Context: an optimization exercise on an open-source flow, tuned for low power. The choices shown serve that exercise and are no tape-out recipe. At most, simulation tests tie the RTL to the original design; equivalence was not proved. Not every run is shown, and edits may drop behaviour that the tests do not exercise. Function not checked in runs 6 and 7: the RTL went through the layout flow alone. In runs 3 to 11 the design's own scripts or RTL, not TritonCTS, make the clock network. No driver is modelled on the clock port, so clock power and skew are understated where the tree is cut down; a real chip needs a root buffer or a tree.

### Full-chip view from the flow's report step, run 1

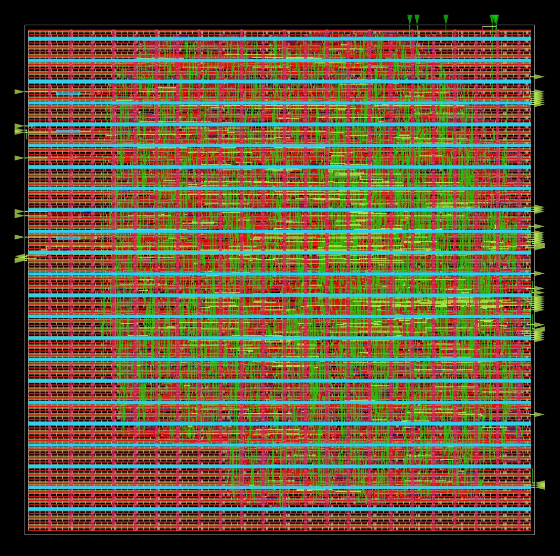
### Signal wires on met4, run 1

(2 px per um) Cells faint in the background.
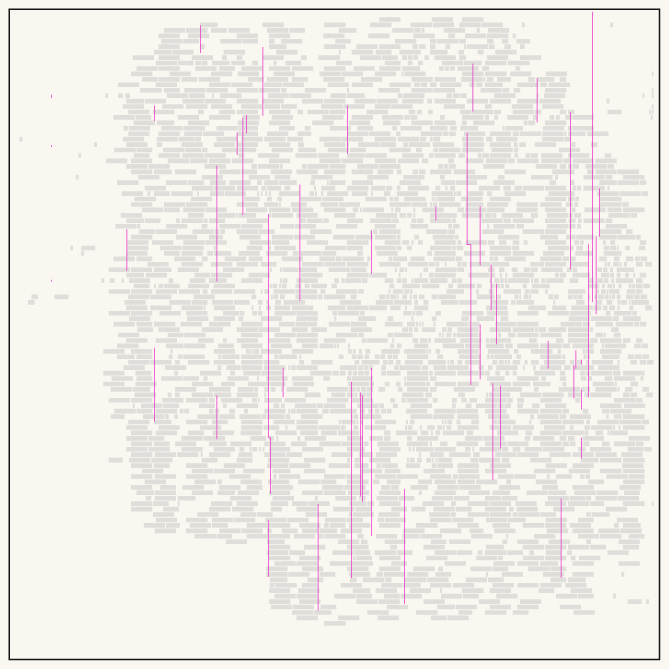
### Metal 3, run 1

(2 px per um)
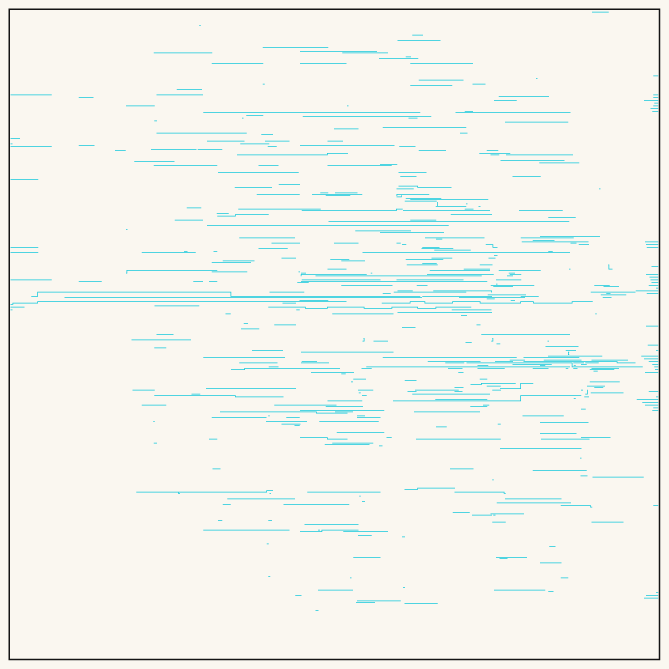
### The metal 2 layer, run 1

(1.5 px per um) Cells faint in the background.
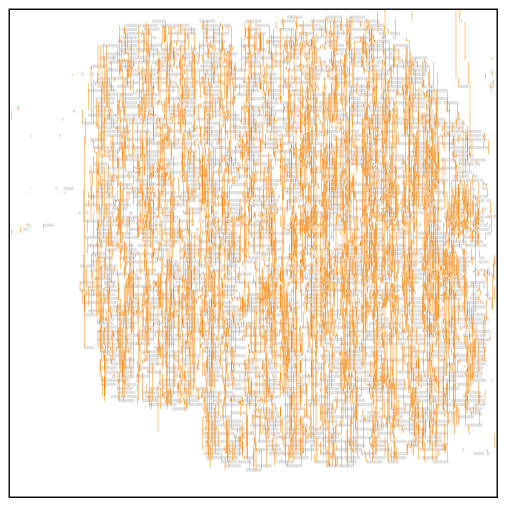
<file path="flow/design.v">
`timescale 1ns / 1ps
module fifo #(
    parameter DATA_WIDTH = 16,
    parameter DEPTH = 64, 
    parameter ALMOST_FULL_THRESH = 56,
    parameter ALMOST_EMPTY_THRESH = 8
)(
    input                   clk,
    input                   rst_n,        
    input                   wr_en,
    input  [DATA_WIDTH-1:0] wr_data,
    input                   rd_en,
    output reg [DATA_WIDTH-1:0] rd_data,
    output                  full,
    output                  empty,
    output                  almost_full,
    output                  almost_empty,
    output                  overflow_err,
    output                  underflow_err,
    output [DATA_WIDTH-1:0] fifo_count
);
    function integer clog2;
        input integer value;
        integer i;
        begin
            clog2 = 0;
            for (i = value-1; i > 0; i = i >> 1)
                clog2 = clog2 + 1;
        end
    endfunction
    localparam ADDR_WIDTH = clog2(DEPTH);
    reg [DATA_WIDTH-1:0] mem [0:DEPTH-1];
    reg [ADDR_WIDTH-1:0] write_pointer;    
    reg [ADDR_WIDTH-1:0] read_pointer;     
    reg [clog2(DEPTH+1)-1:0] count;        
    reg overflow_flag, underflow_flag;
    assign full         = (count == DEPTH);
    assign empty        = (count == 0);
    assign almost_full  = (count >= ALMOST_FULL_THRESH);
    assign almost_empty = (count <= ALMOST_EMPTY_THRESH);
    assign overflow_err = overflow_flag;
    assign underflow_err= underflow_flag;
    assign fifo_count   = count;
    always @(posedge clk) begin
        if (wr_en && !full)
            mem[write_pointer] <= wr_data;
    end
    always @(posedge clk or negedge rst_n) begin
        if (!rst_n) begin
            write_pointer <= 0;
        end else if (wr_en) begin
            if (!full) begin
                write_pointer <= write_pointer + 1'b1;
            end
        end
    end
    always @(posedge clk or negedge rst_n) begin
        if (!rst_n) begin
            read_pointer <= 0;
            rd_data <= 0;
        end else if (rd_en) begin
            if (!empty) begin
                rd_data <= mem[read_pointer];
                read_pointer <= read_pointer + 1'b1;
            end
        end
    end
    always @(posedge clk or negedge rst_n) begin
        if (!rst_n) begin
            count <= 0;
        end else begin
            case ({wr_en && !full, rd_en && !empty})
                2'b10: count <= count + 1'b1; 
                2'b01: count <= count - 1'b1;
                default: count <= count;      
            endcase
        end
    end
    always @(posedge clk or negedge rst_n) begin
        if (!rst_n) begin
            overflow_flag  <= 1'b0;
            underflow_flag <= 1'b0;
        end else begin
            if (wr_en && full)
                overflow_flag <= 1'b1;
            else if (overflow_flag && rd_en && !empty)
                overflow_flag <= 1'b0;
            if (rd_en && empty)
                underflow_flag <= 1'b1;
            else if (underflow_flag && wr_en && !full)
                underflow_flag <= 1'b0;
        end
    end
endmodule
</file>
<file path="flow/run.sh">
#!/bin/bash
# synth_recipe.tcl (not shown) runs the flow's synth.tcl, then flattens the netlist and writes it again
# the make line also repeats each setting of config.mk as NAME=value (left out here)
make -C /OpenROAD-flow-scripts/flow DESIGN_CONFIG=/design/flow/config.mk WORK_HOME=/design/flow/orfs CLKGATE_MAP_FILE= SYNTH_SCRIPT=/design/flow/synth_recipe.tcl finish
</file>
<file path="flow/config.mk">
export PLATFORM = sky130hd
export DESIGN_NAME = fifo
export DESIGN_NICKNAME = fifo
export VERILOG_FILES = /design/flow/design.v
export SDC_FILE = /design/flow/constraint.sdc
export NUM_CORES = 4
export LEC_CHECK = 0
export CAP_MARGIN = 20
export CORE_MARGIN = 2
export CORE_UTILIZATION = 40
export PLACE_DENSITY = 0.6
export SLEW_MARGIN = 20
</file>
<file path="flow/constraint.sdc">
create_clock -name core_clock -period 3.3 [get_ports {clk}]
set_input_delay 0.6600 -clock core_clock [delete_from_list [all_inputs] [get_ports {clk}]]
set_output_delay 0.6600 -clock core_clock [all_outputs]
set_load 0.01 [all_outputs]
</file>
==> results.py, run 1 <==
metrics = {
    "outcome": {
        "outcome": "no timing/DRC/antenna violations",
    },
    "timing": {
        "setup-tns-final_ns": 0,
        "holdWs_ns": 0.09643,
        "finClkSkew_ns": 0.04064,
        "finalWorstPathRequiredPeriod_ns": 3.143,
        "max_freq_ghz": 0.3182,
        "tightest_slew_ns": 0.9256,
        "hold_violations": 0,
        "setup_viol_count_final": 0,
        "rsz0062_at_grt": "false",
    },
    "floorplan": {
        "boundaryPins": 58,
        "rows": 117,
    },
    "synthesis": {
        "synth_top_family_by_area": "multiplexers",
        "synth_simple_gate_area_frac": 0.02292,
        "synth_compound_area_frac": 0.04197,
        "synth_area_leader_cell": "edfxtp_1",
        "synth_xor_area_frac": 0.003841,
        "synth_area_leaders": "edfxtp_1 (75%), mux4_2 (9.7%), mux2i_1 (3.1%), dfrtp_1 (2.3%), mux2_2 (1.3%)",
        "ys_seq_area_frac": 0.7717,
        "syn_area_per_cell_um2": 20.60,
        "synth_warnings": 1,
        "async_flop_share": 0.03487,
        "synthMuxAreaShare": 0.1412,
        "synth-edff-count": 1024,
        "synthAdderAreaFrac": 0.001524,
        "yosys-top-cells-count": "edfxtp_1 (1024), mux4_2 (176), mux2i_1 (128)",
        "netlist_area_um2": 41050,
        "synth_seq_cells": 1061,
        "synth_top_area_frac": 0.7491,
    },
    "placement": {
        "placed_cell_area_um2": 44630,
        "portBuffers": 48,
        "place.gp.congestion": 0.8689,
    },
    "layout": {
        "nFillCells": 8264,
        "nets": 2243,
        "drive_gt1_frac": 0.2678,
        "multi_input_area_um2": 8746,
        "syn_to_final_growth_pct": 17.19,
    },
    "setup_path": {
        "worst-r2r-setup-slack_ns": 0.25,
        "r2r-start": "read_pointer[0]",
        "worstReg2RegEnd": "rd_data[4]",
        "arrival_ns": 2.48,
        "ff2ff_path_depth": 7,
        "crit_type": "flip-flop to primary output",
        "endpoint_kind": "primary output",
        "cp_max_fo": 7,
    },
    "global_routing": {
        "track_usage": 0.1948,
        "grt_pass1_vias": 20870,
        "grt_max_degree": 65,
        "grt_pass1_wl_um": 149800,
    },
    "clock_tree": {
        "clkLatencyLatePin_ns": 0.68,
        "holdBufCountCts": 0,
        "clk_path_buf_depth": 3,
        "cts-root-buf": "clkbuf_16",
        "numCtsBuffers": 105,
        "cts_num_sinks": 1061,
        "cts_tree": "yes",
    },
    "detailed_routing": {
        "drt-wirelength-per-cell_um": 27.92,
        "wirelength_um": 102700,
        "drt_pass1_iterations": 5,
        "via_count": 20620,
    },
    "run": {
        "maxCapViolations": 0,
    },
}
About 'Full-chip view from the flow's report step':
post-route cell area: 48100 um^2
Core Util, Final: 0.4728
Die ar.: 105200 um^2
Die W: 324.3 um

About 'Signal wires on met4':
nets with wire on the layer: 24
share of all routed wire: 1.7%
wire length on this layer: 1770 um

About 'Metal 3':
nets with wire on the layer: 255
share of all routed wire: 7.2%

About 'The metal 2 layer':
nets with wire on the layer: 1976
share of all routed wire: 48%

==> run 1: critical path: stages (launching register included) <==
cell,delay [ns]
dfrtp_1,0.37
or4_4,0.61
nor2_1,0.33
dlygate4sd2_1,0.49
==> run 1: metrics by stage <==
step / setup slack [ns] / std cells
after floorplan: 0.01570 / 2001
after global placement: 0.1653 / 3479
after detailed placement: 0.2469 / 3479
after CTS: 0.04659 / 3676
after global routing: 0.02896 / 3676
final: 0.1570 / 3678
==> run 1: cell type report <==
class	count	share of cell area
well taps	1368	0.03558
repair buffers	245	0.05142
flip-flops and latches	1061	0.6587
clock inverters	73	0.01490
diodes	2	0.0001040
clock buffers	124	0.05699
multi-input cells	799	0.1818
inverters	6	0.0005202
==> run 1: flip-flops by register name, summed over array words and instances, names as in the netlist <==
name,flops
count,7
read_pointer,6
rd_data,16
overflow_flag,1
mem,1024
underflow_flag,1
write_pointer,6
==> run 1: worst max path at each step <==
stage,start,endpoint,cells past startpoint
after floorplan,count[2],count[4],15
after global placement,rd_en,count[4],12
after detailed placement,rd_en,count[4],12
after CTS,count[3],full,3
after global routing,count[3],empty,3
final,count[3],empty,3
==> run 1: layout by cell type, fill, tap and decap left out, drive strengths merged, types with 9 or more instances in the layout <==
master and instances:
mux2i 128, a21oi 23, a2bb2oi 16, xnor2 13
clkdlybuf4s50 30, a211oi 32, dfrtp 37, o22ai 51
mux4 176, nor2 73, edfxtp 1024, clkinv 52
mux2 49, nor4 14, nand2 30, o21ai 11
clkbuf 124, a22o 31, o221ai 13, o31ai 14
conb 9, nand4 21, a22oi 37, bufinv 13
buf 214
==> run 1: what timing repair did <==
action	CTS	global route
buffers inserted	0	0
endpoints found under the setup margin	1	1
resized for setup	1	1
==> run 1: layer usage <==
| metal | global-route usage | part of all wire | vias to the layer above |
|---|---|---|---|
| li1 | - | - | 8751 |
| met1 | 0.2778 | 0.43 | 10970 |
| met2 | 0.3115 | 0.48 | 771 |
| met3 | 0.03627 | 0.072 | 123 |
| met4 | 0.04621 | 0.017 | 6 |
| met5 | 0 | 0.00040 | - |
==> run 2, diff against run 1 <==
==> flow/design.v (replaced) <==
`timescale 1ns / 1ps
module fifo #(
    parameter DATA_WIDTH = 16,
    parameter DEPTH = 64,
    parameter ALMOST_FULL_THRESH = 56,
    parameter ALMOST_EMPTY_THRESH = 8
)(
    input                   clk,
    input                   rst_n,
    input                   wr_en,
    input  [DATA_WIDTH-1:0] wr_data,
    input                   rd_en,
    output [DATA_WIDTH-1:0] rd_data,
    output                  full,
    output                  empty,
    output                  almost_full,
    output                  almost_empty,
    output                  overflow_err,
    output                  underflow_err,
    output [DATA_WIDTH-1:0] fifo_count
);
    localparam AW = 6;
    reg [DATA_WIDTH-1:0] mem [0:DEPTH-1];
    reg [AW-1:0] wp;
    reg [AW-1:0] rp;
    reg [AW:0]   cnt_r;
    reg [DATA_WIDTH-1:0] rd_r;
    reg alive;
    reg rd_valid;
    reg overflow_flag, underflow_flag;
    wire [AW:0] count = cnt_r & {(AW+1){alive}};
    assign full         = count[AW];
    assign empty        = (count == 0);
    assign almost_full  = (count >= ALMOST_FULL_THRESH);
    assign almost_empty = (count <= ALMOST_EMPTY_THRESH);
    assign overflow_err = overflow_flag;
    assign underflow_err= underflow_flag;
    assign fifo_count   = {{(DATA_WIDTH-AW-1){1'b0}}, count};
    assign rd_data      = rd_r & {DATA_WIDTH{rd_valid}};
    wire wr_acc = wr_en & ~full;
    wire rd_acc = rd_en & ~empty;
    always @(posedge clk or negedge rst_n) begin
        if (!rst_n) begin
            alive    <= 1'b0;
            rd_valid <= 1'b0;
        end else begin
            alive    <= alive | wr_en | rd_en;
            rd_valid <= rd_valid | rd_acc;
        end
    end
    always @(posedge clk) begin
        if (wr_acc)
            mem[wp] <= wr_data;
    end
    always @(posedge clk) begin
        if (rd_acc)
            rd_r <= mem[rp];
    end
    genvar k;
    generate
        for (k = 0; k < AW; k = k + 1) begin : g_ptr
            wire wcarry, rcarry;
            if (k == 0) begin : g_c0
                assign wcarry = 1'b1;
                assign rcarry = 1'b1;
            end else begin : g_ck
                assign wcarry = &wp[k-1:0];
                assign rcarry = &rp[k-1:0];
            end
            always @(posedge clk)
                if (wr_acc && wcarry)
                    wp[k] <= ~wp[k];
            always @(posedge clk)
                if (empty && wr_en)
                    rp[k] <= wp[k];
                else if (rd_acc && rcarry)
                    rp[k] <= ~rp[k];
        end
    endgenerate
    wire inc = wr_acc & ~rd_acc;
    wire dec = rd_acc & ~wr_acc;
    genvar j;
    generate
        for (j = 0; j <= AW; j = j + 1) begin : g_cnt
            wire tog;
            if (j == 0) begin : g_t0
                assign tog = inc | dec;
            end else begin : g_tj
                assign tog = (inc & (&count[j-1:0])) | (dec & ~(|count[j-1:0]));
            end
            always @(posedge clk)
                if (!alive || tog)
                    cnt_r[j] <= count[j] ^ tog;
        end
    endgenerate
    always @(posedge clk or negedge rst_n) begin
        if (!rst_n) begin
            overflow_flag  <= 1'b0;
            underflow_flag <= 1'b0;
        end else begin
            if (wr_en && full)
                overflow_flag <= 1'b1;
            else if (rd_acc)
                overflow_flag <= 1'b0;
            if (rd_en && empty)
                underflow_flag <= 1'b1;
            else if (wr_acc)
                underflow_flag <= 1'b0;
        end
    end
endmodule
==> flow/config.mk (replaced) <==
export PLATFORM = sky130hd
export DESIGN_NAME = fifo
export DESIGN_NICKNAME = fifo
export VERILOG_FILES = /design/flow/design.v
export SDC_FILE = /design/flow/constraint.sdc
export NUM_CORES = 4
export LEC_CHECK = 0
export CAP_MARGIN = 0
export CORE_MARGIN = 2
export CORE_UTILIZATION = 60
export CTS_BUF_LIST = sky130_fd_sc_hd__clkbuf_16
export CTS_CLUSTER_DIAMETER = 50
export CTS_CLUSTER_SIZE = 50
export PLACE_DENSITY = 0.8
export SLEW_MARGIN = 0
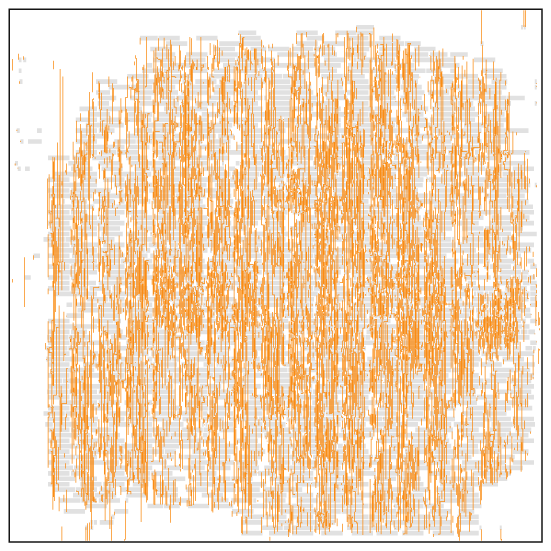
*The metal 2 layer, run 2*
(2 px per um) Cells faint in the background.
share of all routed wire: 47%
longest straight run: 117 um
main direction: vertical
wire length on this layer: 46.5 mm

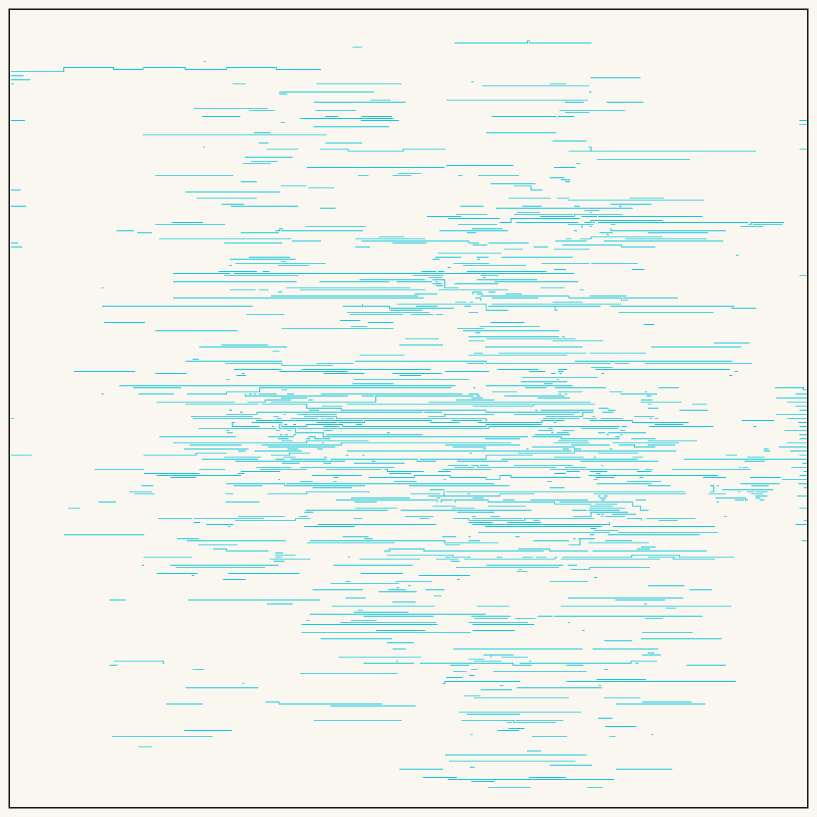
*Metal 3, run 2*
(3 px per um)
wire length on this layer: 12500 um
nets with wire on the layer: 446
share of all routed wire: 13%
main direction: horizontal

==> results.py, run 2 <==
metrics = {
    "detailed_routing": {
        "ant_nets": 0,
        "wirelength_um": 99360,
        "drt_pass1_iterations": 8,
        "drt-wirelength-per-cell_um": 32.08,
        "drtIter0Drc": 3686,
        "via_per_inst": 6.844,
        "via_count": 21200,
        "route.detailed.drc": 0,
    },
    "setup_path": {
        "cpLargestDelayFamily": "simple AND/OR/NAND/NOR gates",
        "critPathLaunchType": "flip-flop",
        "endpoint_kind": "primary output",
        "cp_slowest_cell": "or4_4",
        "max_stage_delay_ns": 0.59,
        "crit_type": "flip-flop to primary output",
        "arrival_ns": 2.57,
        "worstPathCellList": "or4_4 > o21ai_2 > clkdlybuf4s50_1",
        "cp_max_fo": 7,
        "crit_required_ns": 2.64,
        "path_buf_inv": 1,
    },
    "floorplan": {
        "rows": 95,
        "die_w_um": 265.7,
        "boundaryPins": 58,
        "die-area_um2": 70580,
        "die-height_um": 265.7,
        "start_util": 0.6085,
        "core_um2": 67510,
    },
    "synthesis": {
        "yosys-top-cells-count": "edfxtp_1 (1059), mux4_2 (242), nor2_1 (132)",
        "synth_cells": 1944,
        "synth_area_leaders": "edfxtp_1 (77%), mux4_2 (13%), mux2i_1 (1.4%), nor2_1 (1.2%), a22oi_1 (0.90%)",
        "synth_warnings": 1,
        "netlist_area_um2": 41080,
        "synth_seq_cells": 1063,
        "synth_top_area_frac": 0.7740,
        "synth-edff-count": 1059,
        "ys_seq_area_frac": 0.7765,
        "ys_types": 47,
        "syn_area_per_cell_um2": 21.13,
        "async_flop_share": 0.003763,
        "synth_most_common_cell": "edfxtp_1",
        "synthFlopType": "edfxtp_1",
        "synth_area_leader_cell": "edfxtp_1",
    },
    "run": {
        "maxCapViolations": 0,
    },
    "layout": {
        "final_cell_mix": "edfxtp_1 (1059), mux4_2 (242), buf_4 (155)",
        "fin_cells": 3097,
        "design_area_um2": 46560,
        "largest_register": "mem",
        "reg_top3": "mem (1024), rd_r (16), cnt_r (7)",
        "layout_commonest_cell": "edfxtp_1",
        "nets": 2172,
        "drive_gt1_frac": 0.2654,
        "syn_to_final_growth_pct": 13.33,
        "largest_register_ffs": 1024,
    },
    "global_routing": {
        "antenna_found_initial": 6,
        "grt_max_degree": 65,
        "grt_pass1_vias": 20980,
        "overflow": 0,
        "track_usage": 0.2887,
        "grt_pass1_wl_um": 144700,
    },
    "clock_tree": {
        "cts-root-buf": "clkbuf_16",
        "clk_pin_slew_worst_paths_ns": 0.08,
        "clk_path_buf_depth": 3,
        "numCtsBuffers": 85,
        "htreeDepth": 3,
        "cts_num_sinks": 1063,
        "cts_tree": "yes",
        "clkLatencyLatePin_ns": 0.67,
    },
    "timing": {
        "setup_viol_count_final": 0,
        "finClkSkew_ns": 0.04240,
        "finalWorstPathRequiredPeriod_ns": 3.228,
        "setup-tns-final_ns": 0,
        "tightest_slew_ns": 1.076,
        "period_share": 0.9781,
        "slew_headroom": 0.2801,
        "drv_slew": 0,
        "max_freq_ghz": 0.3098,
        "hold_violations": 0,
        "rsz0062_at_grt": "false",
    },
    "placement": {
        "place.gp.congestion": 0.9091,
        "dpl.hpwl_um": 60600,
        "placed_cell_area_um2": 43510,
        "place_inst": 2935,
        "portBuffers": 48,
    },
    "outcome": {
        "outcome": "no timing/DRC/antenna violations",
    },
    "min_path": {
        "hold_class": "input pin to async pin",
    },
}
==> run 2: metal layers <==
layer	up-vias	global-route usage	wire (um)
met2	1579	0.4386	46480
li1	8484	-	-
met5	-	0	28
met4	4	0.1169	4504
met1	10850	0.4209	35820
met3	276	0.05749	12530
==> run 2: worst paths after layout <==
kind / from / end / slack [ns] / cells past startpoint
max: cnt_r[3] / empty / 0.07 / 3
min: rst_n / overflow_flag / 0.19 / 1
max reg2reg: rp[2] / rd_r[10] / 0.14 / 6
min reg2reg: alive / alive / 0.52 / 1
max in group asynchronous: rst_n / rd_valid / 2.92 / 1
min in group core_clock: wr_data[14] / mem[16][14] / 0.42 / 1
==> run 2: through the flow <==
step	hold slack (ns)	setup slack, ns	utilization
after floorplan	0.3644	0.2394	-
after global placement	0.4920	0.3023	0.6444
after detailed placement	0.5060	0.2238	0.6444
after CTS	0.1862	0.02545	0.6894
after global routing	0.2136	0.01432	0.6896
final	0.1950	0.07221	0.6896
==> run 2: logic make-up (layout without fill, tap and decap cells) <==
kind of cell / Yosys count / count (layout) / synth area share
other: 1 / 10 / 0.00009128
multiplexers: 301 / 301 / 0.1471
AO/OA/AOI/OAI: 181 / 181 / 0.02942
AND/OR/NAND/NOR: 267 / 267 / 0.02933
adder cells (fa/ha/maj): 2 / 2 / 0.0006090
XOR/XNOR: 3 / 3 / 0.0006397
flip-flops: 1063 / 1063 / 0.7765
buffers and inverters: 126 / 397 / 0.01632
==> run 2: repair_timing <==
item                                    4_1_cts  5_1_grt
hold buffers                                  0        0
setup buffers                                 0        1
gates resized for setup                       1        1
endpoints found under the setup margin        1        1
==> run 2: area by class of cell <==
class                           count  area, um^2
Sequential cell                  1063       31900
Fill cell                        3872       20960
Multi-Input combinational cell    763        8561
Clock buffer                       88        2202
Timing Repair Buffer              220        1904
Tap cell                          873        1092
Clock inverter                     72       833.3
Inverter                           17       63.81
Antenna cell                        1       2.502
==> run 3, diff against run 2 <==
==> flow/flow/run.sh (new file) <==
#!/bin/bash
# Standard layout (standard.sh) with a custom clock tree: ORFS's cts step
# sources flow/custom_cts.tcl (PRE_CTS_TCL), which builds the tree and stands in
# for TritonCTS. Everything else is the standard flow.
set -euo pipefail
export PRE_CTS_TCL="$(pwd)/flow/custom_cts.tcl"
export CCTS_CLK=clk
export CCTS_LEAF_MAX=24
export CCTS_MID_MAX=6
bash standard.sh > standard.log 2>&1
==> flow/flow/custom_cts.tcl (new file) <==
# Custom clock tree, sourced by ORFS's cts step (PRE_CTS_TCL) before its call to
# clock_tree_synthesis, which it then replaces with a no-op.
# The flip-flops are split into compact groups of at most LEAF_MAX by recursive
# balanced bisection of their placement; each group gets a clkbuf_16 at its centre.
# The leaf buffers are grouped the same way (at most MID_MAX per group) up to one
# root buffer, which is the only cell the clock port drives.
set leaf_max [expr {[info exists ::env(CCTS_LEAF_MAX)] ? $::env(CCTS_LEAF_MAX) : 28}]
set mid_max  [expr {[info exists ::env(CCTS_MID_MAX)] ? $::env(CCTS_MID_MAX) : 6}]
set bufname  [expr {[info exists ::env(CCTS_BUF)] ? $::env(CCTS_BUF) : "sky130_fd_sc_hd__clkbuf_16"}]

set ::ccts_block [ord::get_db_block]
set ::ccts_master [[ord::get_db] findMaster $bufname]
set clk_net [$::ccts_block findNet $::env(CCTS_CLK)]

# items: list of {x y iterm}
proc ccts_split {items nparts} {
  if {$nparts <= 1} { return [list $items] }
  set xs [lmap it $items {lindex $it 0}]
  set ys [lmap it $items {lindex $it 1}]
  set dx [expr {[tcl::mathfunc::max {*}$xs] - [tcl::mathfunc::min {*}$xs]}]
  set dy [expr {[tcl::mathfunc::max {*}$ys] - [tcl::mathfunc::min {*}$ys]}]
  set key [expr {$dx >= $dy ? 0 : 1}]
  set sorted [lsort -real -index $key $items]
  set na [expr {$nparts / 2}]
  set nb [expr {$nparts - $na}]
  set n [llength $sorted]
  set cut [expr {int(round(double($n) * $na / $nparts))}]
  set a [lrange $sorted 0 [expr {$cut - 1}]]
  set b [lrange $sorted $cut end]
  return [concat [ccts_split $a $na] [ccts_split $b $nb]]
}

proc ccts_center {items} {
  set sx 0.0; set sy 0.0
  foreach it $items { set sx [expr {$sx + [lindex $it 0]}]; set sy [expr {$sy + [lindex $it 1]}] }
  set n [llength $items]
  return [list [expr {int($sx / $n)}] [expr {int($sy / $n)}]]
}

set ::ccts_count 0
proc ccts_add_buffer {level x y loads} {
  set name "ccts_${level}_$::ccts_count"
  incr ::ccts_count
  set inst [odb::dbInst_create $::ccts_block $::ccts_master $name]
  set net [odb::dbNet_create $::ccts_block "clknet_$name"]
  $net setSigType CLOCK
  [$inst findITerm X] connect $net
  foreach it $loads {
    set iterm [lindex $it 2]
    $iterm disconnect
    $iterm connect $net
  }
  set w [[$inst getMaster] getWidth]
  set h [[$inst getMaster] getHeight]
  $inst setLocation [expr {$x - $w / 2}] [expr {$y - $h / 2}]
  $inst setPlacementStatus PLACED
  return [list $x $y [$inst findITerm A]]
}

set sinks {}
foreach iterm [$clk_net getITerms] {
  set bb [[$iterm getInst] getBBox]
  lappend sinks [list [expr {([$bb xMin] + [$bb xMax]) / 2}] [expr {([$bb yMin] + [$bb yMax]) / 2}] $iterm]
}
puts "custom cts: [llength $sinks] sinks on [$clk_net getName]"

set level 0
set nodes $sinks
set maxn $leaf_max
while {[llength $nodes] > 1} {
  set ngroups [expr {int(ceil(double([llength $nodes]) / $maxn))}]
  set groups [ccts_split $nodes $ngroups]
  set next {}
  foreach g $groups {
    lassign [ccts_center $g] x y
    lappend next [ccts_add_buffer $level $x $y $g]
  }
  puts "custom cts: level $level: [llength $nodes] loads in [llength $groups] groups"
  set nodes $next
  set maxn $mid_max
  incr level
}
# the clock port now drives only the root buffer
[lindex $nodes 0 2] connect $clk_net
proc ::clock_tree_synthesis {args} { puts "custom clock tree already built; clock_tree_synthesis skipped" }
==> flow/standard.sh (new file) <==
#!/bin/bash
# synth_recipe.tcl (not shown) runs the flow's synth.tcl, then flattens the netlist and writes it again
# the make line also repeats each setting of config.mk as NAME=value (left out here)
make -C /OpenROAD-flow-scripts/flow DESIGN_CONFIG=/design/flow/config.mk WORK_HOME=/design/flow/orfs CLKGATE_MAP_FILE= SYNTH_SCRIPT=/design/flow/synth_recipe.tcl "${@:-finish}"
--- a/flow/config.mk
+++ b/flow/config.mk
@@ -9,7 +9,4 @@
 export CORE_MARGIN = 2
 export CORE_UTILIZATION = 60
-export CTS_BUF_LIST = sky130_fd_sc_hd__clkbuf_16
-export CTS_CLUSTER_DIAMETER = 50
-export CTS_CLUSTER_SIZE = 50
 export PLACE_DENSITY = 0.8
 export SLEW_MARGIN = 0
removed: flow/run.sh
==> results.py, run 3 <==
metrics = {
    "placement": {
        "place.gp.congestion": 0.9091,
        "portBuffers": 48,
        "dpl.hpwl_um": 60600,
    },
    "timing": {
        "holdWs_ns": 0.1877,
        "setup-tns-final_ns": 0,
        "max_freq_ghz": 0.3081,
        "slew_headroom": 0.3035,
        "tightest_slew_ns": 1.041,
        "period_share": 0.9836,
        "drv_slew": 0,
        "hold_violations": 0,
        "rsz0062_at_grt": "false",
        "setup_viol_count_final": 0,
        "finClkSkew_ns": 0.03707,
        "finalWorstPathRequiredPeriod_ns": 3.246,
    },
    "setup_path": {
        "cp_max_fo": 7,
        "critPathLaunchType": "flip-flop",
        "crit_type": "flip-flop to primary output",
        "arrival_ns": 2.59,
        "worstPathCellList": "or4_1 > o21ai_2 > clkdlybuf4s50_1",
        "ff2ff_path_depth": 6,
        "crit_required_ns": 2.64,
        "endpoint_kind": "primary output",
        "max_stage_delay_ns": 0.61,
        "cp_slowest_cell": "or4_1",
    },
    "layout": {
        "nFillCells": 4087,
        "largest_register": "mem",
        "register_area_um2": 31900,
        "syn_to_final_growth_pct": 9.352,
        "diodes": 0,
        "layout_commonest_cell": "edfxtp_1",
        "drive_gt1_frac": 0.2335,
        "reg_top3": "mem (1024), rd_r (16), cnt_r (7)",
        "final_cell_mix": "edfxtp_1 (1059), mux4_2 (242), buf_4 (156)",
        "nets": 2144,
        "largest_register_ffs": 1024,
        "multi_input_area_um2": 8557,
    },
    "clock_tree": {
        "clk_pin_slew_worst_paths_ns": 0.09,
        "clkLatencyLatePin_ns": 0.70,
    },
    "global_routing": {
        "grt_pass1_vias": 20250,
        "antenna_found_initial": 1,
        "grt_pass1_wl_um": 140200,
        "grt_max_degree": 65,
        "track_usage": 0.2756,
        "overflow": 0,
    },
    "floorplan": {
        "die_w_um": 265.7,
        "boundaryPins": 58,
        "start_util": 0.6085,
        "die-area_um2": 70580,
        "core_um2": 67510,
        "rows": 95,
    },
    "synthesis": {
        "synth_simple_gate_area_frac": 0.02933,
        "synth_compound_area_frac": 0.02942,
        "synthFlopType": "edfxtp_1",
        "synth_area_leader_cell": "edfxtp_1",
        "synth_top_area_frac": 0.7740,
        "synth_most_common_cell": "edfxtp_1",
        "synth_top_family_by_area": "multiplexers",
        "synthAdderAreaFrac": 0.0006091,
        "synth-edff-count": 1059,
        "synth_area_leaders": "edfxtp_1 (77%), mux4_2 (13%), mux2i_1 (1.4%), nor2_1 (1.2%), a22oi_1 (0.90%)",
        "synth_seq_cells": 1063,
        "syn_area_per_cell_um2": 21.13,
        "yosys-top-cells-count": "edfxtp_1 (1059), mux4_2 (242), nor2_1 (132)",
        "synth_warnings": 1,
        "synth_xor_area_frac": 0.0006395,
        "synth_cells": 1944,
        "async_flop_share": 0.003763,
        "synthMuxAreaShare": 0.1471,
        "ys_seq_area_frac": 0.7765,
        "ys_types": 47,
        "netlist_area_um2": 41080,
    },
    "detailed_routing": {
        "route.detailed.drc": 0,
        "via_per_inst": 6.889,
        "drt_pass1_iterations": 6,
        "wirelength_um": 96680,
        "via_count": 20620,
        "ant_nets": 0,
        "drt-wirelength-per-cell_um": 32.30,
        "drtIter0Drc": 3561,
    },
    "min_path": {
        "hold_class": "input pin to async pin",
    },
    "outcome": {
        "outcome": "no timing/DRC/antenna violations",
    },
    "run": {
        "maxCapViolations": 0,
    },
}
[run 3: final cells by class]
type | instances | share of cell area
Sequential cell | 1063 | 0.7101
Buffer | 56 | 0.03119
Inverter | 17 | 0.001420
Multi-Input combinational cell | 763 | 0.1905
Timing Repair Buffer | 221 | 0.04255
Tap cell | 873 | 0.02431
[run 3: path summary, 6_finish.rpt]
path                             endpoint  slack [ns]         from
setup / recovery                    empty        0.05     cnt_r[3]
hold / removal             underflow_flag        0.19        rst_n
setup reg to reg                  rd_r[1]        0.20        rp[2]
hold reg to reg                     alive        0.52        alive
max in group asynchronous        rd_valid        2.93        rst_n
min in group core_clock       mem[27][14]        0.40  wr_data[14]
[run 3: kinds of logic (layout without fill, tap and decap cells)]
kind of cell | Yosys count | after routing
DFF | 1063 | 1063
muxes | 301 | 301
and+or+nand+nor | 267 | 267
AOI/OAI and AO/OA | 181 | 181
buffers and inverters | 126 | 294
xor gates and xnor gates | 3 | 3
adders and majority gates | 2 | 2
other | 1 | 9
[run 3: stage by stage]
step / util / setup slack, ns / instance area [um^2] / std cells
3_5_place_dp: 0.6444 / 0.2238 / 43510 / 2935
2_1_floorplan: - / 0.2394 / 41110 / 1952
5_1_grt: 0.6654 / 0.006874 / 44930 / 2993
3_3_place_gp: 0.6444 / 0.3023 / 43510 / 2935
4_1_cts: 0.6652 / 0.2085 / 44910 / 2991
6_report: 0.6654 / 0.05415 / 44930 / 2993
[run 3: worst max-delay path, delay by kind of cell (launching register included)]
kind	cells	cell delay [ns]
AO/OA/AOI/OAI	1	0.23
flip-flops	1	0.49
AND/OR/NAND/NOR	1	0.61
buffers and inverters	1	0.59
[run 3: layer usage]
metal	vias up	part of all wire	track usage
met4	0	0.033	0.06696
met5	-	0	0
met2	1415	0.48	0.4376
met3	181	0.12	0.04712
met1	10710	0.37	0.4097
li1	8317	-	-
[run 3: timing repair]
action / in CTS / in global routing
setup buffers: 0 / 2
gates resized for setup: 0 / 1
endpoints found under the setup margin: 0 / 1
hold buffers: 0 / 0
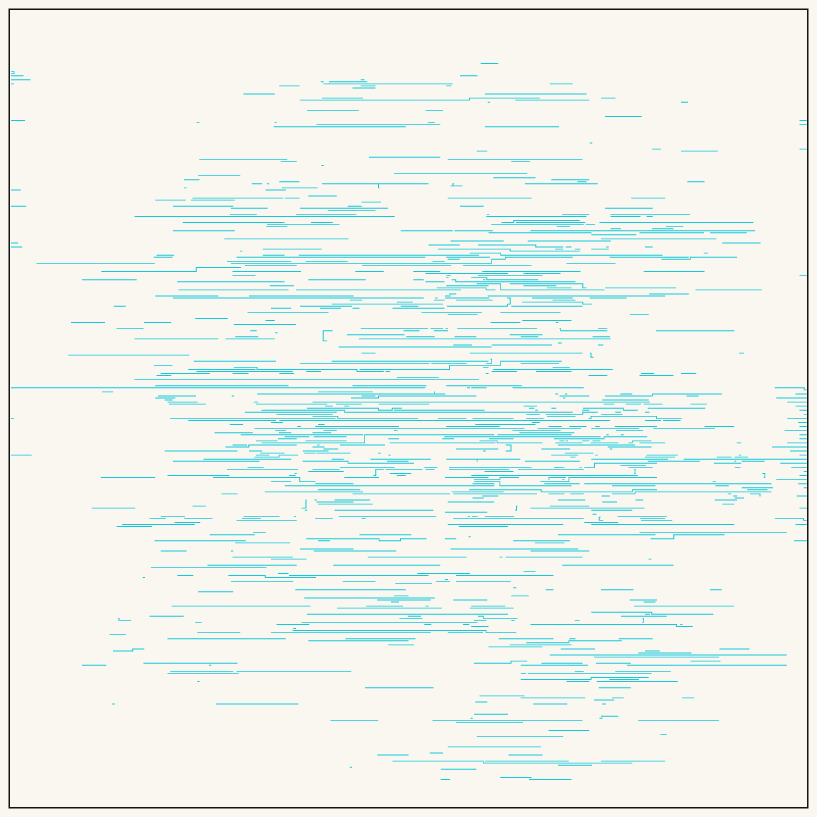
*Metal 3, run 3*
(3 px per um)
main direction: horizontal
longest straight run: 138 um
share of all routed wire: 12%
wire length on this layer: 11800 um

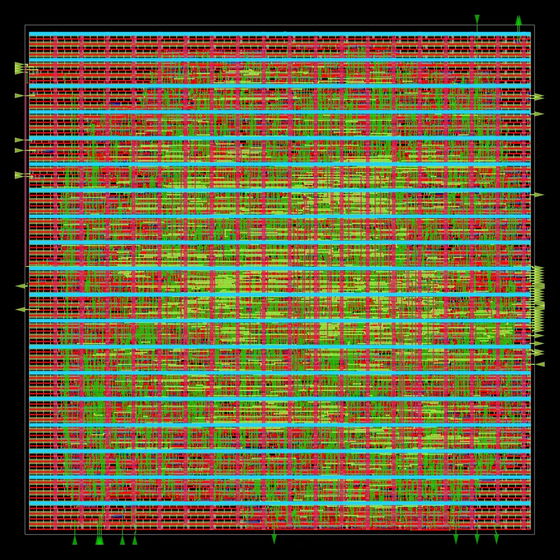
*Full-chip view from the flow's report step, run 3*
final cell count without fillers: 2993
Core Util, Final: 0.6654
post-route cell area: 44930 um^2
die height: 265.7 um

### Signal wires on met1, run 3

(2 px per um) Cells faint in the background.
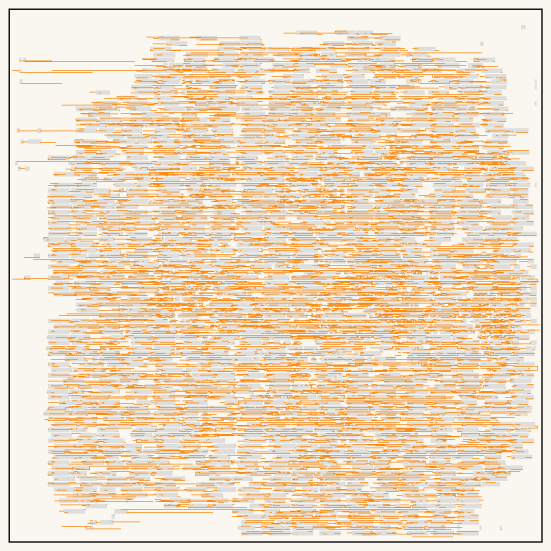

==> run 4, diff against run 3 <==
--- a/flow/flow/run.sh
+++ b/flow/flow/run.sh
@@ -6,5 +6,5 @@
 export PRE_CTS_TCL="$(pwd)/flow/custom_cts.tcl"
 export CCTS_CLK=clk
-export CCTS_LEAF_MAX=24
+export CCTS_LEAF_MAX=28
 export CCTS_MID_MAX=6
 bash standard.sh > standard.log 2>&1
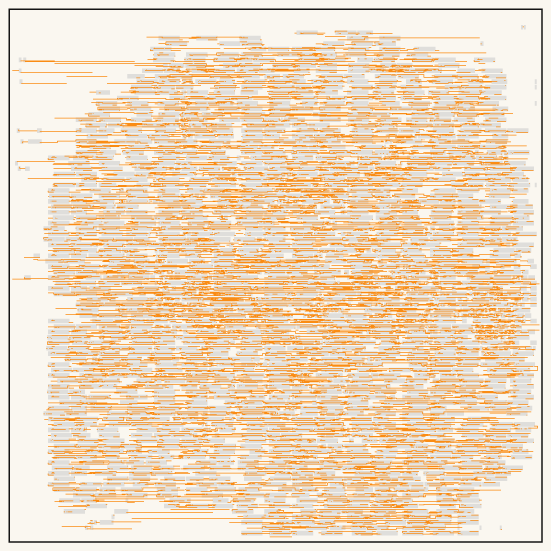
*Signal wires on met1, run 4*
(2 px per um) Cells faint in the background.
main direction: horizontal
nets with wire on the layer: 2045
longest straight run: 97.5 um
wire length on this layer: 35.9 mm

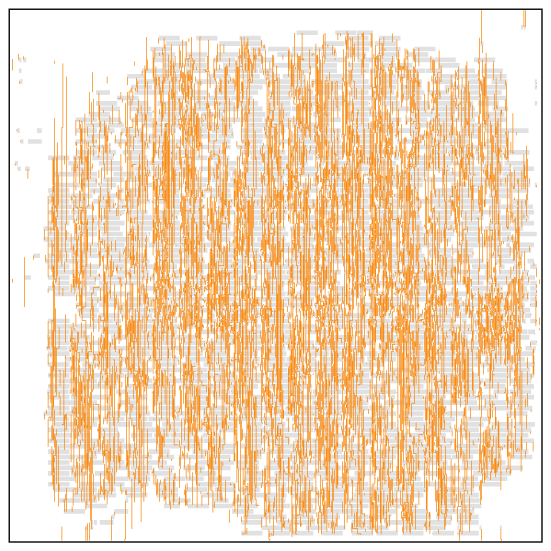
*The metal 2 layer, run 4*
(2 px per um) Cells faint in the background.
main direction: vertical
share of all routed wire: 47%
longest straight run: 89.8 um
wire length on this layer: 45.6 mm

==> results.py, run 4 <==
metrics = {
    "detailed_routing": {
        "top_layer_used": "met5",
        "via_per_inst": 6.866,
        "via_count": 20540,
        "wirelength_um": 96170,
        "routedLengthMet1_um": 35860,
        "drt_pass1_iterations": 5,
        "ant_nets": 0,
        "route.detailed.drc": 0,
        "drt-wirelength-per-cell_um": 32.15,
        "wl_met3_um": 11550,
        "met2_length_um": 45640,
        "drtIter0Drc": 3423,
    },
    "synthesis": {
        "synth_cells": 1944,
        "ys_types": 47,
        "synth-edff-count": 1059,
        "synth_warnings": 1,
        "synth_area_leader_cell": "edfxtp_1",
        "synth_top_area_frac": 0.7740,
        "synthFlopType": "edfxtp_1",
        "synth_area_leaders": "edfxtp_1 (77%), mux4_2 (13%), mux2i_1 (1.4%), nor2_1 (1.2%), a22oi_1 (0.90%)",
        "syn_area_per_cell_um2": 21.13,
        "synth_seq_cells": 1063,
        "ys_seq_area_frac": 0.7765,
        "synth_most_common_cell": "edfxtp_1",
        "netlist_area_um2": 41080,
        "yosys-top-cells-count": "edfxtp_1 (1059), mux4_2 (242), nor2_1 (132)",
        "async_flop_share": 0.003763,
    },
    "layout": {
        "syn_to_final_growth_pct": 8.951,
        "drive_gt1_frac": 0.2320,
        "fin_cells": 2991,
        "nets": 2140,
        "final_cell_mix": "edfxtp_1 (1059), mux4_2 (242), buf_4 (160)",
        "utilization": 0.6630,
        "nFillCells": 4121,
        "largest_register": "mem",
        "layout_commonest_cell": "edfxtp_1",
        "reg_top3": "mem (1024), rd_r (16), cnt_r (7)",
        "largest_register_ffs": 1024,
    },
    "global_routing": {
        "grt_max_degree": 65,
        "grt_pass1_vias": 20220,
        "overflow": 0,
        "antenna_found_initial": 4,
        "grt_pass1_wl_um": 140000,
        "track_usage": 0.2749,
    },
    "floorplan": {
        "die_w_um": 265.7,
        "die-area_um2": 70580,
        "die-height_um": 265.7,
        "start_util": 0.6085,
        "boundaryPins": 58,
        "rows": 95,
        "core_um2": 67510,
    },
    "timing": {
        "setup_viol_count_final": 0,
        "rsz0062_at_grt": "false",
        "holdWs_ns": 0.1596,
        "hold_violations": 0,
        "finClkSkew_ns": 0.06015,
        "slew_headroom": 0.2456,
        "period_share": 0.9792,
        "setup-tns-final_ns": 0,
        "max_freq_ghz": 0.3095,
        "finalWorstPathRequiredPeriod_ns": 3.231,
        "tightest_slew_ns": 1.127,
        "drv_slew": 0,
    },
    "clock_tree": {
        "holdBufCountCts": 0,
        "clkLatencyLatePin_ns": 0.72,
        "clk_pin_slew_worst_paths_ns": 0.10,
    },
    "placement": {
        "place_inst": 2935,
        "portBuffers": 48,
        "dpl.hpwl_um": 60600,
        "place.gp.congestion": 0.9091,
    },
    "setup_path": {
        "crit_type": "flip-flop to primary output",
        "worst-r2r-setup-slack_ns": 0.13,
        "cp_max_fo": 6,
        "arrival_ns": 2.57,
        "crit_required_ns": 2.64,
        "critPathLaunchType": "flip-flop",
        "endpoint_kind": "primary output",
    },
    "min_path": {
        "hold_class": "input pin to async pin",
    },
    "run": {
        "maxCapViolations": 0,
    },
    "outcome": {
        "outcome": "no timing/DRC/antenna violations",
    },
}
==> run 4: repair_timing <==
| item | CTS | global route |
|---|---|---|
| setup endpoints to repair | 0 | 1 |
| gates resized for setup | 0 | 1 |
| buffers inserted | 0 | 6 |
==> run 4: cell families after synthesis <==
group | Yosys count | share of synthesized area
AOI/OAI and AO/OA | 181 | 0.02942
xor gates and xnor gates | 3 | 0.0006397
adders and majority gates | 2 | 0.0006090
buffers and inverters | 126 | 0.01632
DFF | 1063 | 0.7765
muxes | 301 | 0.1471
other | 1 | 0.00009128
and+or+nand+nor | 267 | 0.02933
==> run 4: layout make-up <==
| type | instances | area (um^2) | share of cell area |
|---|---|---|---|
| Inverter | 17 | 63.81 | 0.001426 |
| Buffer | 48 | 1201 | 0.02683 |
| Multi-Input combinational cell | 763 | 8557 | 0.1912 |
| Sequential cell | 1063 | 31900 | 0.7127 |
| Antenna cell | 2 | 5.005 | 0.0001118 |
| Timing Repair Buffer | 225 | 1942 | 0.04338 |
| Tap cell | 873 | 1092 | 0.02440 |
==> run 4: stage by stage <==
step	area [um^2]	worst slack, ns
final	44760	0.06875
after global routing	44760	0.02155
after CTS	44710	0.2171
after detailed placement	43510	0.2238
after global placement	43510	0.3023
after floorplan	41110	0.2394
==> run 4: final timing paths <==
| path | startpoint | end | cells past startpoint |
|---|---|---|---|
| hold reg to reg | alive | alive | 1 |
| setup / recovery | cnt_r[3] | empty | 3 |
| hold / removal | rst_n | underflow_flag | 1 |
| setup reg to reg | rp[2] | rd_r[1] | 6 |
| min in group core_clock | wr_data[14] | mem[27][14] | 1 |
| max in group asynchronous | rst_n | rd_valid | 1 |
==> run 4: critical path, stage by stage (launching register included) <==
cell,delay (ns)
edfxtp_1,0.47
or4_1,0.60
o21ai_2,0.22
clkdlybuf4s50_1,0.59
==> run 4: layer usage <==
metal | global-route usage | vias to the layer above
met5 | 0 | -
met4 | 0.06650 | 4
met3 | 0.05138 | 177
met2 | 0.4307 | 1346
met1 | 0.4111 | 10690
li1 | - | 8314
==> run 5, diff against run 4 <==
--- a/flow/flow/run.sh
+++ b/flow/flow/run.sh
@@ -8,3 +8,5 @@
 export CCTS_LEAF_MAX=28
 export CCTS_MID_MAX=6
+export CCTS_MID_BUF=sky130_fd_sc_hd__clkbuf_8
+export MIN_CLK_ROUTING_LAYER=met1
 bash standard.sh > standard.log 2>&1
--- a/flow/flow/custom_cts.tcl
+++ b/flow/flow/custom_cts.tcl
@@ -3,5 +3,5 @@
 # The flip-flops are split into compact groups of at most LEAF_MAX by recursive
 # balanced bisection of their placement; each group gets a clkbuf_16 at its centre.
-# The leaf buffers are grouped the same way (at most MID_MAX per group) up to one
+# The leaf buffers are grouped (buffers CCTS_MID_BUF above the leaves) the same way (at most MID_MAX per group) up to one
 # root buffer, which is the only cell the clock port drives.
 set leaf_max [expr {[info exists ::env(CCTS_LEAF_MAX)] ? $::env(CCTS_LEAF_MAX) : 28}]
@@ -11,4 +11,6 @@
 set ::ccts_block [ord::get_db_block]
 set ::ccts_master [[ord::get_db] findMaster $bufname]
+set midname [expr {[info exists ::env(CCTS_MID_BUF)] ? $::env(CCTS_MID_BUF) : $bufname}]
+set ::ccts_mid_master [[ord::get_db] findMaster $midname]
 set clk_net [$::ccts_block findNet $::env(CCTS_CLK)]
 
@@ -42,5 +44,6 @@
   set name "ccts_${level}_$::ccts_count"
   incr ::ccts_count
-  set inst [odb::dbInst_create $::ccts_block $::ccts_master $name]
+  set m [expr {$level == 0 ? $::ccts_master : $::ccts_mid_master}]
+  set inst [odb::dbInst_create $::ccts_block $m $name]
   set net [odb::dbNet_create $::ccts_block "clknet_$name"]
   $net setSigType CLOCK
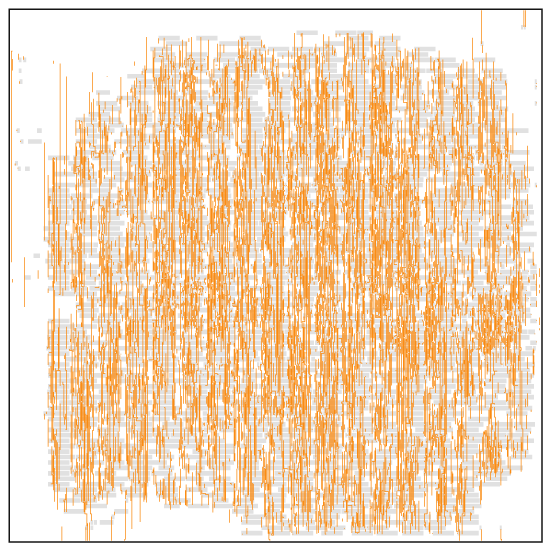
*The metal 2 layer, run 5*
(2 px per um) Cells faint in the background.
share of all routed wire: 48%
wire length on this layer: 46.1 mm
longest straight run: 106 um
nets with wire on the layer: 1943

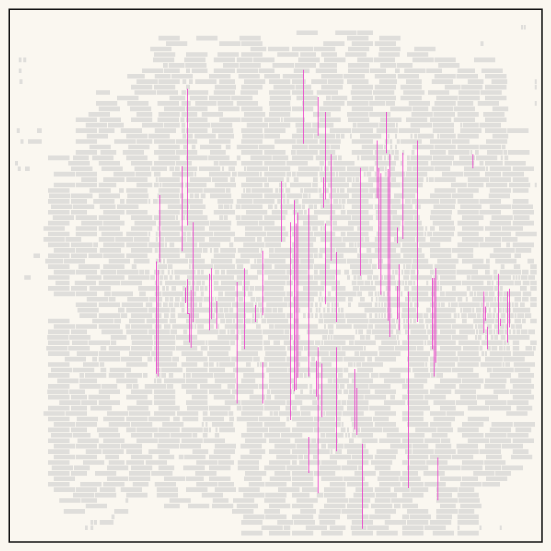
*Signal wires on met4, run 5*
(2 px per um) Cells faint in the background.
longest straight run: 98.6 um
main direction: vertical
wire length on this layer: 2540 um

==> results.py, run 5 <==
metrics = {
    "setup_path": {
        "worstPathCellList": "and2_1 > clkdlybuf4s50_1",
        "cp_max_fo": 17,
        "crit_required_ns": 2.64,
        "cpLargestDelayFamily": "flip-flops",
        "path_buf_inv": 1,
        "critPathLaunchType": "flip-flop",
        "endpoint_kind": "primary output",
        "crit_type": "flip-flop to primary output",
        "max_stage_delay_ns": 0.75,
        "cp_slowest_cell": "dfrtp_1",
        "arrival_ns": 2.57,
    },
    "detailed_routing": {
        "drt-wirelength-per-cell_um": 32.13,
        "wirelength_um": 96030,
        "drtIter0Drc": 3563,
        "ant_nets": 0,
        "via_per_inst": 6.853,
        "route.detailed.drc": 0,
        "via_count": 20480,
        "drt_pass1_iterations": 5,
    },
    "timing": {
        "tightest_slew_ns": 1.107,
        "setup_ws_ns": 0.06787,
        "setup_viol_count_final": 0,
        "finClkSkew_ns": 0.06968,
        "slew_headroom": 0.2594,
        "finalWorstPathRequiredPeriod_ns": 3.232,
        "drv_slew": 0,
        "hold_violations": 0,
        "holdWs_ns": 0.07660,
        "max_freq_ghz": 0.3094,
        "period_share": 0.9794,
        "setup-tns-final_ns": 0,
    },
    "synthesis": {
        "netlist_area_um2": 41080,
        "synth-edff-count": 1059,
        "async_flop_share": 0.003763,
        "synth_xor_area_frac": 0.0006395,
        "ys_seq_area_frac": 0.7765,
        "synth_cells": 1944,
        "syn_area_per_cell_um2": 21.13,
        "ys_types": 47,
        "synthAdderAreaFrac": 0.0006091,
        "synth_most_common_cell": "edfxtp_1",
        "synth_area_leaders": "edfxtp_1 (77%), mux4_2 (13%), mux2i_1 (1.4%), nor2_1 (1.2%), a22oi_1 (0.90%)",
        "yosys-top-cells-count": "edfxtp_1 (1059), mux4_2 (242), nor2_1 (132)",
        "synth_warnings": 1,
        "synth_simple_gate_area_frac": 0.02933,
        "synth_top_area_frac": 0.7740,
        "synthMuxAreaShare": 0.1471,
        "synth_area_leader_cell": "edfxtp_1",
        "synthFlopType": "edfxtp_1",
        "synth_top_family_by_area": "multiplexers",
        "synth_compound_area_frac": 0.02942,
        "synth_seq_cells": 1063,
    },
    "global_routing": {
        "overflow": 0,
        "grt_pass1_vias": 20070,
        "grt_max_degree": 65,
        "antenna_found_initial": 0,
        "track_usage": 0.2741,
        "grt_pass1_wl_um": 139600,
    },
    "outcome": {
        "outcome": "no timing/DRC/antenna violations",
    },
    "layout": {
        "layout_commonest_cell": "edfxtp_1",
        "largest_register_ffs": 1024,
        "drive_gt1_frac": 0.2320,
        "nFillCells": 4137,
        "reg_top3": "mem (1024), rd_r (16), cnt_r (7)",
        "utilization": 0.6613,
        "design_area_um2": 44650,
        "final_cell_mix": "edfxtp_1 (1059), mux4_2 (242), buf_4 (160)",
        "diodes": 0,
        "syn_to_final_growth_pct": 8.670,
        "nets": 2140,
        "largest_register": "mem",
    },
    "placement": {
        "placed_cell_area_um2": 43510,
        "dpl.hpwl_um": 60600,
        "place.gp.congestion": 0.9091,
        "dpl_worst_slack_ns": 0.2238,
        "portBuffers": 48,
    },
    "run": {
        "maxCapViolations": 0,
    },
    "floorplan": {
        "rows": 95,
        "start_util": 0.6085,
        "boundaryPins": 58,
        "core_um2": 67510,
        "die-height_um": 265.7,
        "die-area_um2": 70580,
        "die_w_um": 265.7,
    },
    "min_path": {
        "hold_class": "input pin to async pin",
    },
    "clock_tree": {
        "clk_pin_slew_worst_paths_ns": 0.10,
        "clkLatencyLatePin_ns": 0.81,
    },
}
==> run 5: cell count changes in the layout (fill, tap and decap cells not counted) <==
| cell | change |
|---|---|
| clkbuf_16 | -10 |
| dlymetal6s2s_1 | +1 |
| clkbuf_8 | +10 |
| clkdlybuf4s50_1 | -1 |
| diode_2 | -2 |
==> run 5: what timing repair did <==
action                     in CTS  in global routing
setup endpoints to repair       0                  1
buffers inserted                0                  6
hold buffers                    0                  0
resized for setup               0                  2
==> run 5: metal layers <==
layer	vias up	routed length, um	GRT usage
li1	8308	-	-
met1	10700	36490	0.4202
met2	1340	46120	0.4371
met3	137	10870	0.03786
met4	0	2536	0.04889
met5	-	0	0
==> run 5: path summary, 6_finish.rpt <==
kind                                   from       endpoint  slack (ns)  cells past startpoint
worst max-delay path               rd_valid    rd_data[10]        0.07                      2
worst min-delay path                  rst_n  overflow_flag        0.08                      1
worst max register to register        rp[2]       rd_r[10]        0.14                      6
worst min register to register        alive          alive        0.53                      1
max in group asynchronous             rst_n          alive        3.04                      1
min in group core_clock         wr_data[14]    mem[27][14]        0.29                      1
==> run 5: layout make-up <==
class	instances	area, um^2	area share
Buffer	48	1089	0.02438
Timing Repair Buffer	225	1944	0.04355
Inverter	17	63.81	0.001429
Multi-Input combinational cell	763	8557	0.1917
Sequential cell	1063	31900	0.7145
Tap cell	873	1092	0.02447
==> run 5: worst reg2reg max path, delay by kind of cell, from the launching register on <==
family	cells	cell delay [ns]
flip-flops	1	0.87
AO/OA/AOI/OAI	2	0.62
buffers and inverters	2	0.47
AND/OR/NAND/NOR	2	1.05
==> run 5: cell families (layout without fill, tap and decap cells) <==
kind of cell / count (synthesis) / after routing
AND/OR/NAND/NOR: 267 / 267
adder cells (fa/ha/maj): 2 / 2
multiplexers: 301 / 301
XOR/XNOR: 3 / 3
other: 1 / 9
flip-flops: 1063 / 1063
buffers and inverters: 126 / 290
AO/OA/AOI/OAI: 181 / 181
==> run 5: through the flow <==
step / instances
final: 2989
after global routing: 2989
after CTS: 2983
after detailed placement: 2935
after global placement: 2935
after floorplan: 1952
==> run 6, diff against run 5 <==
--- a/flow/design.v
+++ b/flow/design.v
@@ -49,11 +49,13 @@
         end
     end
+    wire [AW-1:0] wa = {wp[0], wp[1], wp[2], wp[3], wp[4], wp[5]};
+    wire [AW-1:0] ra = {rp[0], rp[1], rp[2], rp[3], rp[4], rp[5]};
     always @(posedge clk) begin
         if (wr_acc)
-            mem[wp] <= wr_data;
+            mem[wa] <= wr_data;
     end
     always @(posedge clk) begin
         if (rd_acc)
-            rd_r <= mem[rp];
+            rd_r <= mem[ra];
     end
     genvar k;
--- a/flow/flow/run.sh
+++ b/flow/flow/run.sh
@@ -9,4 +9,3 @@
 export CCTS_MID_MAX=6
 export CCTS_MID_BUF=sky130_fd_sc_hd__clkbuf_8
-export MIN_CLK_ROUTING_LAYER=met1
 bash standard.sh > standard.log 2>&1
==> results.py, run 6 <==
metrics = {
    "outcome": {
        "outcome": "no timing/DRC/antenna violations",
    },
    "floorplan": {
        "core_um2": 67510,
        "die_w_um": 265.8,
        "die-height_um": 265.8,
        "boundaryPins": 58,
        "start_util": 0.6089,
    },
    "layout": {
        "final_cell_mix": "edfxtp_1 (1059), mux4_2 (212), buf_4 (135)",
        "syn_to_final_growth_pct": 8.930,
        "layout_commonest_cell": "edfxtp_1",
        "largest_register": "mem",
        "largest_register_ffs": 1024,
        "nFillCells": 4092,
        "nets": 2152,
        "reg_top3": "mem (1024), rd_r (16), cnt_r (7)",
    },
    "global_routing": {
        "grt_pass1_wl_um": 135100,
        "antenna_found_initial": 3,
        "overflow": 0,
        "track_usage": 0.2607,
        "grt_pass1_vias": 20160,
        "grt_max_degree": 65,
    },
    "placement": {
        "portBuffers": 48,
        "dpl.hpwl_um": 58380,
        "placed_cell_area_um2": 43660,
        "place.gp.congestion": 0.9606,
    },
    "timing": {
        "drv_slew": 0,
        "tightest_slew_ns": 1.093,
        "max_freq_ghz": 0.3126,
        "hold_violations": 0,
        "holdWs_ns": 0.03282,
        "slew_headroom": 0.2698,
        "period_share": 0.9693,
        "setup-tns-final_ns": 0,
        "finClkSkew_ns": 0.09821,
        "finalWorstPathRequiredPeriod_ns": 3.199,
    },
    "detailed_routing": {
        "via_count": 20490,
        "drt-wirelength-per-cell_um": 30.82,
        "ant_nets": 0,
        "drt_pass1_iterations": 8,
        "route.detailed.drc": 0,
        "drtIter0Drc": 3341,
        "via_per_inst": 6.824,
    },
    "synthesis": {
        "synth_warnings": 1,
        "synth_top_area_frac": 0.7736,
        "async_flop_share": 0.003763,
        "synth_cells": 1975,
        "syn_area_per_cell_um2": 20.81,
        "synthFlopType": "edfxtp_1",
        "yosys-top-cells-count": "edfxtp_1 (1059), mux4_2 (212), mux2i_1 (90)",
        "synth_compound_area_frac": 0.04015,
        "synthMuxAreaShare": 0.1381,
        "ys_types": 49,
        "synth_top_family_by_area": "multiplexers",
        "netlist_area_um2": 41110,
        "synth_area_leader_cell": "edfxtp_1",
        "synth_most_common_cell": "edfxtp_1",
        "synth_xor_area_frac": 0.0006392,
        "ys_seq_area_frac": 0.7760,
        "synth_area_leaders": "edfxtp_1 (77%), mux4_2 (12%), mux2i_1 (2.2%), a22oi_1 (1.5%), nor2_1 (0.78%)",
        "synth_seq_cells": 1063,
    },
    "setup_path": {
        "crit_required_ns": 2.64,
        "endpoint_kind": "primary output",
        "critPathLaunchType": "flip-flop",
        "arrival_ns": 2.54,
    },
    "run": {
        "maxCapViolations": 0,
    },
    "min_path": {
        "hold_class": "input pin to async pin",
    },
    "clock_tree": {
        "holdBufCountCts": 0,
        "clk_pin_slew_worst_paths_ns": 0.11,
    },
}
==> run 6: area by class of cell <==
type | instances | area, um^2 | area share
multi-input cells | 786 | 8594 | 0.1919
well taps | 873 | 1092 | 0.02439
flip-flops and latches | 1063 | 31900 | 0.7124
repair buffers | 214 | 2037 | 0.04549
inverters | 17 | 63.81 | 0.001425
diodes | 1 | 2.502 | 0.00005588
plain buffers | 48 | 1089 | 0.02431
==> run 6: per-layer routing <==
layer,part of all wire,up-vias,global-route usage
met1,0.39,10590,0.3866
met3,0.11,170,0.04353
met4,0.037,4,0.07804
li1,-,8422,-
met2,0.47,1297,0.4079
met5,0.00025,-,0
==> run 6: critical path: stages, from the launching register on <==
cell             delay, ns
edfxtp_1              0.53
nor3_1                0.39
nor2_1                0.09
o21ai_0               0.16
clkdlybuf4s50_1       0.55
==> run 6: stage by stage <==
| step | setup WS (ns) | cells | utilization |
|---|---|---|---|
| floorplan | 0.3937 | 1983 | - |
| global placement | 0.2780 | 2951 | 0.6467 |
| detailed placement | 0.1416 | 2951 | 0.6467 |
| CTS | 0.1050 | 2999 | 0.6628 |
| global route | -0.06043 | 3002 | 0.6633 |
| finish | 0.1012 | 3002 | 0.6633 |
==> run 6: worst paths after layout <==
check	cells after the start	from	slack (ns)	endpoint
setup / recovery	4	cnt_r[1]	0.10	almost_empty
hold / removal	1	rst_n	0.03	underflow_flag
setup reg to reg	8	rp[5]	0.19	rd_r[6]
hold reg to reg	2	underflow_flag	0.51	underflow_flag
max in group asynchronous	1	rst_n	3.10	overflow_flag
min in group core_clock	2	wr_data[12]	0.38	mem[39][12]
==> run 6: timing repair <==
item	in CTS	in global routing
buffers inserted	0	2
gates resized for setup	0	3
endpoints found under the setup margin	0	2
==> run 6: cell families (layout without fill, tap and decap cells) <==
family                   count (synthesis)  after routing
multiplexers                           302            302
other                                    1             10
buffers and inverters                  134            279
adder cells (fa/ha/maj)                  2              2
flip-flops                            1063           1063
AO/OA/AOI/OAI                          234            234
XOR/XNOR                                 3              3
AND/OR/NAND/NOR                        236            236
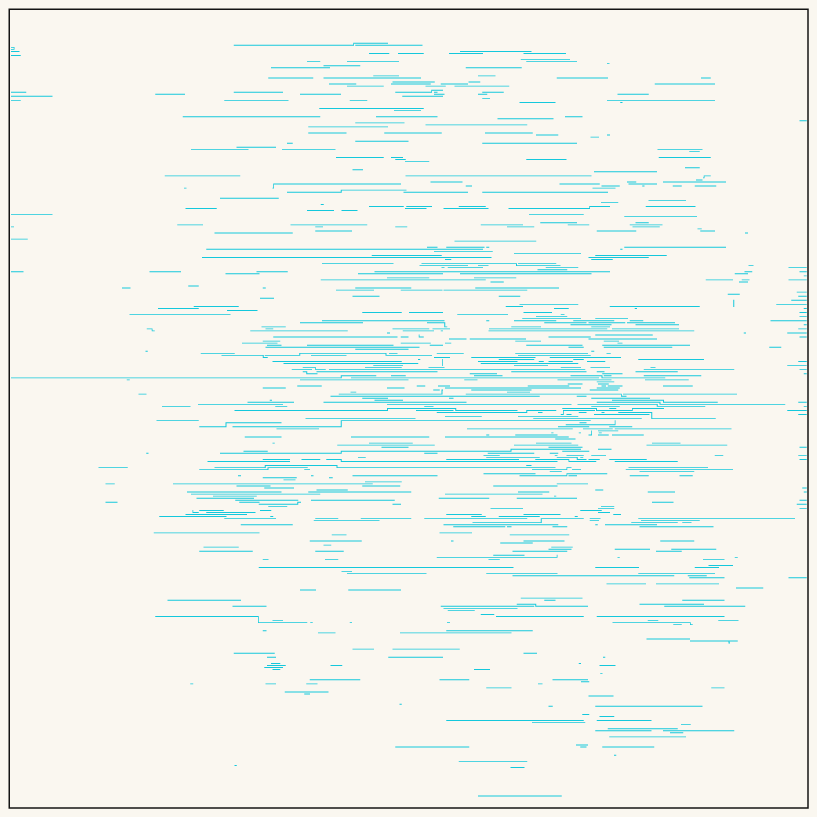
*Metal 3, run 6*
(3 px per um)
share of all routed wire: 11%
main direction: horizontal
longest straight run: 110 um
wire length on this layer: 9830 um
nets with wire on the layer: 371

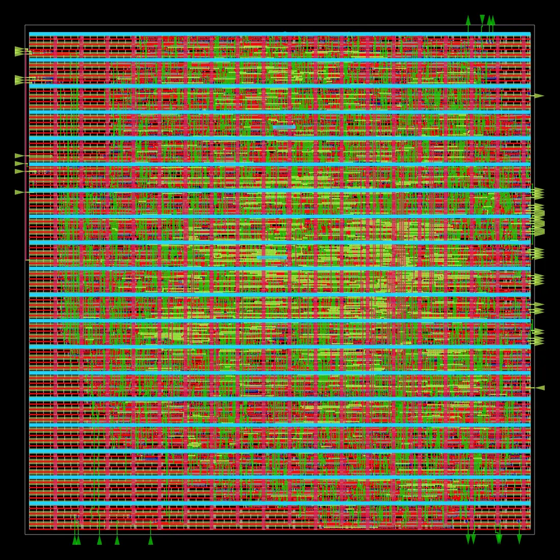
*Full-chip view from the flow's report step, run 6*
FP Rows: 95
Routed WL: 92510 um

### Signal wires on met4, run 6

(2 px per um) Cells faint in the background.
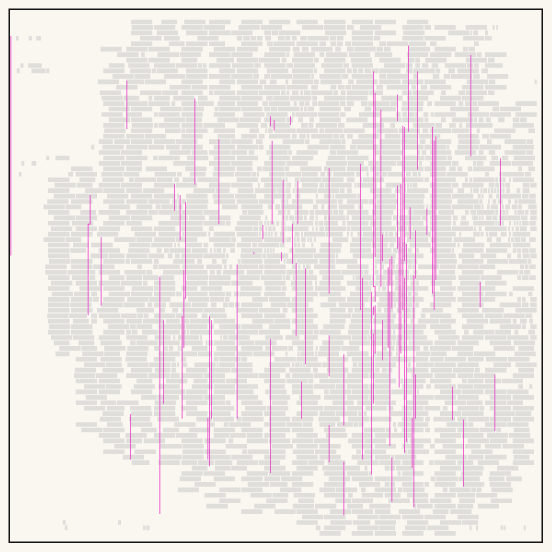

==> run 7, diff against run 6 <==
--- a/flow/flow/run.sh
+++ b/flow/flow/run.sh
@@ -6,5 +6,5 @@
 export PRE_CTS_TCL="$(pwd)/flow/custom_cts.tcl"
 export CCTS_CLK=clk
-export CCTS_LEAF_MAX=28
+export CCTS_LEAF_MAX=31
 export CCTS_MID_MAX=6
 export CCTS_MID_BUF=sky130_fd_sc_hd__clkbuf_8
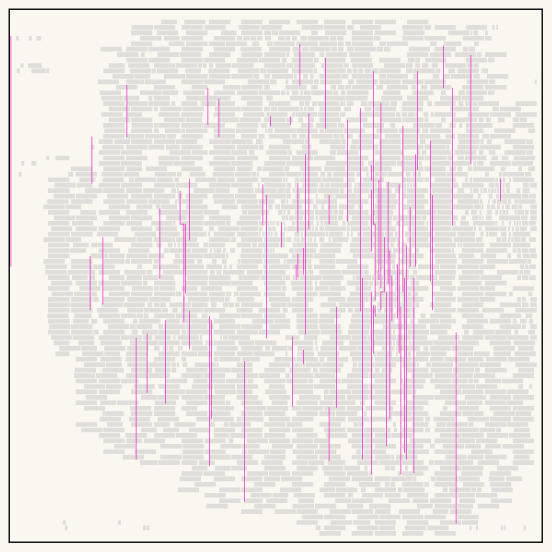
*Signal wires on met4, run 7*
(2 px per um) Cells faint in the background.
longest straight run: 115 um
share of all routed wire: 3.6%

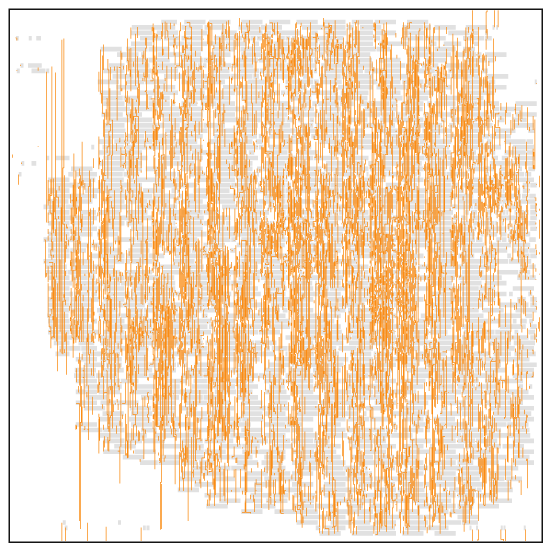
*The metal 2 layer, run 7*
(2 px per um) Cells faint in the background.
wire length on this layer: 42.9 mm
main direction: vertical
longest straight run: 157 um
share of all routed wire: 47%
nets with wire on the layer: 1924

==> results.py, run 7 <==
metrics = {
    "synthesis": {
        "ys_seq_area_frac": 0.7760,
        "synthAdderAreaFrac": 0.0006087,
        "synth_cells": 1975,
        "yosys-top-cells-count": "edfxtp_1 (1059), mux4_2 (212), mux2i_1 (90)",
        "synthFlopType": "edfxtp_1",
        "synth_seq_cells": 1063,
        "synth_compound_area_frac": 0.04015,
        "syn_area_per_cell_um2": 20.81,
        "synth_area_leaders": "edfxtp_1 (77%), mux4_2 (12%), mux2i_1 (2.2%), a22oi_1 (1.5%), nor2_1 (0.78%)",
        "synthMuxAreaShare": 0.1381,
        "synth_top_family_by_area": "multiplexers",
        "synth_top_area_frac": 0.7736,
        "synth_warnings": 1,
        "ys_types": 49,
        "synth_most_common_cell": "edfxtp_1",
        "synth-edff-count": 1059,
        "synth_area_leader_cell": "edfxtp_1",
        "synth_xor_area_frac": 0.0006392,
        "synth_simple_gate_area_frac": 0.02788,
        "netlist_area_um2": 41110,
        "async_flop_share": 0.003763,
    },
    "global_routing": {
        "grt_pass1_wl_um": 133500,
        "track_usage": 0.2568,
        "overflow": 0,
        "grt_max_degree": 65,
        "antenna_found_initial": 3,
        "grt_pass1_vias": 20100,
    },
    "layout": {
        "reg_top3": "mem (1024), rd_r (16), cnt_r (7)",
        "utilization": 0.6617,
        "syn_to_final_growth_pct": 8.674,
        "final_cell_mix": "edfxtp_1 (1059), mux4_2 (212), buf_4 (137)",
        "fin_cells": 2999,
        "drive_gt1_frac": 0.2095,
        "nets": 2148,
        "design_area_um2": 44670,
        "largest_register": "mem",
        "largest_register_ffs": 1024,
        "layout_commonest_cell": "edfxtp_1",
    },
    "setup_path": {
        "max_stage_delay_ns": 0.61,
        "ff2ff_path_depth": 8,
        "arrival_ns": 2.51,
        "endpoint_kind": "primary output",
        "crit_type": "flip-flop to primary output",
        "worst-r2r-setup-slack_ns": 0.15,
        "cp_max_fo": 7,
        "r2r-start": "rp[5]",
        "critPathLaunchType": "flip-flop",
        "cp_slowest_cell": "or4_1",
        "worstReg2RegEnd": "rd_r[6]",
        "worstPathCellList": "or4_1 > o21ai_2 > clkdlybuf4s50_1",
        "crit_required_ns": 2.64,
    },
    "detailed_routing": {
        "route.detailed.drc": 0,
        "drt_pass1_iterations": 6,
        "wirelength_um": 91010,
        "via_per_inst": 6.825,
        "drtIter0Drc": 3140,
        "ant_nets": 0,
        "drt-wirelength-per-cell_um": 30.35,
        "via_count": 20470,
    },
    "clock_tree": {
        "clkLatencyLatePin_ns": 0.72,
        "clk_pin_slew_worst_paths_ns": 0.11,
    },
    "timing": {
        "finClkSkew_ns": 0.05647,
        "holdWs_ns": 0.1784,
        "slew_headroom": 0.2493,
        "finalWorstPathRequiredPeriod_ns": 3.169,
        "tightest_slew_ns": 1.123,
        "drv_slew": 0,
        "period_share": 0.9602,
        "setup-tns-final_ns": 0,
        "hold_violations": 0,
        "setup_viol_count_final": 0,
        "setup_ws_ns": 0.1313,
        "rsz0062_at_grt": "false",
        "max_freq_ghz": 0.3156,
    },
    "floorplan": {
        "core_um2": 67510,
        "start_util": 0.6089,
        "boundaryPins": 58,
        "die_w_um": 265.8,
        "die-area_um2": 70620,
        "rows": 95,
        "die-height_um": 265.8,
    },
    "min_path": {
        "hold_class": "input pin to async pin",
    },
    "placement": {
        "dpl_worst_slack_ns": 0.1416,
        "place.gp.congestion": 0.9606,
        "dpl.hpwl_um": 58380,
        "portBuffers": 48,
        "place_inst": 2951,
        "placed_cell_area_um2": 43660,
    },
    "outcome": {
        "outcome": "no timing/DRC/antenna violations",
    },
    "run": {
        "maxCapViolations": 0,
    },
}
run 7: cell counts after synthesis:
No cell type changed its count.
run 7: kinds of logic after synthesis:
family	after synthesis
other	1
buffers and inverters	134
multiplexers	302
AND/OR/NAND/NOR	236
XOR/XNOR	3
flip-flops	1063
adder cells (fa/ha/maj)	2
AO/OA/AOI/OAI	234
run 7: area by class of cell:
cell class	count	area [um^2]
well taps	873	1092
repair buffers	216	2049
inverters	17	63.81
diodes	2	5.005
multi-input cells	786	8591
plain buffers	42	972.2
flip-flops and latches	1063	31900
fillers	4124	22840
run 7: worst max-delay path by stage:
stage | start | endpoint | slack [ns]
floorplan | cnt_r[0] | cnt_r[2] | 0.39
global placement | wr_en | mem[17][8] | 0.28
detailed placement | wr_en | mem[17][8] | 0.14
CTS | wr_en | mem[17][6] | 0.12
global route | cnt_r[2] | empty | 0.04
finish | cnt_r[2] | empty | 0.13
run 7: metal layers:
layer / vias up / GRT usage / part of all wire / routed length [um]
li1: 8412 / - / - / -
met1: 10550 / 0.3840 / 0.38 / 34560
met2: 1346 / 0.4007 / 0.47 / 42880
met3: 156 / 0.04076 / 0.11 / 10270
met4: 2 / 0.07607 / 0.036 / 3286
met5: - / 0 / 0.00011 / 10
run 7: what timing repair did:
action                                  CTS  global route
setup buffers                             0             4
endpoints found under the setup margin    0             1
hold buffers                              0             0
resized for setup                         0             1
run 7: critical path: cells and delay by family, from the launching register on:
family                 cells  cell delay (ns)
AO/OA/AOI/OAI              1             0.19
buffers and inverters      1             0.56
flip-flops                 1             0.48
AND/OR/NAND/NOR            1             0.61
==> run 8, diff against run 7 <==
--- a/flow/design.v
+++ b/flow/design.v
@@ -22,6 +22,6 @@
     localparam AW = 6;
     reg [DATA_WIDTH-1:0] mem [0:DEPTH-1];
-    reg [AW-1:0] wp;
-    reg [AW-1:0] rp;
+    reg [AW-1:0] wp_r;
+    reg [AW-1:0] rp_r;
     reg [AW:0]   cnt_r;
     reg [DATA_WIDTH-1:0] rd_r;
@@ -29,5 +29,7 @@
     reg rd_valid;
     reg overflow_flag, underflow_flag;
-    wire [AW:0] count = cnt_r & {(AW+1){alive}};
+    wire [AW:0]   count = cnt_r & {(AW+1){alive}};
+    wire [AW-1:0] wp    = wp_r & {AW{alive}};
+    wire [AW-1:0] rp    = rp_r & {AW{alive}};
     assign full         = count[AW];
     assign empty        = (count == 0);
@@ -59,23 +61,24 @@
             rd_r <= mem[ra];
     end
+    wire rp_load = empty & (wr_en | ~alive);
     genvar k;
     generate
         for (k = 0; k < AW; k = k + 1) begin : g_ptr
-            wire wcarry, rcarry;
+            wire wtog, rtog;
             if (k == 0) begin : g_c0
-                assign wcarry = 1'b1;
-                assign rcarry = 1'b1;
+                assign wtog = wr_acc;
+                assign rtog = rd_acc;
             end else begin : g_ck
-                assign wcarry = &wp[k-1:0];
-                assign rcarry = &rp[k-1:0];
+                assign wtog = wr_acc & (&wp[k-1:0]);
+                assign rtog = rd_acc & (&rp[k-1:0]);
             end
             always @(posedge clk)
-                if (wr_acc && wcarry)
-                    wp[k] <= ~wp[k];
+                if (!alive || wtog)
+                    wp_r[k] <= wp[k] ^ wtog;
             always @(posedge clk)
-                if (empty && wr_en)
-                    rp[k] <= wp[k];
-                else if (rd_acc && rcarry)
-                    rp[k] <= ~rp[k];
+                if (rp_load)
+                    rp_r[k] <= wp[k];
+                else if (rtog)
+                    rp_r[k] <= ~rp[k];
         end
     endgenerate
--- a/flow/flow/run.sh
+++ b/flow/flow/run.sh
@@ -6,5 +6,5 @@
 export PRE_CTS_TCL="$(pwd)/flow/custom_cts.tcl"
 export CCTS_CLK=clk
-export CCTS_LEAF_MAX=31
+export CCTS_LEAF_MAX=33
 export CCTS_MID_MAX=6
 export CCTS_MID_BUF=sky130_fd_sc_hd__clkbuf_8
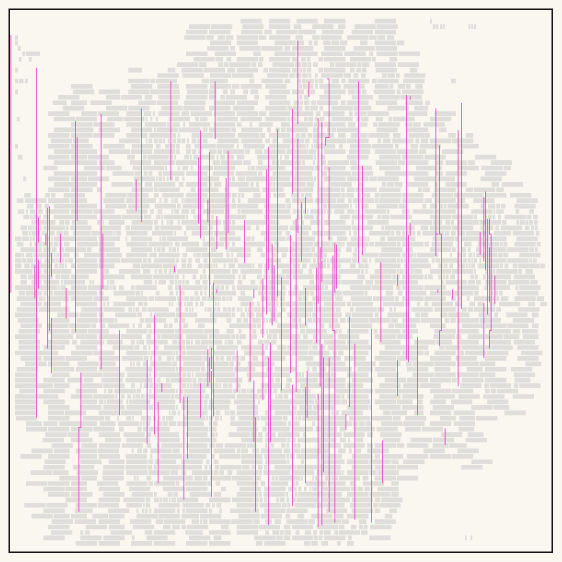
*Signal wires on met4, run 8*
(2 px per um) Cells faint in the background.
longest straight run: 175 um
wire length on this layer: 5230 um

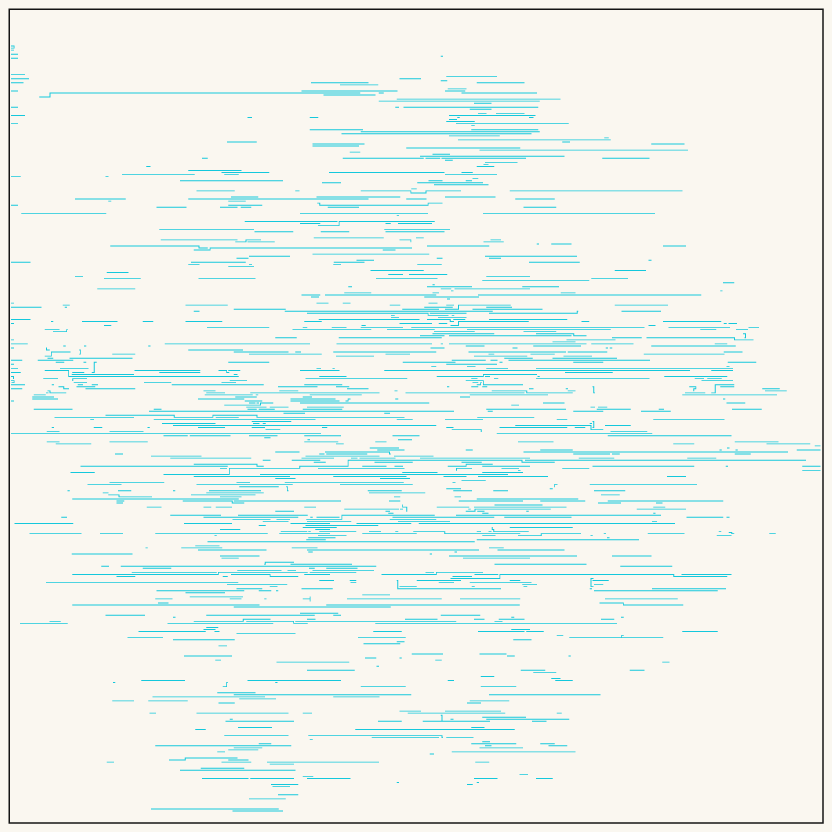
*Metal 3, run 8*
(3 px per um)
main direction: horizontal
longest straight run: 103 um
wire length on this layer: 12600 um

==> results.py, run 8 <==
metrics = {
    "floorplan": {
        "start_util": 0.6076,
        "boundaryPins": 58,
        "die-height_um": 270.8,
        "rows": 97,
        "die_w_um": 270.8,
        "die-area_um2": 73310,
        "core_um2": 70270,
    },
    "timing": {
        "period_share": 0.9918,
        "max_freq_ghz": 0.3055,
        "setup_viol_count_final": 0,
        "finalWorstPathRequiredPeriod_ns": 3.273,
        "slew_headroom": 0.2056,
        "drv_slew": 0,
        "finClkSkew_ns": 0.04223,
        "hold_violations": 0,
        "tightest_slew_ns": 1.192,
    },
    "synthesis": {
        "synthFlopType": "edfxtp_1",
        "synth-edff-count": 1059,
        "synth_area_leaders": "edfxtp_1 (74%), mux2_2 (4.5%), mux4_2 (4.3%), nor2_1 (1.7%), a211oi_1 (1.1%)",
        "syn_area_per_cell_um2": 17.01,
        "synth_seq_cells": 1063,
        "ys_types": 69,
        "synth_area_leader_cell": "edfxtp_1",
        "synth_top_area_frac": 0.7448,
        "ys_seq_area_frac": 0.7471,
        "yosys-top-cells-count": "edfxtp_1 (1059), nor2_1 (192), mux2_2 (171)",
        "async_flop_share": 0.003763,
        "synth_cells": 2510,
        "netlist_area_um2": 42700,
        "synth_warnings": 1,
        "synth_most_common_cell": "edfxtp_1",
    },
    "placement": {
        "portBuffers": 48,
        "place_inst": 3540,
        "dpl.hpwl_um": 69930,
        "place.gp.congestion": 0.9396,
        "placed_cell_area_um2": 45280,
    },
    "layout": {
        "nets": 2677,
        "fin_cells": 3595,
        "syn_to_final_growth_pct": 8.451,
        "largest_register_ffs": 1024,
        "nFillCells": 4514,
        "layout_commonest_cell": "edfxtp_1",
        "utilization": 0.6590,
        "final_cell_mix": "edfxtp_1 (1059), buf_4 (203), nor2_1 (192)",
        "register_area_um2": 31900,
        "reg_top3": "mem (1024), rd_r (16), cnt_r (7)",
        "multi_input_area_um2": 9952,
        "largest_register": "mem",
        "drive_gt1_frac": 0.2221,
        "design_area_um2": 46310,
    },
    "clock_tree": {
        "clkLatencyLatePin_ns": 0.74,
        "holdBufCountCts": 0,
        "clk_pin_slew_worst_paths_ns": 0.12,
    },
    "global_routing": {
        "grt_pass1_wl_um": 158100,
        "overflow": 0,
        "antenna_found_initial": 3,
        "grt_max_degree": 85,
        "grt_pass1_vias": 23740,
        "track_usage": 0.2902,
    },
    "outcome": {
        "outcome": "no timing/DRC/antenna violations",
    },
    "detailed_routing": {
        "via_count": 24470,
        "ant_nets": 0,
        "wl_met3_um": 12580,
        "routedLengthMet1_um": 40020,
        "drtIter0Drc": 4108,
        "via_per_inst": 6.807,
        "top_layer_used": "met5",
        "drt_pass1_iterations": 6,
        "route.detailed.drc": 0,
        "wirelength_um": 107400,
        "met2_length_um": 49570,
        "drt-wirelength-per-cell_um": 29.88,
    },
    "setup_path": {
        "cp_max_fo": 4,
        "crit_type": "flip-flop to primary output",
        "critPathLaunchType": "flip-flop",
        "ff2ff_path_depth": 7,
        "arrival_ns": 2.61,
        "worstReg2RegEnd": "rd_r[2]",
        "worst-r2r-setup-slack_ns": 0.26,
        "endpoint_kind": "primary output",
        "crit_required_ns": 2.64,
        "r2r-start": "rp_r[5]",
    },
    "min_path": {
        "hold_class": "input pin to async pin",
    },
    "run": {
        "maxCapViolations": 0,
    },
}
run 8: worst max-delay path by stage:
stage                   from            to  slack [ns]  depth (start not counted)
floorplan              alive    mem[49][0]       -0.14                          7
global placement       wr_en      cnt_r[6]        0.39                          9
detailed placement   rp_r[5]       rd_r[2]        0.29                          7
CTS                    wr_en      cnt_r[6]        0.30                          9
global route        cnt_r[0]  almost_empty       -0.03                          4
finish              cnt_r[4]         empty        0.03                          3
run 8: cell families (layout without fill, tap and decap cells):
group / count (synthesis) / in the layout / share of synthesized area
buffers and inverters: 188 / 322 / 0.02166
AO/OA/AOI/OAI: 455 / 455 / 0.07086
adder cells (fa/ha/maj): 3 / 3 / 0.0008792
XOR/XNOR: 9 / 9 / 0.001846
other: 1 / 12 / 0.00008783
flip-flops: 1063 / 1063 / 0.7471
multiplexers: 273 / 273 / 0.09274
AND/OR/NAND/NOR: 518 / 518 / 0.06482
run 8: area by class of cell:
| cell class | count | share of cell area |
|---|---|---|
| Sequential cell | 1063 | 0.6890 |
| Multi-Input combinational cell | 1267 | 0.2149 |
| Timing Repair Buffer | 270 | 0.04966 |
| Tap cell | 940 | 0.02540 |
| Buffer | 40 | 0.01991 |
| Inverter | 12 | 0.0009727 |
| Antenna cell | 3 | 0.0001621 |
run 8: critical path: stages (launching register included):
cell	delay [ns]
edfxtp_1	0.48
or4_1	0.60
a21oi_2	0.25
clkdlybuf4s50_1	0.59
run 8: per-stage QoR:
step           setup WS, ns  hold WS (ns)   TNS, ns
5_1_grt            -0.03035        0.1438  -0.05470
2_1_floorplan       -0.1445        0.3644    -4.624
3_3_place_gp         0.3873        0.5032         0
4_1_cts              0.2961        0.5261         0
6_report            0.02703        0.1362         0
3_5_place_dp         0.2931        0.5167         0
run 8: per-layer routing:
layer | vias up | track usage
li1 | 10190 | -
met1 | 12300 | 0.4217
met2 | 1719 | 0.4515
met3 | 252 | 0.04633
met4 | 6 | 0.1064
met5 | - | 0
run 8: repair_timing:
item / 4_1_cts / 5_1_grt
buffers inserted: 0 / 12
gates resized for setup: 0 / 1
setup endpoints to repair: 0 / 3
==> run 9, diff against run 8 <==
--- a/flow/flow/run.sh
+++ b/flow/flow/run.sh
@@ -6,5 +6,5 @@
 export PRE_CTS_TCL="$(pwd)/flow/custom_cts.tcl"
 export CCTS_CLK=clk
-export CCTS_LEAF_MAX=33
+export CCTS_LEAF_MAX=31
 export CCTS_MID_MAX=6
 export CCTS_MID_BUF=sky130_fd_sc_hd__clkbuf_8
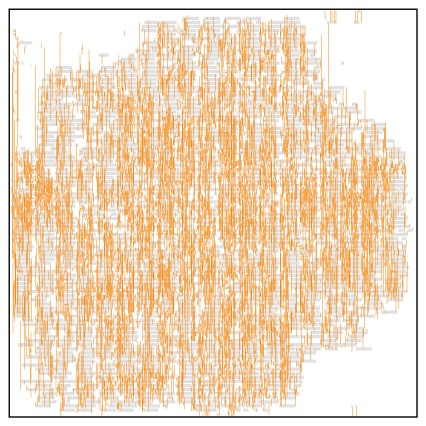
*The metal 2 layer, run 9*
(1.5 px per um) Cells faint in the background.
main direction: vertical
wire length on this layer: 50.2 mm
nets with wire on the layer: 2346

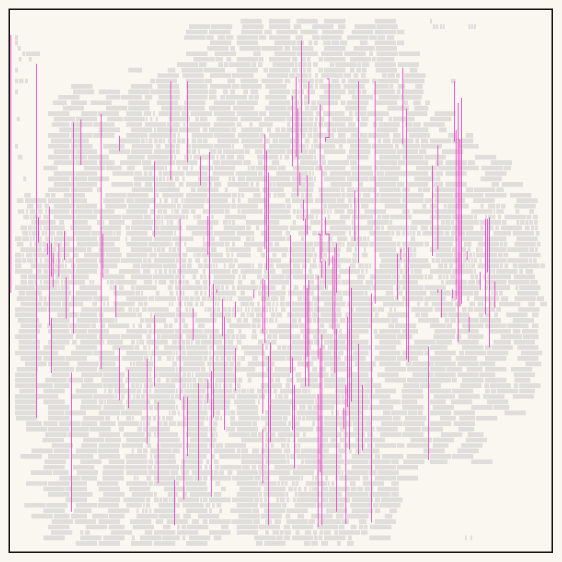
*Signal wires on met4, run 9*
(2 px per um) Cells faint in the background.
nets with wire on the layer: 88
wire length on this layer: 5100 um

==> results.py, run 9 <==
metrics = {
    "outcome": {
        "outcome": "no timing/DRC/antenna violations",
    },
    "placement": {
        "portBuffers": 48,
        "dpl_worst_slack_ns": 0.2931,
        "dpl.hpwl_um": 69930,
        "place.gp.congestion": 0.9396,
        "placed_cell_area_um2": 45280,
    },
    "synthesis": {
        "synth_most_common_cell": "edfxtp_1",
        "synth_top_area_frac": 0.7448,
        "async_flop_share": 0.003763,
        "synth_warnings": 1,
        "ys_types": 69,
        "synth_area_leaders": "edfxtp_1 (74%), mux2_2 (4.5%), mux4_2 (4.3%), nor2_1 (1.7%), a211oi_1 (1.1%)",
        "syn_area_per_cell_um2": 17.01,
        "netlist_area_um2": 42700,
        "synth_area_leader_cell": "edfxtp_1",
        "synth-edff-count": 1059,
        "yosys-top-cells-count": "edfxtp_1 (1059), nor2_1 (192), mux2_2 (171)",
        "synth_cells": 2510,
        "synth_seq_cells": 1063,
        "ys_seq_area_frac": 0.7471,
        "synthFlopType": "edfxtp_1",
    },
    "setup_path": {
        "arrival_ns": 2.62,
        "r2r-start": "rp_r[5]",
        "crit_required_ns": 2.64,
        "cp_max_fo": 5,
        "cp-startpoint": "cnt_r[5]",
        "critPathLaunchType": "flip-flop",
        "endpoint_kind": "primary output",
        "crit_type": "flip-flop to primary output",
    },
    "detailed_routing": {
        "via_per_inst": 6.797,
        "drtIter0Drc": 4117,
        "ant_nets": 0,
        "route.detailed.drc": 0,
        "met2_length_um": 50180,
        "routedLengthMet1_um": 39850,
        "via_count": 24420,
        "drt-wirelength-per-cell_um": 29.99,
        "wirelength_um": 107800,
        "drt_pass1_iterations": 6,
        "wl_met3_um": 12590,
        "top_layer_used": "met5",
    },
    "layout": {
        "layout_commonest_cell": "edfxtp_1",
        "largest_register_ffs": 1024,
        "largest_register": "mem",
        "nFillCells": 4496,
        "register_area_um2": 31900,
        "syn_to_final_growth_pct": 8.521,
        "nets": 2677,
        "drive_gt1_frac": 0.2221,
        "final_cell_mix": "edfxtp_1 (1059), buf_4 (201), nor2_1 (192)",
        "reg_top3": "mem (1024), rd_r (16), cnt_r (7)",
        "design_area_um2": 46340,
        "multi_input_area_um2": 9952,
    },
    "timing": {
        "max_freq_ghz": 0.3051,
        "drv_slew": 0,
        "period_share": 0.9932,
        "rsz0062_at_grt": "true",
        "hold_violations": 0,
        "setup_ws_ns": 0.02245,
        "finClkSkew_ns": 0.04663,
        "setup-tns-final_ns": 0,
        "finalWorstPathRequiredPeriod_ns": 3.278,
        "setup_viol_count_final": 0,
        "slew_headroom": 0.2237,
        "tightest_slew_ns": 1.164,
    },
    "run": {
        "maxCapViolations": 0,
    },
    "clock_tree": {
        "clkLatencyLatePin_ns": 0.73,
        "clk_pin_slew_worst_paths_ns": 0.11,
    },
    "floorplan": {
        "boundaryPins": 58,
        "die-area_um2": 73310,
        "start_util": 0.6076,
        "core_um2": 70270,
        "rows": 97,
        "die_w_um": 270.8,
        "die-height_um": 270.8,
    },
    "global_routing": {
        "track_usage": 0.2909,
        "antenna_found_initial": 3,
        "overflow": 0,
        "grt_pass1_vias": 23760,
        "grt_max_degree": 85,
        "grt_pass1_wl_um": 158500,
    },
    "min_path": {
        "hold_class": "input pin to async pin",
    },
}
-- run 9: cell types whose count changed in the layout (fill, tap and decap cells not counted), sizes merged --
cell	previous run	this run
buf	238	236
clkbuf	40	42
diode	3	1
-- run 9: logic make-up after synthesis --
logic type	share of synthesized area
compound gates	0.07086
simple gates	0.06482
mux	0.09274
buf+inv	0.02166
flops	0.7471
other cells	0.00008783
xor+xnor	0.001846
fa+ha+maj	0.0008792
-- run 9: worst paths after layout --
| check | to | slack (ns) | cells after the start |
|---|---|---|---|
| min in group core_clock | mem[17][9] | 0.35 | 1 |
| worst min-delay path | underflow_flag | 0.15 | 1 |
| worst max register to register | rd_r[2] | 0.19 | 7 |
| worst min register to register | underflow_flag | 0.55 | 1 |
| worst max-delay path | empty | 0.02 | 3 |
| max in group asynchronous | alive | 2.94 | 1 |
-- run 9: critical path, cell delays in order (launching register included) --
cell             delay [ns]
edfxtp_1               0.49
or4_1                  0.59
a21oi_2                0.23
clkdlybuf4s50_1        0.58
-- run 9: per-stage QoR --
stage | hold slack (ns) | std cells | util
2_1_floorplan | 0.3644 | 2518 | -
3_3_place_gp | 0.5032 | 3540 | 0.6443
3_5_place_dp | 0.5167 | 3540 | 0.6443
4_1_cts | 0.5260 | 3582 | 0.6581
5_1_grt | 0.1507 | 3593 | 0.6594
6_report | 0.1462 | 3593 | 0.6594
-- run 9: cell type report --
class,instances,share of cell area
Antenna cell,1,0.00005400
Timing Repair Buffer,268,0.04931
Sequential cell,1063,0.6885
Multi-Input combinational cell,1267,0.2148
Tap cell,940,0.02538
Inverter,12,0.0009721
Buffer,42,0.02098
-- run 9: repair_timing --
action,in CTS,in global routing
hold buffers,0,0
setup buffers,0,10
setup endpoints to repair,0,3
resized for setup,0,1
-- run 9: metal layers --
metal  GRT usage  up-vias
met5           0        -
met4      0.1028        4
met3     0.04864      251
met2      0.4563     1650
met1      0.4193    12310
li1            -    10200
### Full-chip view from the flow's report step, run 9

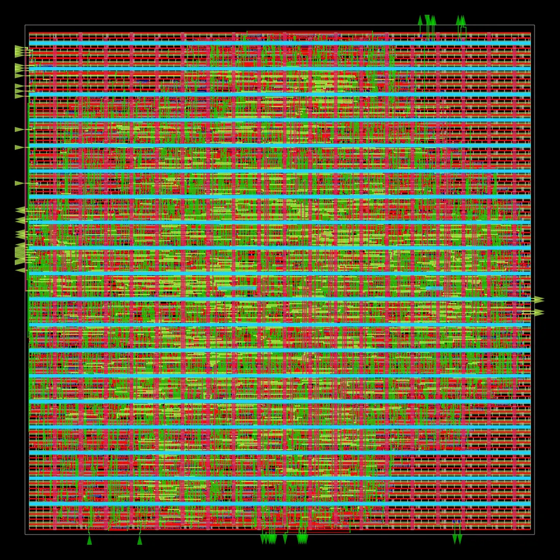

==> run 10, diff against run 9 <==
--- a/flow/flow/run.sh
+++ b/flow/flow/run.sh
@@ -8,4 +8,4 @@
 export CCTS_LEAF_MAX=31
 export CCTS_MID_MAX=6
-export CCTS_MID_BUF=sky130_fd_sc_hd__clkbuf_8
+export CCTS_MID_BUF=sky130_fd_sc_hd__clkbuf_16
 bash standard.sh > standard.log 2>&1
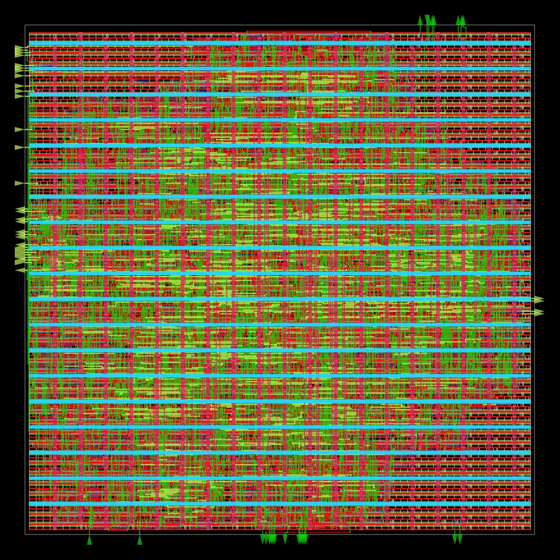
*Full-chip view from the flow's report step, run 10*
Routed WL: 107500 um
final cell count without fillers: 3588
Die W: 270.8 um
FP Rows: 97
num ports: 58

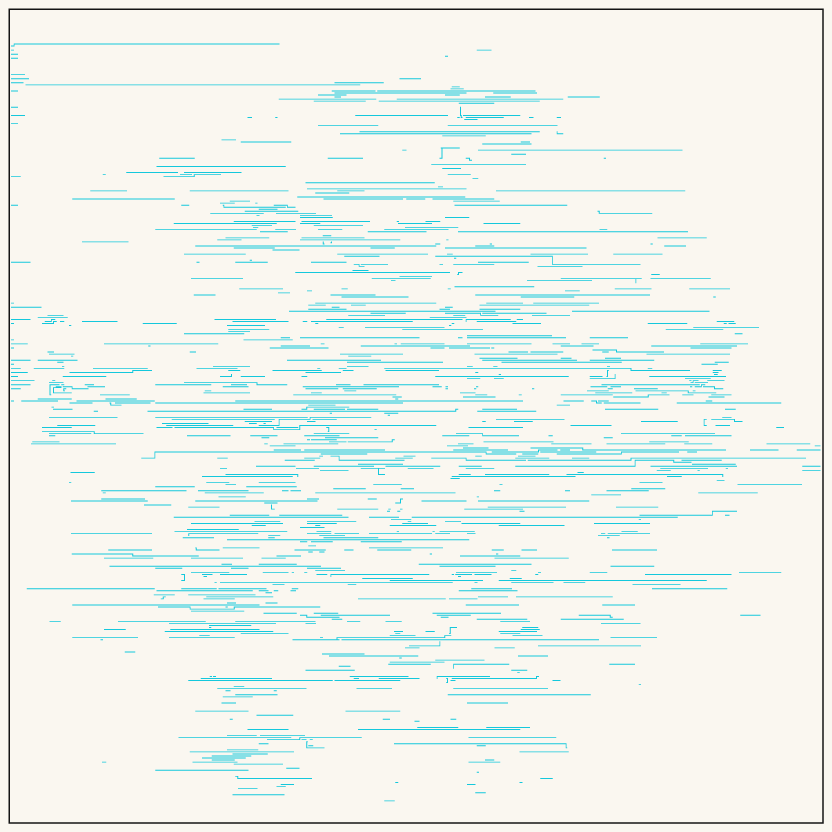
*Metal 3, run 10*
(3 px per um)
main direction: horizontal
share of all routed wire: 11%

==> results.py, run 10 <==
metrics = {
    "layout": {
        "nFillCells": 4500,
        "final_cell_mix": "edfxtp_1 (1059), buf_4 (197), nor2_1 (192)",
        "largest_register_ffs": 1024,
        "nets": 2672,
        "syn_to_final_growth_pct": 8.592,
        "layout_commonest_cell": "edfxtp_1",
        "largest_register": "mem",
        "reg_top3": "mem (1024), rd_r (16), cnt_r (7)",
        "drive_gt1_frac": 0.2202,
    },
    "synthesis": {
        "async_flop_share": 0.003763,
        "synth_area_leaders": "edfxtp_1 (74%), mux2_2 (4.5%), mux4_2 (4.3%), nor2_1 (1.7%), a211oi_1 (1.1%)",
        "synth_seq_cells": 1063,
        "yosys-top-cells-count": "edfxtp_1 (1059), nor2_1 (192), mux2_2 (171)",
        "syn_area_per_cell_um2": 17.01,
        "synth_most_common_cell": "edfxtp_1",
        "synth_area_leader_cell": "edfxtp_1",
        "synth_top_area_frac": 0.7448,
        "synth_cells": 2510,
        "ys_types": 69,
        "synth_warnings": 1,
        "netlist_area_um2": 42700,
        "synthFlopType": "edfxtp_1",
        "ys_seq_area_frac": 0.7471,
        "synth-edff-count": 1059,
    },
    "detailed_routing": {
        "route.detailed.drc": 0,
        "met2_length_um": 50080,
        "drt-wirelength-per-cell_um": 29.97,
        "routedLengthMet1_um": 40640,
        "via_per_inst": 6.807,
        "ant_nets": 0,
        "drtIter0Drc": 4070,
        "via_count": 24430,
        "top_layer_used": "met4",
        "wl_met3_um": 12120,
        "drt_pass1_iterations": 6,
    },
    "global_routing": {
        "met3_usage": 0.04509,
        "grt_pass1_vias": 23750,
        "grt_util_met2": 0.4586,
        "antenna_found_initial": 1,
        "grt_max_degree": 85,
        "track_usage": 0.2914,
        "grt_pass1_wl_um": 158700,
        "grt.met1_usage": 0.4233,
        "gr-max-usage-layer": "met2",
        "overflow": 0,
    },
    "floorplan": {
        "die-area_um2": 73310,
        "core_um2": 70270,
        "start_util": 0.6076,
    },
    "timing": {
        "slew_headroom": 0.2104,
        "max_freq_ghz": 0.3098,
        "finalWorstPathRequiredPeriod_ns": 3.228,
        "setup_ws_ns": 0.07228,
        "hold_violations": 0,
        "finClkSkew_ns": 0.03867,
        "drv_slew": 0,
        "period_share": 0.9781,
        "rsz0062_at_grt": "false",
        "setup_viol_count_final": 0,
        "tightest_slew_ns": 1.184,
    },
    "placement": {
        "portBuffers": 48,
        "place.gp.congestion": 0.9396,
        "dpl_worst_slack_ns": 0.2931,
        "place_inst": 3540,
        "dpl.hpwl_um": 69930,
    },
    "clock_tree": {
        "clkLatencyLatePin_ns": 0.63,
        "clk_pin_slew_worst_paths_ns": 0.11,
        "holdBufCountCts": 0,
    },
    "run": {
        "maxCapViolations": 0,
    },
    "setup_path": {
        "arrival_ns": 2.57,
        "endpoint_kind": "primary output",
        "cp_max_fo": 4,
        "ff2ff_path_depth": 6,
        "critPathLaunchType": "flip-flop",
        "crit_type": "flip-flop to primary output",
        "crit_required_ns": 2.64,
    },
    "outcome": {
        "outcome": "no timing/DRC/antenna violations",
    },
    "min_path": {
        "hold_class": "input pin to async pin",
    },
}
run 10: cell counts after synthesis:
Identical to the previous run, type by type.
run 10: cells by family (layout without fill, tap and decap cells):
kind of cell,after synthesis,count (layout),synth area share
and+or+nand+nor,518,518,0.06482
other,1,10,0.00008783
muxes,273,273,0.09274
xor gates and xnor gates,9,9,0.001846
AOI/OAI and AO/OA,455,455,0.07086
DFF,1063,1063,0.7471
adders and majority gates,3,3,0.0008792
buffers and inverters,188,317,0.02166
run 10: final timing paths:
check / startpoint / endpoint / slack [ns]
setup / recovery: cnt_r[4] / empty / 0.07
min in group core_clock: wr_data[9] / mem[17][9] / 0.45
hold reg to reg: underflow_flag / underflow_flag / 0.55
setup reg to reg: alive / rd_r[4] / 0.22
hold / removal: rst_n / underflow_flag / 0.25
max in group asynchronous: rst_n / alive / 2.84
run 10: worst max-delay path, stage by stage, from the launching register on:
cell and delay, ns:
edfxtp_1 0.48, or4_1 0.58, a21oi_1 0.29, clkdlybuf4s50_1 0.60
run 10: layout make-up:
| type | instances | area, um^2 | area share |
|---|---|---|---|
| diodes | 1 | 2.502 | 0.00005397 |
| plain buffers | 42 | 1051 | 0.02267 |
| inverters | 12 | 45.04 | 0.0009714 |
| multi-input cells | 1267 | 9948 | 0.2146 |
| flip-flops and latches | 1063 | 31900 | 0.6881 |
| well taps | 940 | 1176 | 0.02537 |
| repair buffers | 263 | 2240 | 0.04830 |
run 10: stage by stage:
stage / setup TNS (ns) / cell area [um^2] / util / hold slack, ns
2_1_floorplan: -4.624 / 42730 / - / 0.3644
3_3_place_gp: 0 / 45280 / 0.6443 / 0.5032
3_5_place_dp: 0 / 45280 / 0.6443 / 0.5167
4_1_cts: 0 / 46330 / 0.6593 / 0.5260
5_1_grt: 0 / 46360 / 0.6598 / 0.2525
6_report: 0 / 46370 / 0.6598 / 0.2489
run 10: timing repair:
action | CTS | global route
gates resized for setup | 0 | 0
setup endpoints to repair | 0 | 1
setup buffers | 0 | 5
==> run 11, diff against run 10 <==
==> flow/flow/run.sh (replaced) <==
#!/bin/bash
# Standard layout (standard.sh) with a custom clock tree: ORFS's cts step
# sources flow/custom_cts.tcl (PRE_CTS_TCL), which builds the tree, gives the
# output ports plain buffers instead of delay cells, and stands in for
# repair_clock_inverters and TritonCTS. Everything else is the standard flow.
set -euo pipefail
export PRE_CTS_TCL="$(pwd)/flow/custom_cts.tcl"
export CCTS_CLK=clk
export CCTS_LEVELS="sky130_fd_sc_hd__clkinv_8:30 sky130_fd_sc_hd__clkinv_16:5 sky130_fd_sc_hd__clkbuf_16:4"
export CCTS_OUTBUF=sky130_fd_sc_hd__buf_2
bash standard.sh > standard.log 2>&1
==> flow/flow/custom_cts.tcl (replaced) <==
# Custom clock tree, sourced by ORFS's cts step (PRE_CTS_TCL) before its calls to
# repair_clock_inverters and clock_tree_synthesis, which it then replaces with
# no-ops.
# CCTS_LEVELS lists, from the flip-flops up, "cell:max_loads" for each level of
# the tree; the last entry repeats until one cell remains, and that cell is the
# only load of the clock port. At each level the loads are split into compact
# groups by recursive balanced bisection of their placement, and each group gets
# one cell at its centre. Inverting levels must come in pairs, so every
# flip-flop sees the clock port's polarity.
set ::ccts_block [ord::get_db_block]
set ::ccts_db [ord::get_db]
set clk_net [$::ccts_block findNet $::env(CCTS_CLK)]

proc ccts_split {items nparts} {
  if {$nparts <= 1} { return [list $items] }
  set xs [lmap it $items {lindex $it 0}]
  set ys [lmap it $items {lindex $it 1}]
  set dx [expr {[tcl::mathfunc::max {*}$xs] - [tcl::mathfunc::min {*}$xs]}]
  set dy [expr {[tcl::mathfunc::max {*}$ys] - [tcl::mathfunc::min {*}$ys]}]
  set key [expr {$dx >= $dy ? 0 : 1}]
  set sorted [lsort -real -index $key $items]
  set na [expr {$nparts / 2}]
  set nb [expr {$nparts - $na}]
  set n [llength $sorted]
  set cut [expr {int(round(double($n) * $na / $nparts))}]
  set a [lrange $sorted 0 [expr {$cut - 1}]]
  set b [lrange $sorted $cut end]
  return [concat [ccts_split $a $na] [ccts_split $b $nb]]
}

proc ccts_center {items} {
  set sx 0.0; set sy 0.0
  foreach it $items { set sx [expr {$sx + [lindex $it 0]}]; set sy [expr {$sy + [lindex $it 1]}] }
  set n [llength $items]
  return [list [expr {int($sx / $n)}] [expr {int($sy / $n)}]]
}

proc ccts_pin {master dir} {
  foreach mt [$master getMTerms] {
    if {[$mt getSigType] ne "SIGNAL"} continue
    if {[$mt getIoType] eq $dir} { return [$mt getName] }
  }
  error "custom cts: no $dir pin on [$master getName]"
}

set ::ccts_count 0
proc ccts_add_cell {level master x y loads} {
  set name "ccts_${level}_$::ccts_count"
  incr ::ccts_count
  set inst [odb::dbInst_create $::ccts_block $master $name]
  set net [odb::dbNet_create $::ccts_block "clknet_$name"]
  $net setSigType CLOCK
  [$inst findITerm [ccts_pin $master OUTPUT]] connect $net
  foreach it $loads {
    set iterm [lindex $it 2]
    $iterm disconnect
    $iterm connect $net
  }
  set w [$master getWidth]
  set h [$master getHeight]
  $inst setLocation [expr {$x - $w / 2}] [expr {$y - $h / 2}]
  $inst setPlacementStatus PLACED
  return [list $x $y [$inst findITerm [ccts_pin $master INPUT]]]
}

set sinks {}
foreach iterm [$clk_net getITerms] {
  set bb [[$iterm getInst] getBBox]
  lappend sinks [list [expr {([$bb xMin] + [$bb xMax]) / 2}] [expr {([$bb yMin] + [$bb yMax]) / 2}] $iterm]
}
puts "custom cts: [llength $sinks] sinks on [$clk_net getName]"

set specs $::env(CCTS_LEVELS)
set level 0
set nodes $sinks
set inversions 0
while {1} {
  set spec [lindex $specs [expr {min($level, [llength $specs] - 1)}]]
  lassign [split $spec :] cell maxn
  set master [$::ccts_db findMaster $cell]
  if {$master eq "NULL" || $master eq ""} { error "custom cts: no cell $cell" }
  set ngroups [expr {int(ceil(double([llength $nodes]) / $maxn))}]
  if {$level >= [llength $specs] - 1 && [llength $nodes] > 1 && $ngroups == 1} { set ngroups 1 }
  set groups [ccts_split $nodes $ngroups]
  set next {}
  foreach g $groups {
    lassign [ccts_center $g] x y
    lappend next [ccts_add_cell $level $master $x $y $g]
  }
  if {[string match "*inv*" $cell]} { incr inversions }
  puts "custom cts: level $level: [llength $nodes] loads in [llength $groups] groups of $cell"
  set nodes $next
  incr level
  if {[llength $nodes] == 1 && $level >= [llength $specs]} break
}
if {$inversions % 2} { error "custom cts: odd number of inverting levels" }
[lindex $nodes 0 2] connect $clk_net

# Optionally give the output ports faster buffers than the delay cells the
# standard flow's port buffering picked (CCTS_OUTBUF, same function: a buffer).
if {[info exists ::env(CCTS_OUTBUF)]} {
  set outbuf [$::ccts_db findMaster $::env(CCTS_OUTBUF)]
  set nswap 0
  foreach bt [$::ccts_block getBTerms] {
    if {[$bt getIoType] ne "OUTPUT"} continue
    set net [$bt getNet]
    if {$net eq "NULL"} continue
    foreach it [$net getITerms] {
      if {![$it isOutputSignal]} continue
      set inst [$it getInst]
      if {[[$inst getMaster] getName] eq "sky130_fd_sc_hd__clkdlybuf4s50_1"} {
        $inst swapMaster $outbuf
        incr nswap
      }
    }
  }
  puts "custom cts: $nswap output port buffers now [$outbuf getName]"
}

proc ::repair_clock_inverters {args} { puts "custom clock tree: repair_clock_inverters skipped" }
proc ::clock_tree_synthesis {args} { puts "custom clock tree: clock_tree_synthesis skipped" }
==> results.py, run 11 <==
metrics = {
    "synthesis": {
        "synth_cells": 2510,
        "synth_area_leaders": "edfxtp_1 (74%), mux2_2 (4.5%), mux4_2 (4.3%), nor2_1 (1.7%), a211oi_1 (1.1%)",
        "synth-edff-count": 1059,
        "ys_seq_area_frac": 0.7471,
        "synthFlopType": "edfxtp_1",
        "synth_top_area_frac": 0.7448,
        "syn_area_per_cell_um2": 17.01,
        "yosys-top-cells-count": "edfxtp_1 (1059), nor2_1 (192), mux2_2 (171)",
        "synth_area_leader_cell": "edfxtp_1",
        "async_flop_share": 0.003763,
        "synth_most_common_cell": "edfxtp_1",
        "ys_types": 69,
        "synth_seq_cells": 1063,
        "synth_warnings": 1,
    },
    "outcome": {
        "outcome": "no timing/DRC/antenna violations",
    },
    "detailed_routing": {
        "via_per_inst": 6.793,
        "wirelength_um": 107000,
        "route.detailed.drc": 0,
        "drt-wirelength-per-cell_um": 29.82,
        "drtIter0Drc": 4008,
        "ant_nets": 0,
        "via_count": 24370,
    },
    "clock_tree": {
        "cts_resized": 0,
        "holdBufCountCts": 0,
        "cts_setup_buffers": 0,
        "clkLatencyLatePin_ns": 0.69,
    },
    "timing": {
        "drv_slew": 0,
        "slew_headroom": 0.2115,
        "setup-tns-final_ns": 0,
        "finalWorstPathRequiredPeriod_ns": 3.119,
        "period_share": 0.9451,
        "hold_violations": 0,
        "tightest_slew_ns": 1.183,
        "setup_viol_count_final": 0,
        "max_freq_ghz": 0.3206,
        "rsz0062_at_grt": "false",
        "holdWs_ns": 0.1936,
    },
    "placement": {
        "place.gp.congestion": 0.9396,
        "place_inst": 3540,
        "dpl.hpwl_um": 69930,
    },
    "layout": {
        "diodes": 0,
        "syn_to_final_growth_pct": 7.806,
        "fin_cells": 3587,
        "final_cell_mix": "edfxtp_1 (1059), nor2_1 (192), buf_4 (192)",
        "nets": 2672,
        "reg_top3": "mem (1024), rd_r (16), cnt_r (7)",
        "drive_gt1_frac": 0.2312,
        "nFillCells": 4550,
        "layout_commonest_cell": "edfxtp_1",
        "largest_register_ffs": 1024,
        "largest_register": "mem",
    },
    "floorplan": {
        "rows": 97,
        "die-height_um": 270.8,
        "boundaryPins": 58,
        "start_util": 0.6076,
        "die-area_um2": 73310,
        "core_um2": 70270,
        "die_w_um": 270.8,
    },
    "global_routing": {
        "grt_max_degree": 85,
        "antenna_found_initial": 2,
        "track_usage": 0.2902,
        "overflow": 0,
        "grt_pass1_wl_um": 158100,
        "met3_usage": 0.04695,
        "grt.met1_usage": 0.4200,
        "gr-max-usage-layer": "met2",
        "grt_util_met2": 0.4588,
        "grt_pass1_vias": 23720,
    },
    "setup_path": {
        "endpoint_kind": "flip-flop",
        "arrival_ns": 3.66,
        "crit_required_ns": 3.84,
        "crit_type": "flip-flop to flip-flop",
        "critPathLaunchType": "flip-flop",
    },
    "min_path": {
        "hold_class": "input pin to async pin",
    },
    "run": {
        "maxCapViolations": 0,
    },
}
==> run 11: cell counts after synthesis <==
No cell type changed its count.
==> run 11: critical path: stages, from the launching register on <==
cell      delay (ns)
dfrtp_4         0.72
buf_4           0.25
and4b_1         0.71
o21ai_0         0.40
o22ai_1         0.57
a221oi_2        0.16
nand4b_1        0.14
==> run 11: worst paths after layout <==
kind	start	cells after the start	slack (ns)	end
min in group core_clock	wr_data[9]	1	0.42	mem[20][9]
max in group asynchronous	rst_n	1	2.89	alive
worst max register to register	alive	6	0.18	rd_r[4]
worst min-delay path	rst_n	1	0.19	underflow_flag
worst max-delay path	alive	6	0.18	rd_r[4]
worst min register to register	underflow_flag	1	0.55	underflow_flag
==> run 11: final cells by class <==
type	count	area [um^2]	area share
plain buffers	3	75.07	0.001631
inverters	56	870.8	0.01892
multi-input cells	1267	9948	0.2161
flip-flops and latches	1063	31900	0.6931
well taps	940	1176	0.02555
repair buffers	258	2057	0.04469
==> run 11: through the flow <==
stage	utilization	area [um^2]
floorplan	-	42730
global placement	0.6443	45280
detailed placement	0.6443	45280
CTS	0.6551	46030
global route	0.6551	46030
finish	0.6551	46030
==> run 11: kinds of logic after synthesis <==
group,synth area share
xor+xnor,0.001846
simple gates,0.06482
compound gates,0.07086
buf+inv,0.02166
other cells,0.00008783
flops,0.7471
fa+ha+maj,0.0008792
mux,0.09274
==> run 11: routing by layer <==
| layer | share of wire | up-vias |
|---|---|---|
| met3 | 0.11 | 233 |
| met1 | 0.38 | 12300 |
| li1 | - | 10190 |
| met4 | 0.043 | 4 |
| met2 | 0.47 | 1644 |
| met5 | 0.00022 | - |
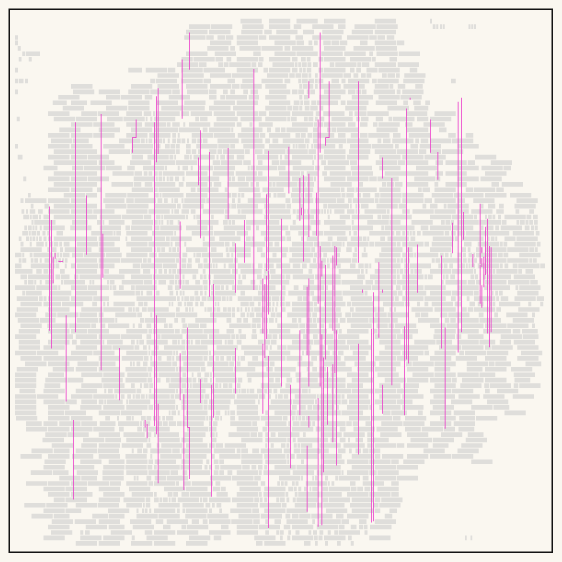
*Signal wires on met4, run 11*
(2 px per um) Cells faint in the background.
longest straight run: 152 um
share of all routed wire: 4.3%
main direction: vertical
wire length on this layer: 4580 um
nets with wire on the layer: 86

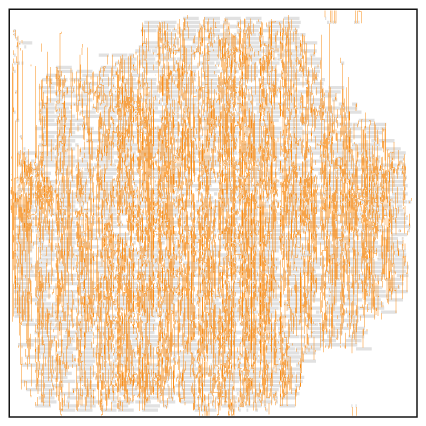
*The metal 2 layer, run 11*
(1.5 px per um) Cells faint in the background.
nets with wire on the layer: 2336
main direction: vertical


==> layout pictures side by side <==
Signal wires on met4.
(2 px per um) Cells faint in the background.
picture 1
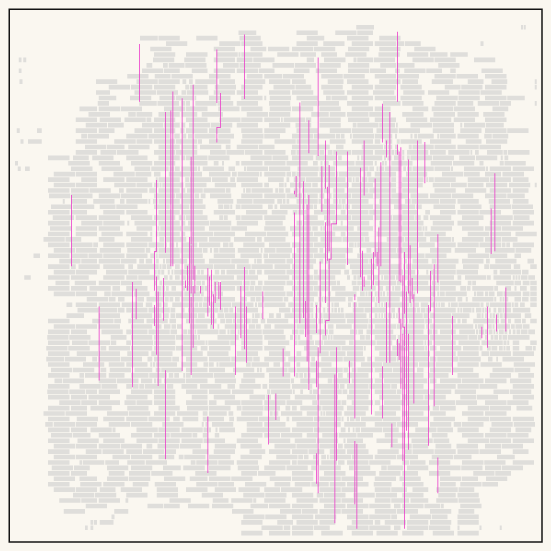
picture 2
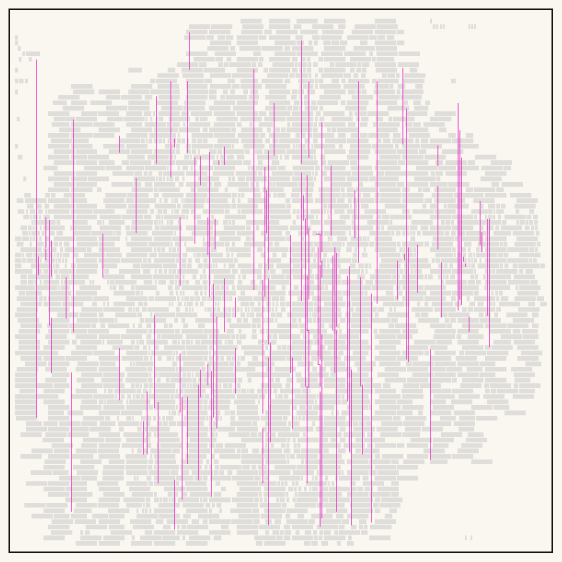
run 10 -> picture 2
run 2 -> picture 1

Key to picture 2:
share of all routed wire: 4.4%
longest straight run: 179 um
wire length on this layer: 4680 um
main direction: vertical
nets with wire on the layer: 84


## Gallery

Full-chip view from the flow's report step.
Plate I
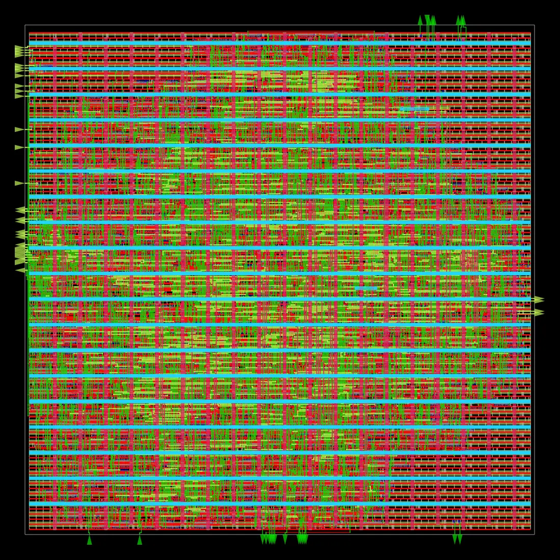
Plate II
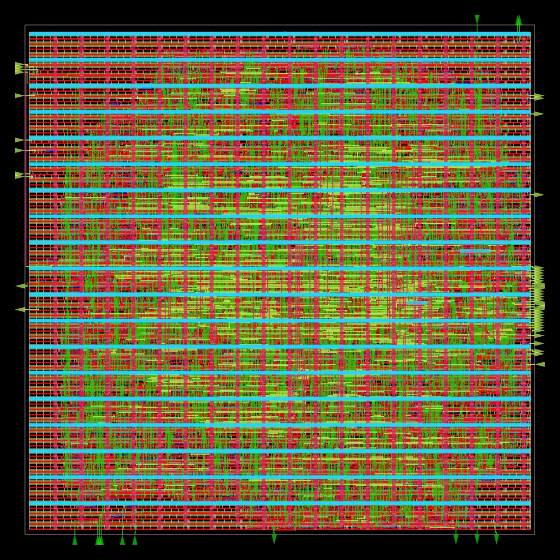
Plate III
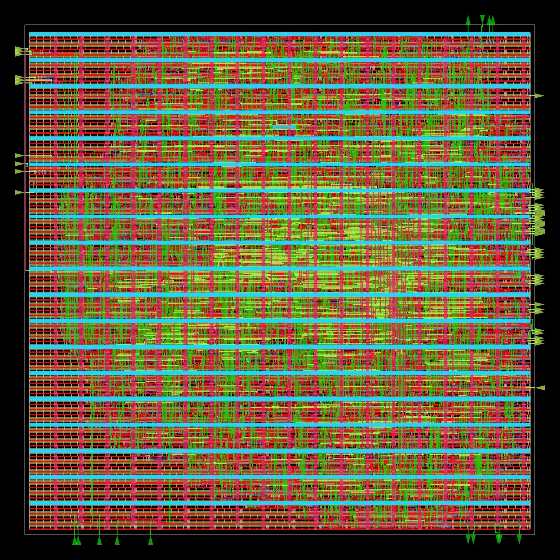
The one with the most cells is Plate I.
Run 11 is Plate I.
Run 7 is Plate III.
Run 4 is Plate II.

[afterwards: timing with drivers on the ports]
How much do the figures lean on ideal ports? The routed layouts below were timed once more, with nothing changed but the port constraints.
Step 1 sets driving cells, clkbuf_16 on the clock port and buf_2 on the other inputs (assumed; they add their load-dependent delay and slew).
Step 2 moves the port delays by t, midway between the first and last clock arrival at a register: inputs arrive t later, outputs are due t later. That takes back most of the time a late clock gives input paths.
a / b / c = no drivers / after step 1 / after step 2; a / b = the first two.
| run | t (ns) | slack for setup (ns) | worst setup path after step 2 | clock arrival spread, ns |
|---|---|---|---|---|
| run 1 | 0.722 | 0.157 / 0.092 / 0.221 | input to register | 0.040 / 0.041 |
| run 2 | 0.720 | 0.072 / 0.003 / 0.053 | input to register | 0.048 / 0.048 |
| run 3 | 0.744 | 0.054 / -0.008 / 0.103 | input to register | 0.041 / 0.040 |
| run 4 | 0.746 | 0.069 / 0.010 / 0.047 | input to register | 0.063 / 0.063 |
| run 5 | 0.835 | 0.068 / 0.010 / 0.062 | input to register | 0.081 / 0.081 |
| run 6 | 0.826 | 0.101 / 0.043 / -0.015 | input to register | 0.102 / 0.102 |
| run 7 | 0.759 | 0.131 / 0.067 / -0.019 | input to register | 0.058 / 0.058 |
| run 8 | 0.784 | 0.027 / -0.040 / 0.154 | input to register | 0.047 / 0.047 |
| run 9 | 0.777 | 0.022 / -0.041 / 0.191 | register to register | 0.054 / 0.054 |
| run 10 | 0.677 | 0.072 / 0.008 / 0.216 | register to register | 0.040 / 0.040 |
| run 11 | 0.731 | 0.181 / 0.181 / 0.181 | register to register | 0.052 / 0.052 |
With both steps, setup timing fails in run 6 and run 7, where it was met with ideal ports. The setup slack of run 7, which loses most, moves by -0.064 ns with the drivers and by -0.150 ns with both steps.
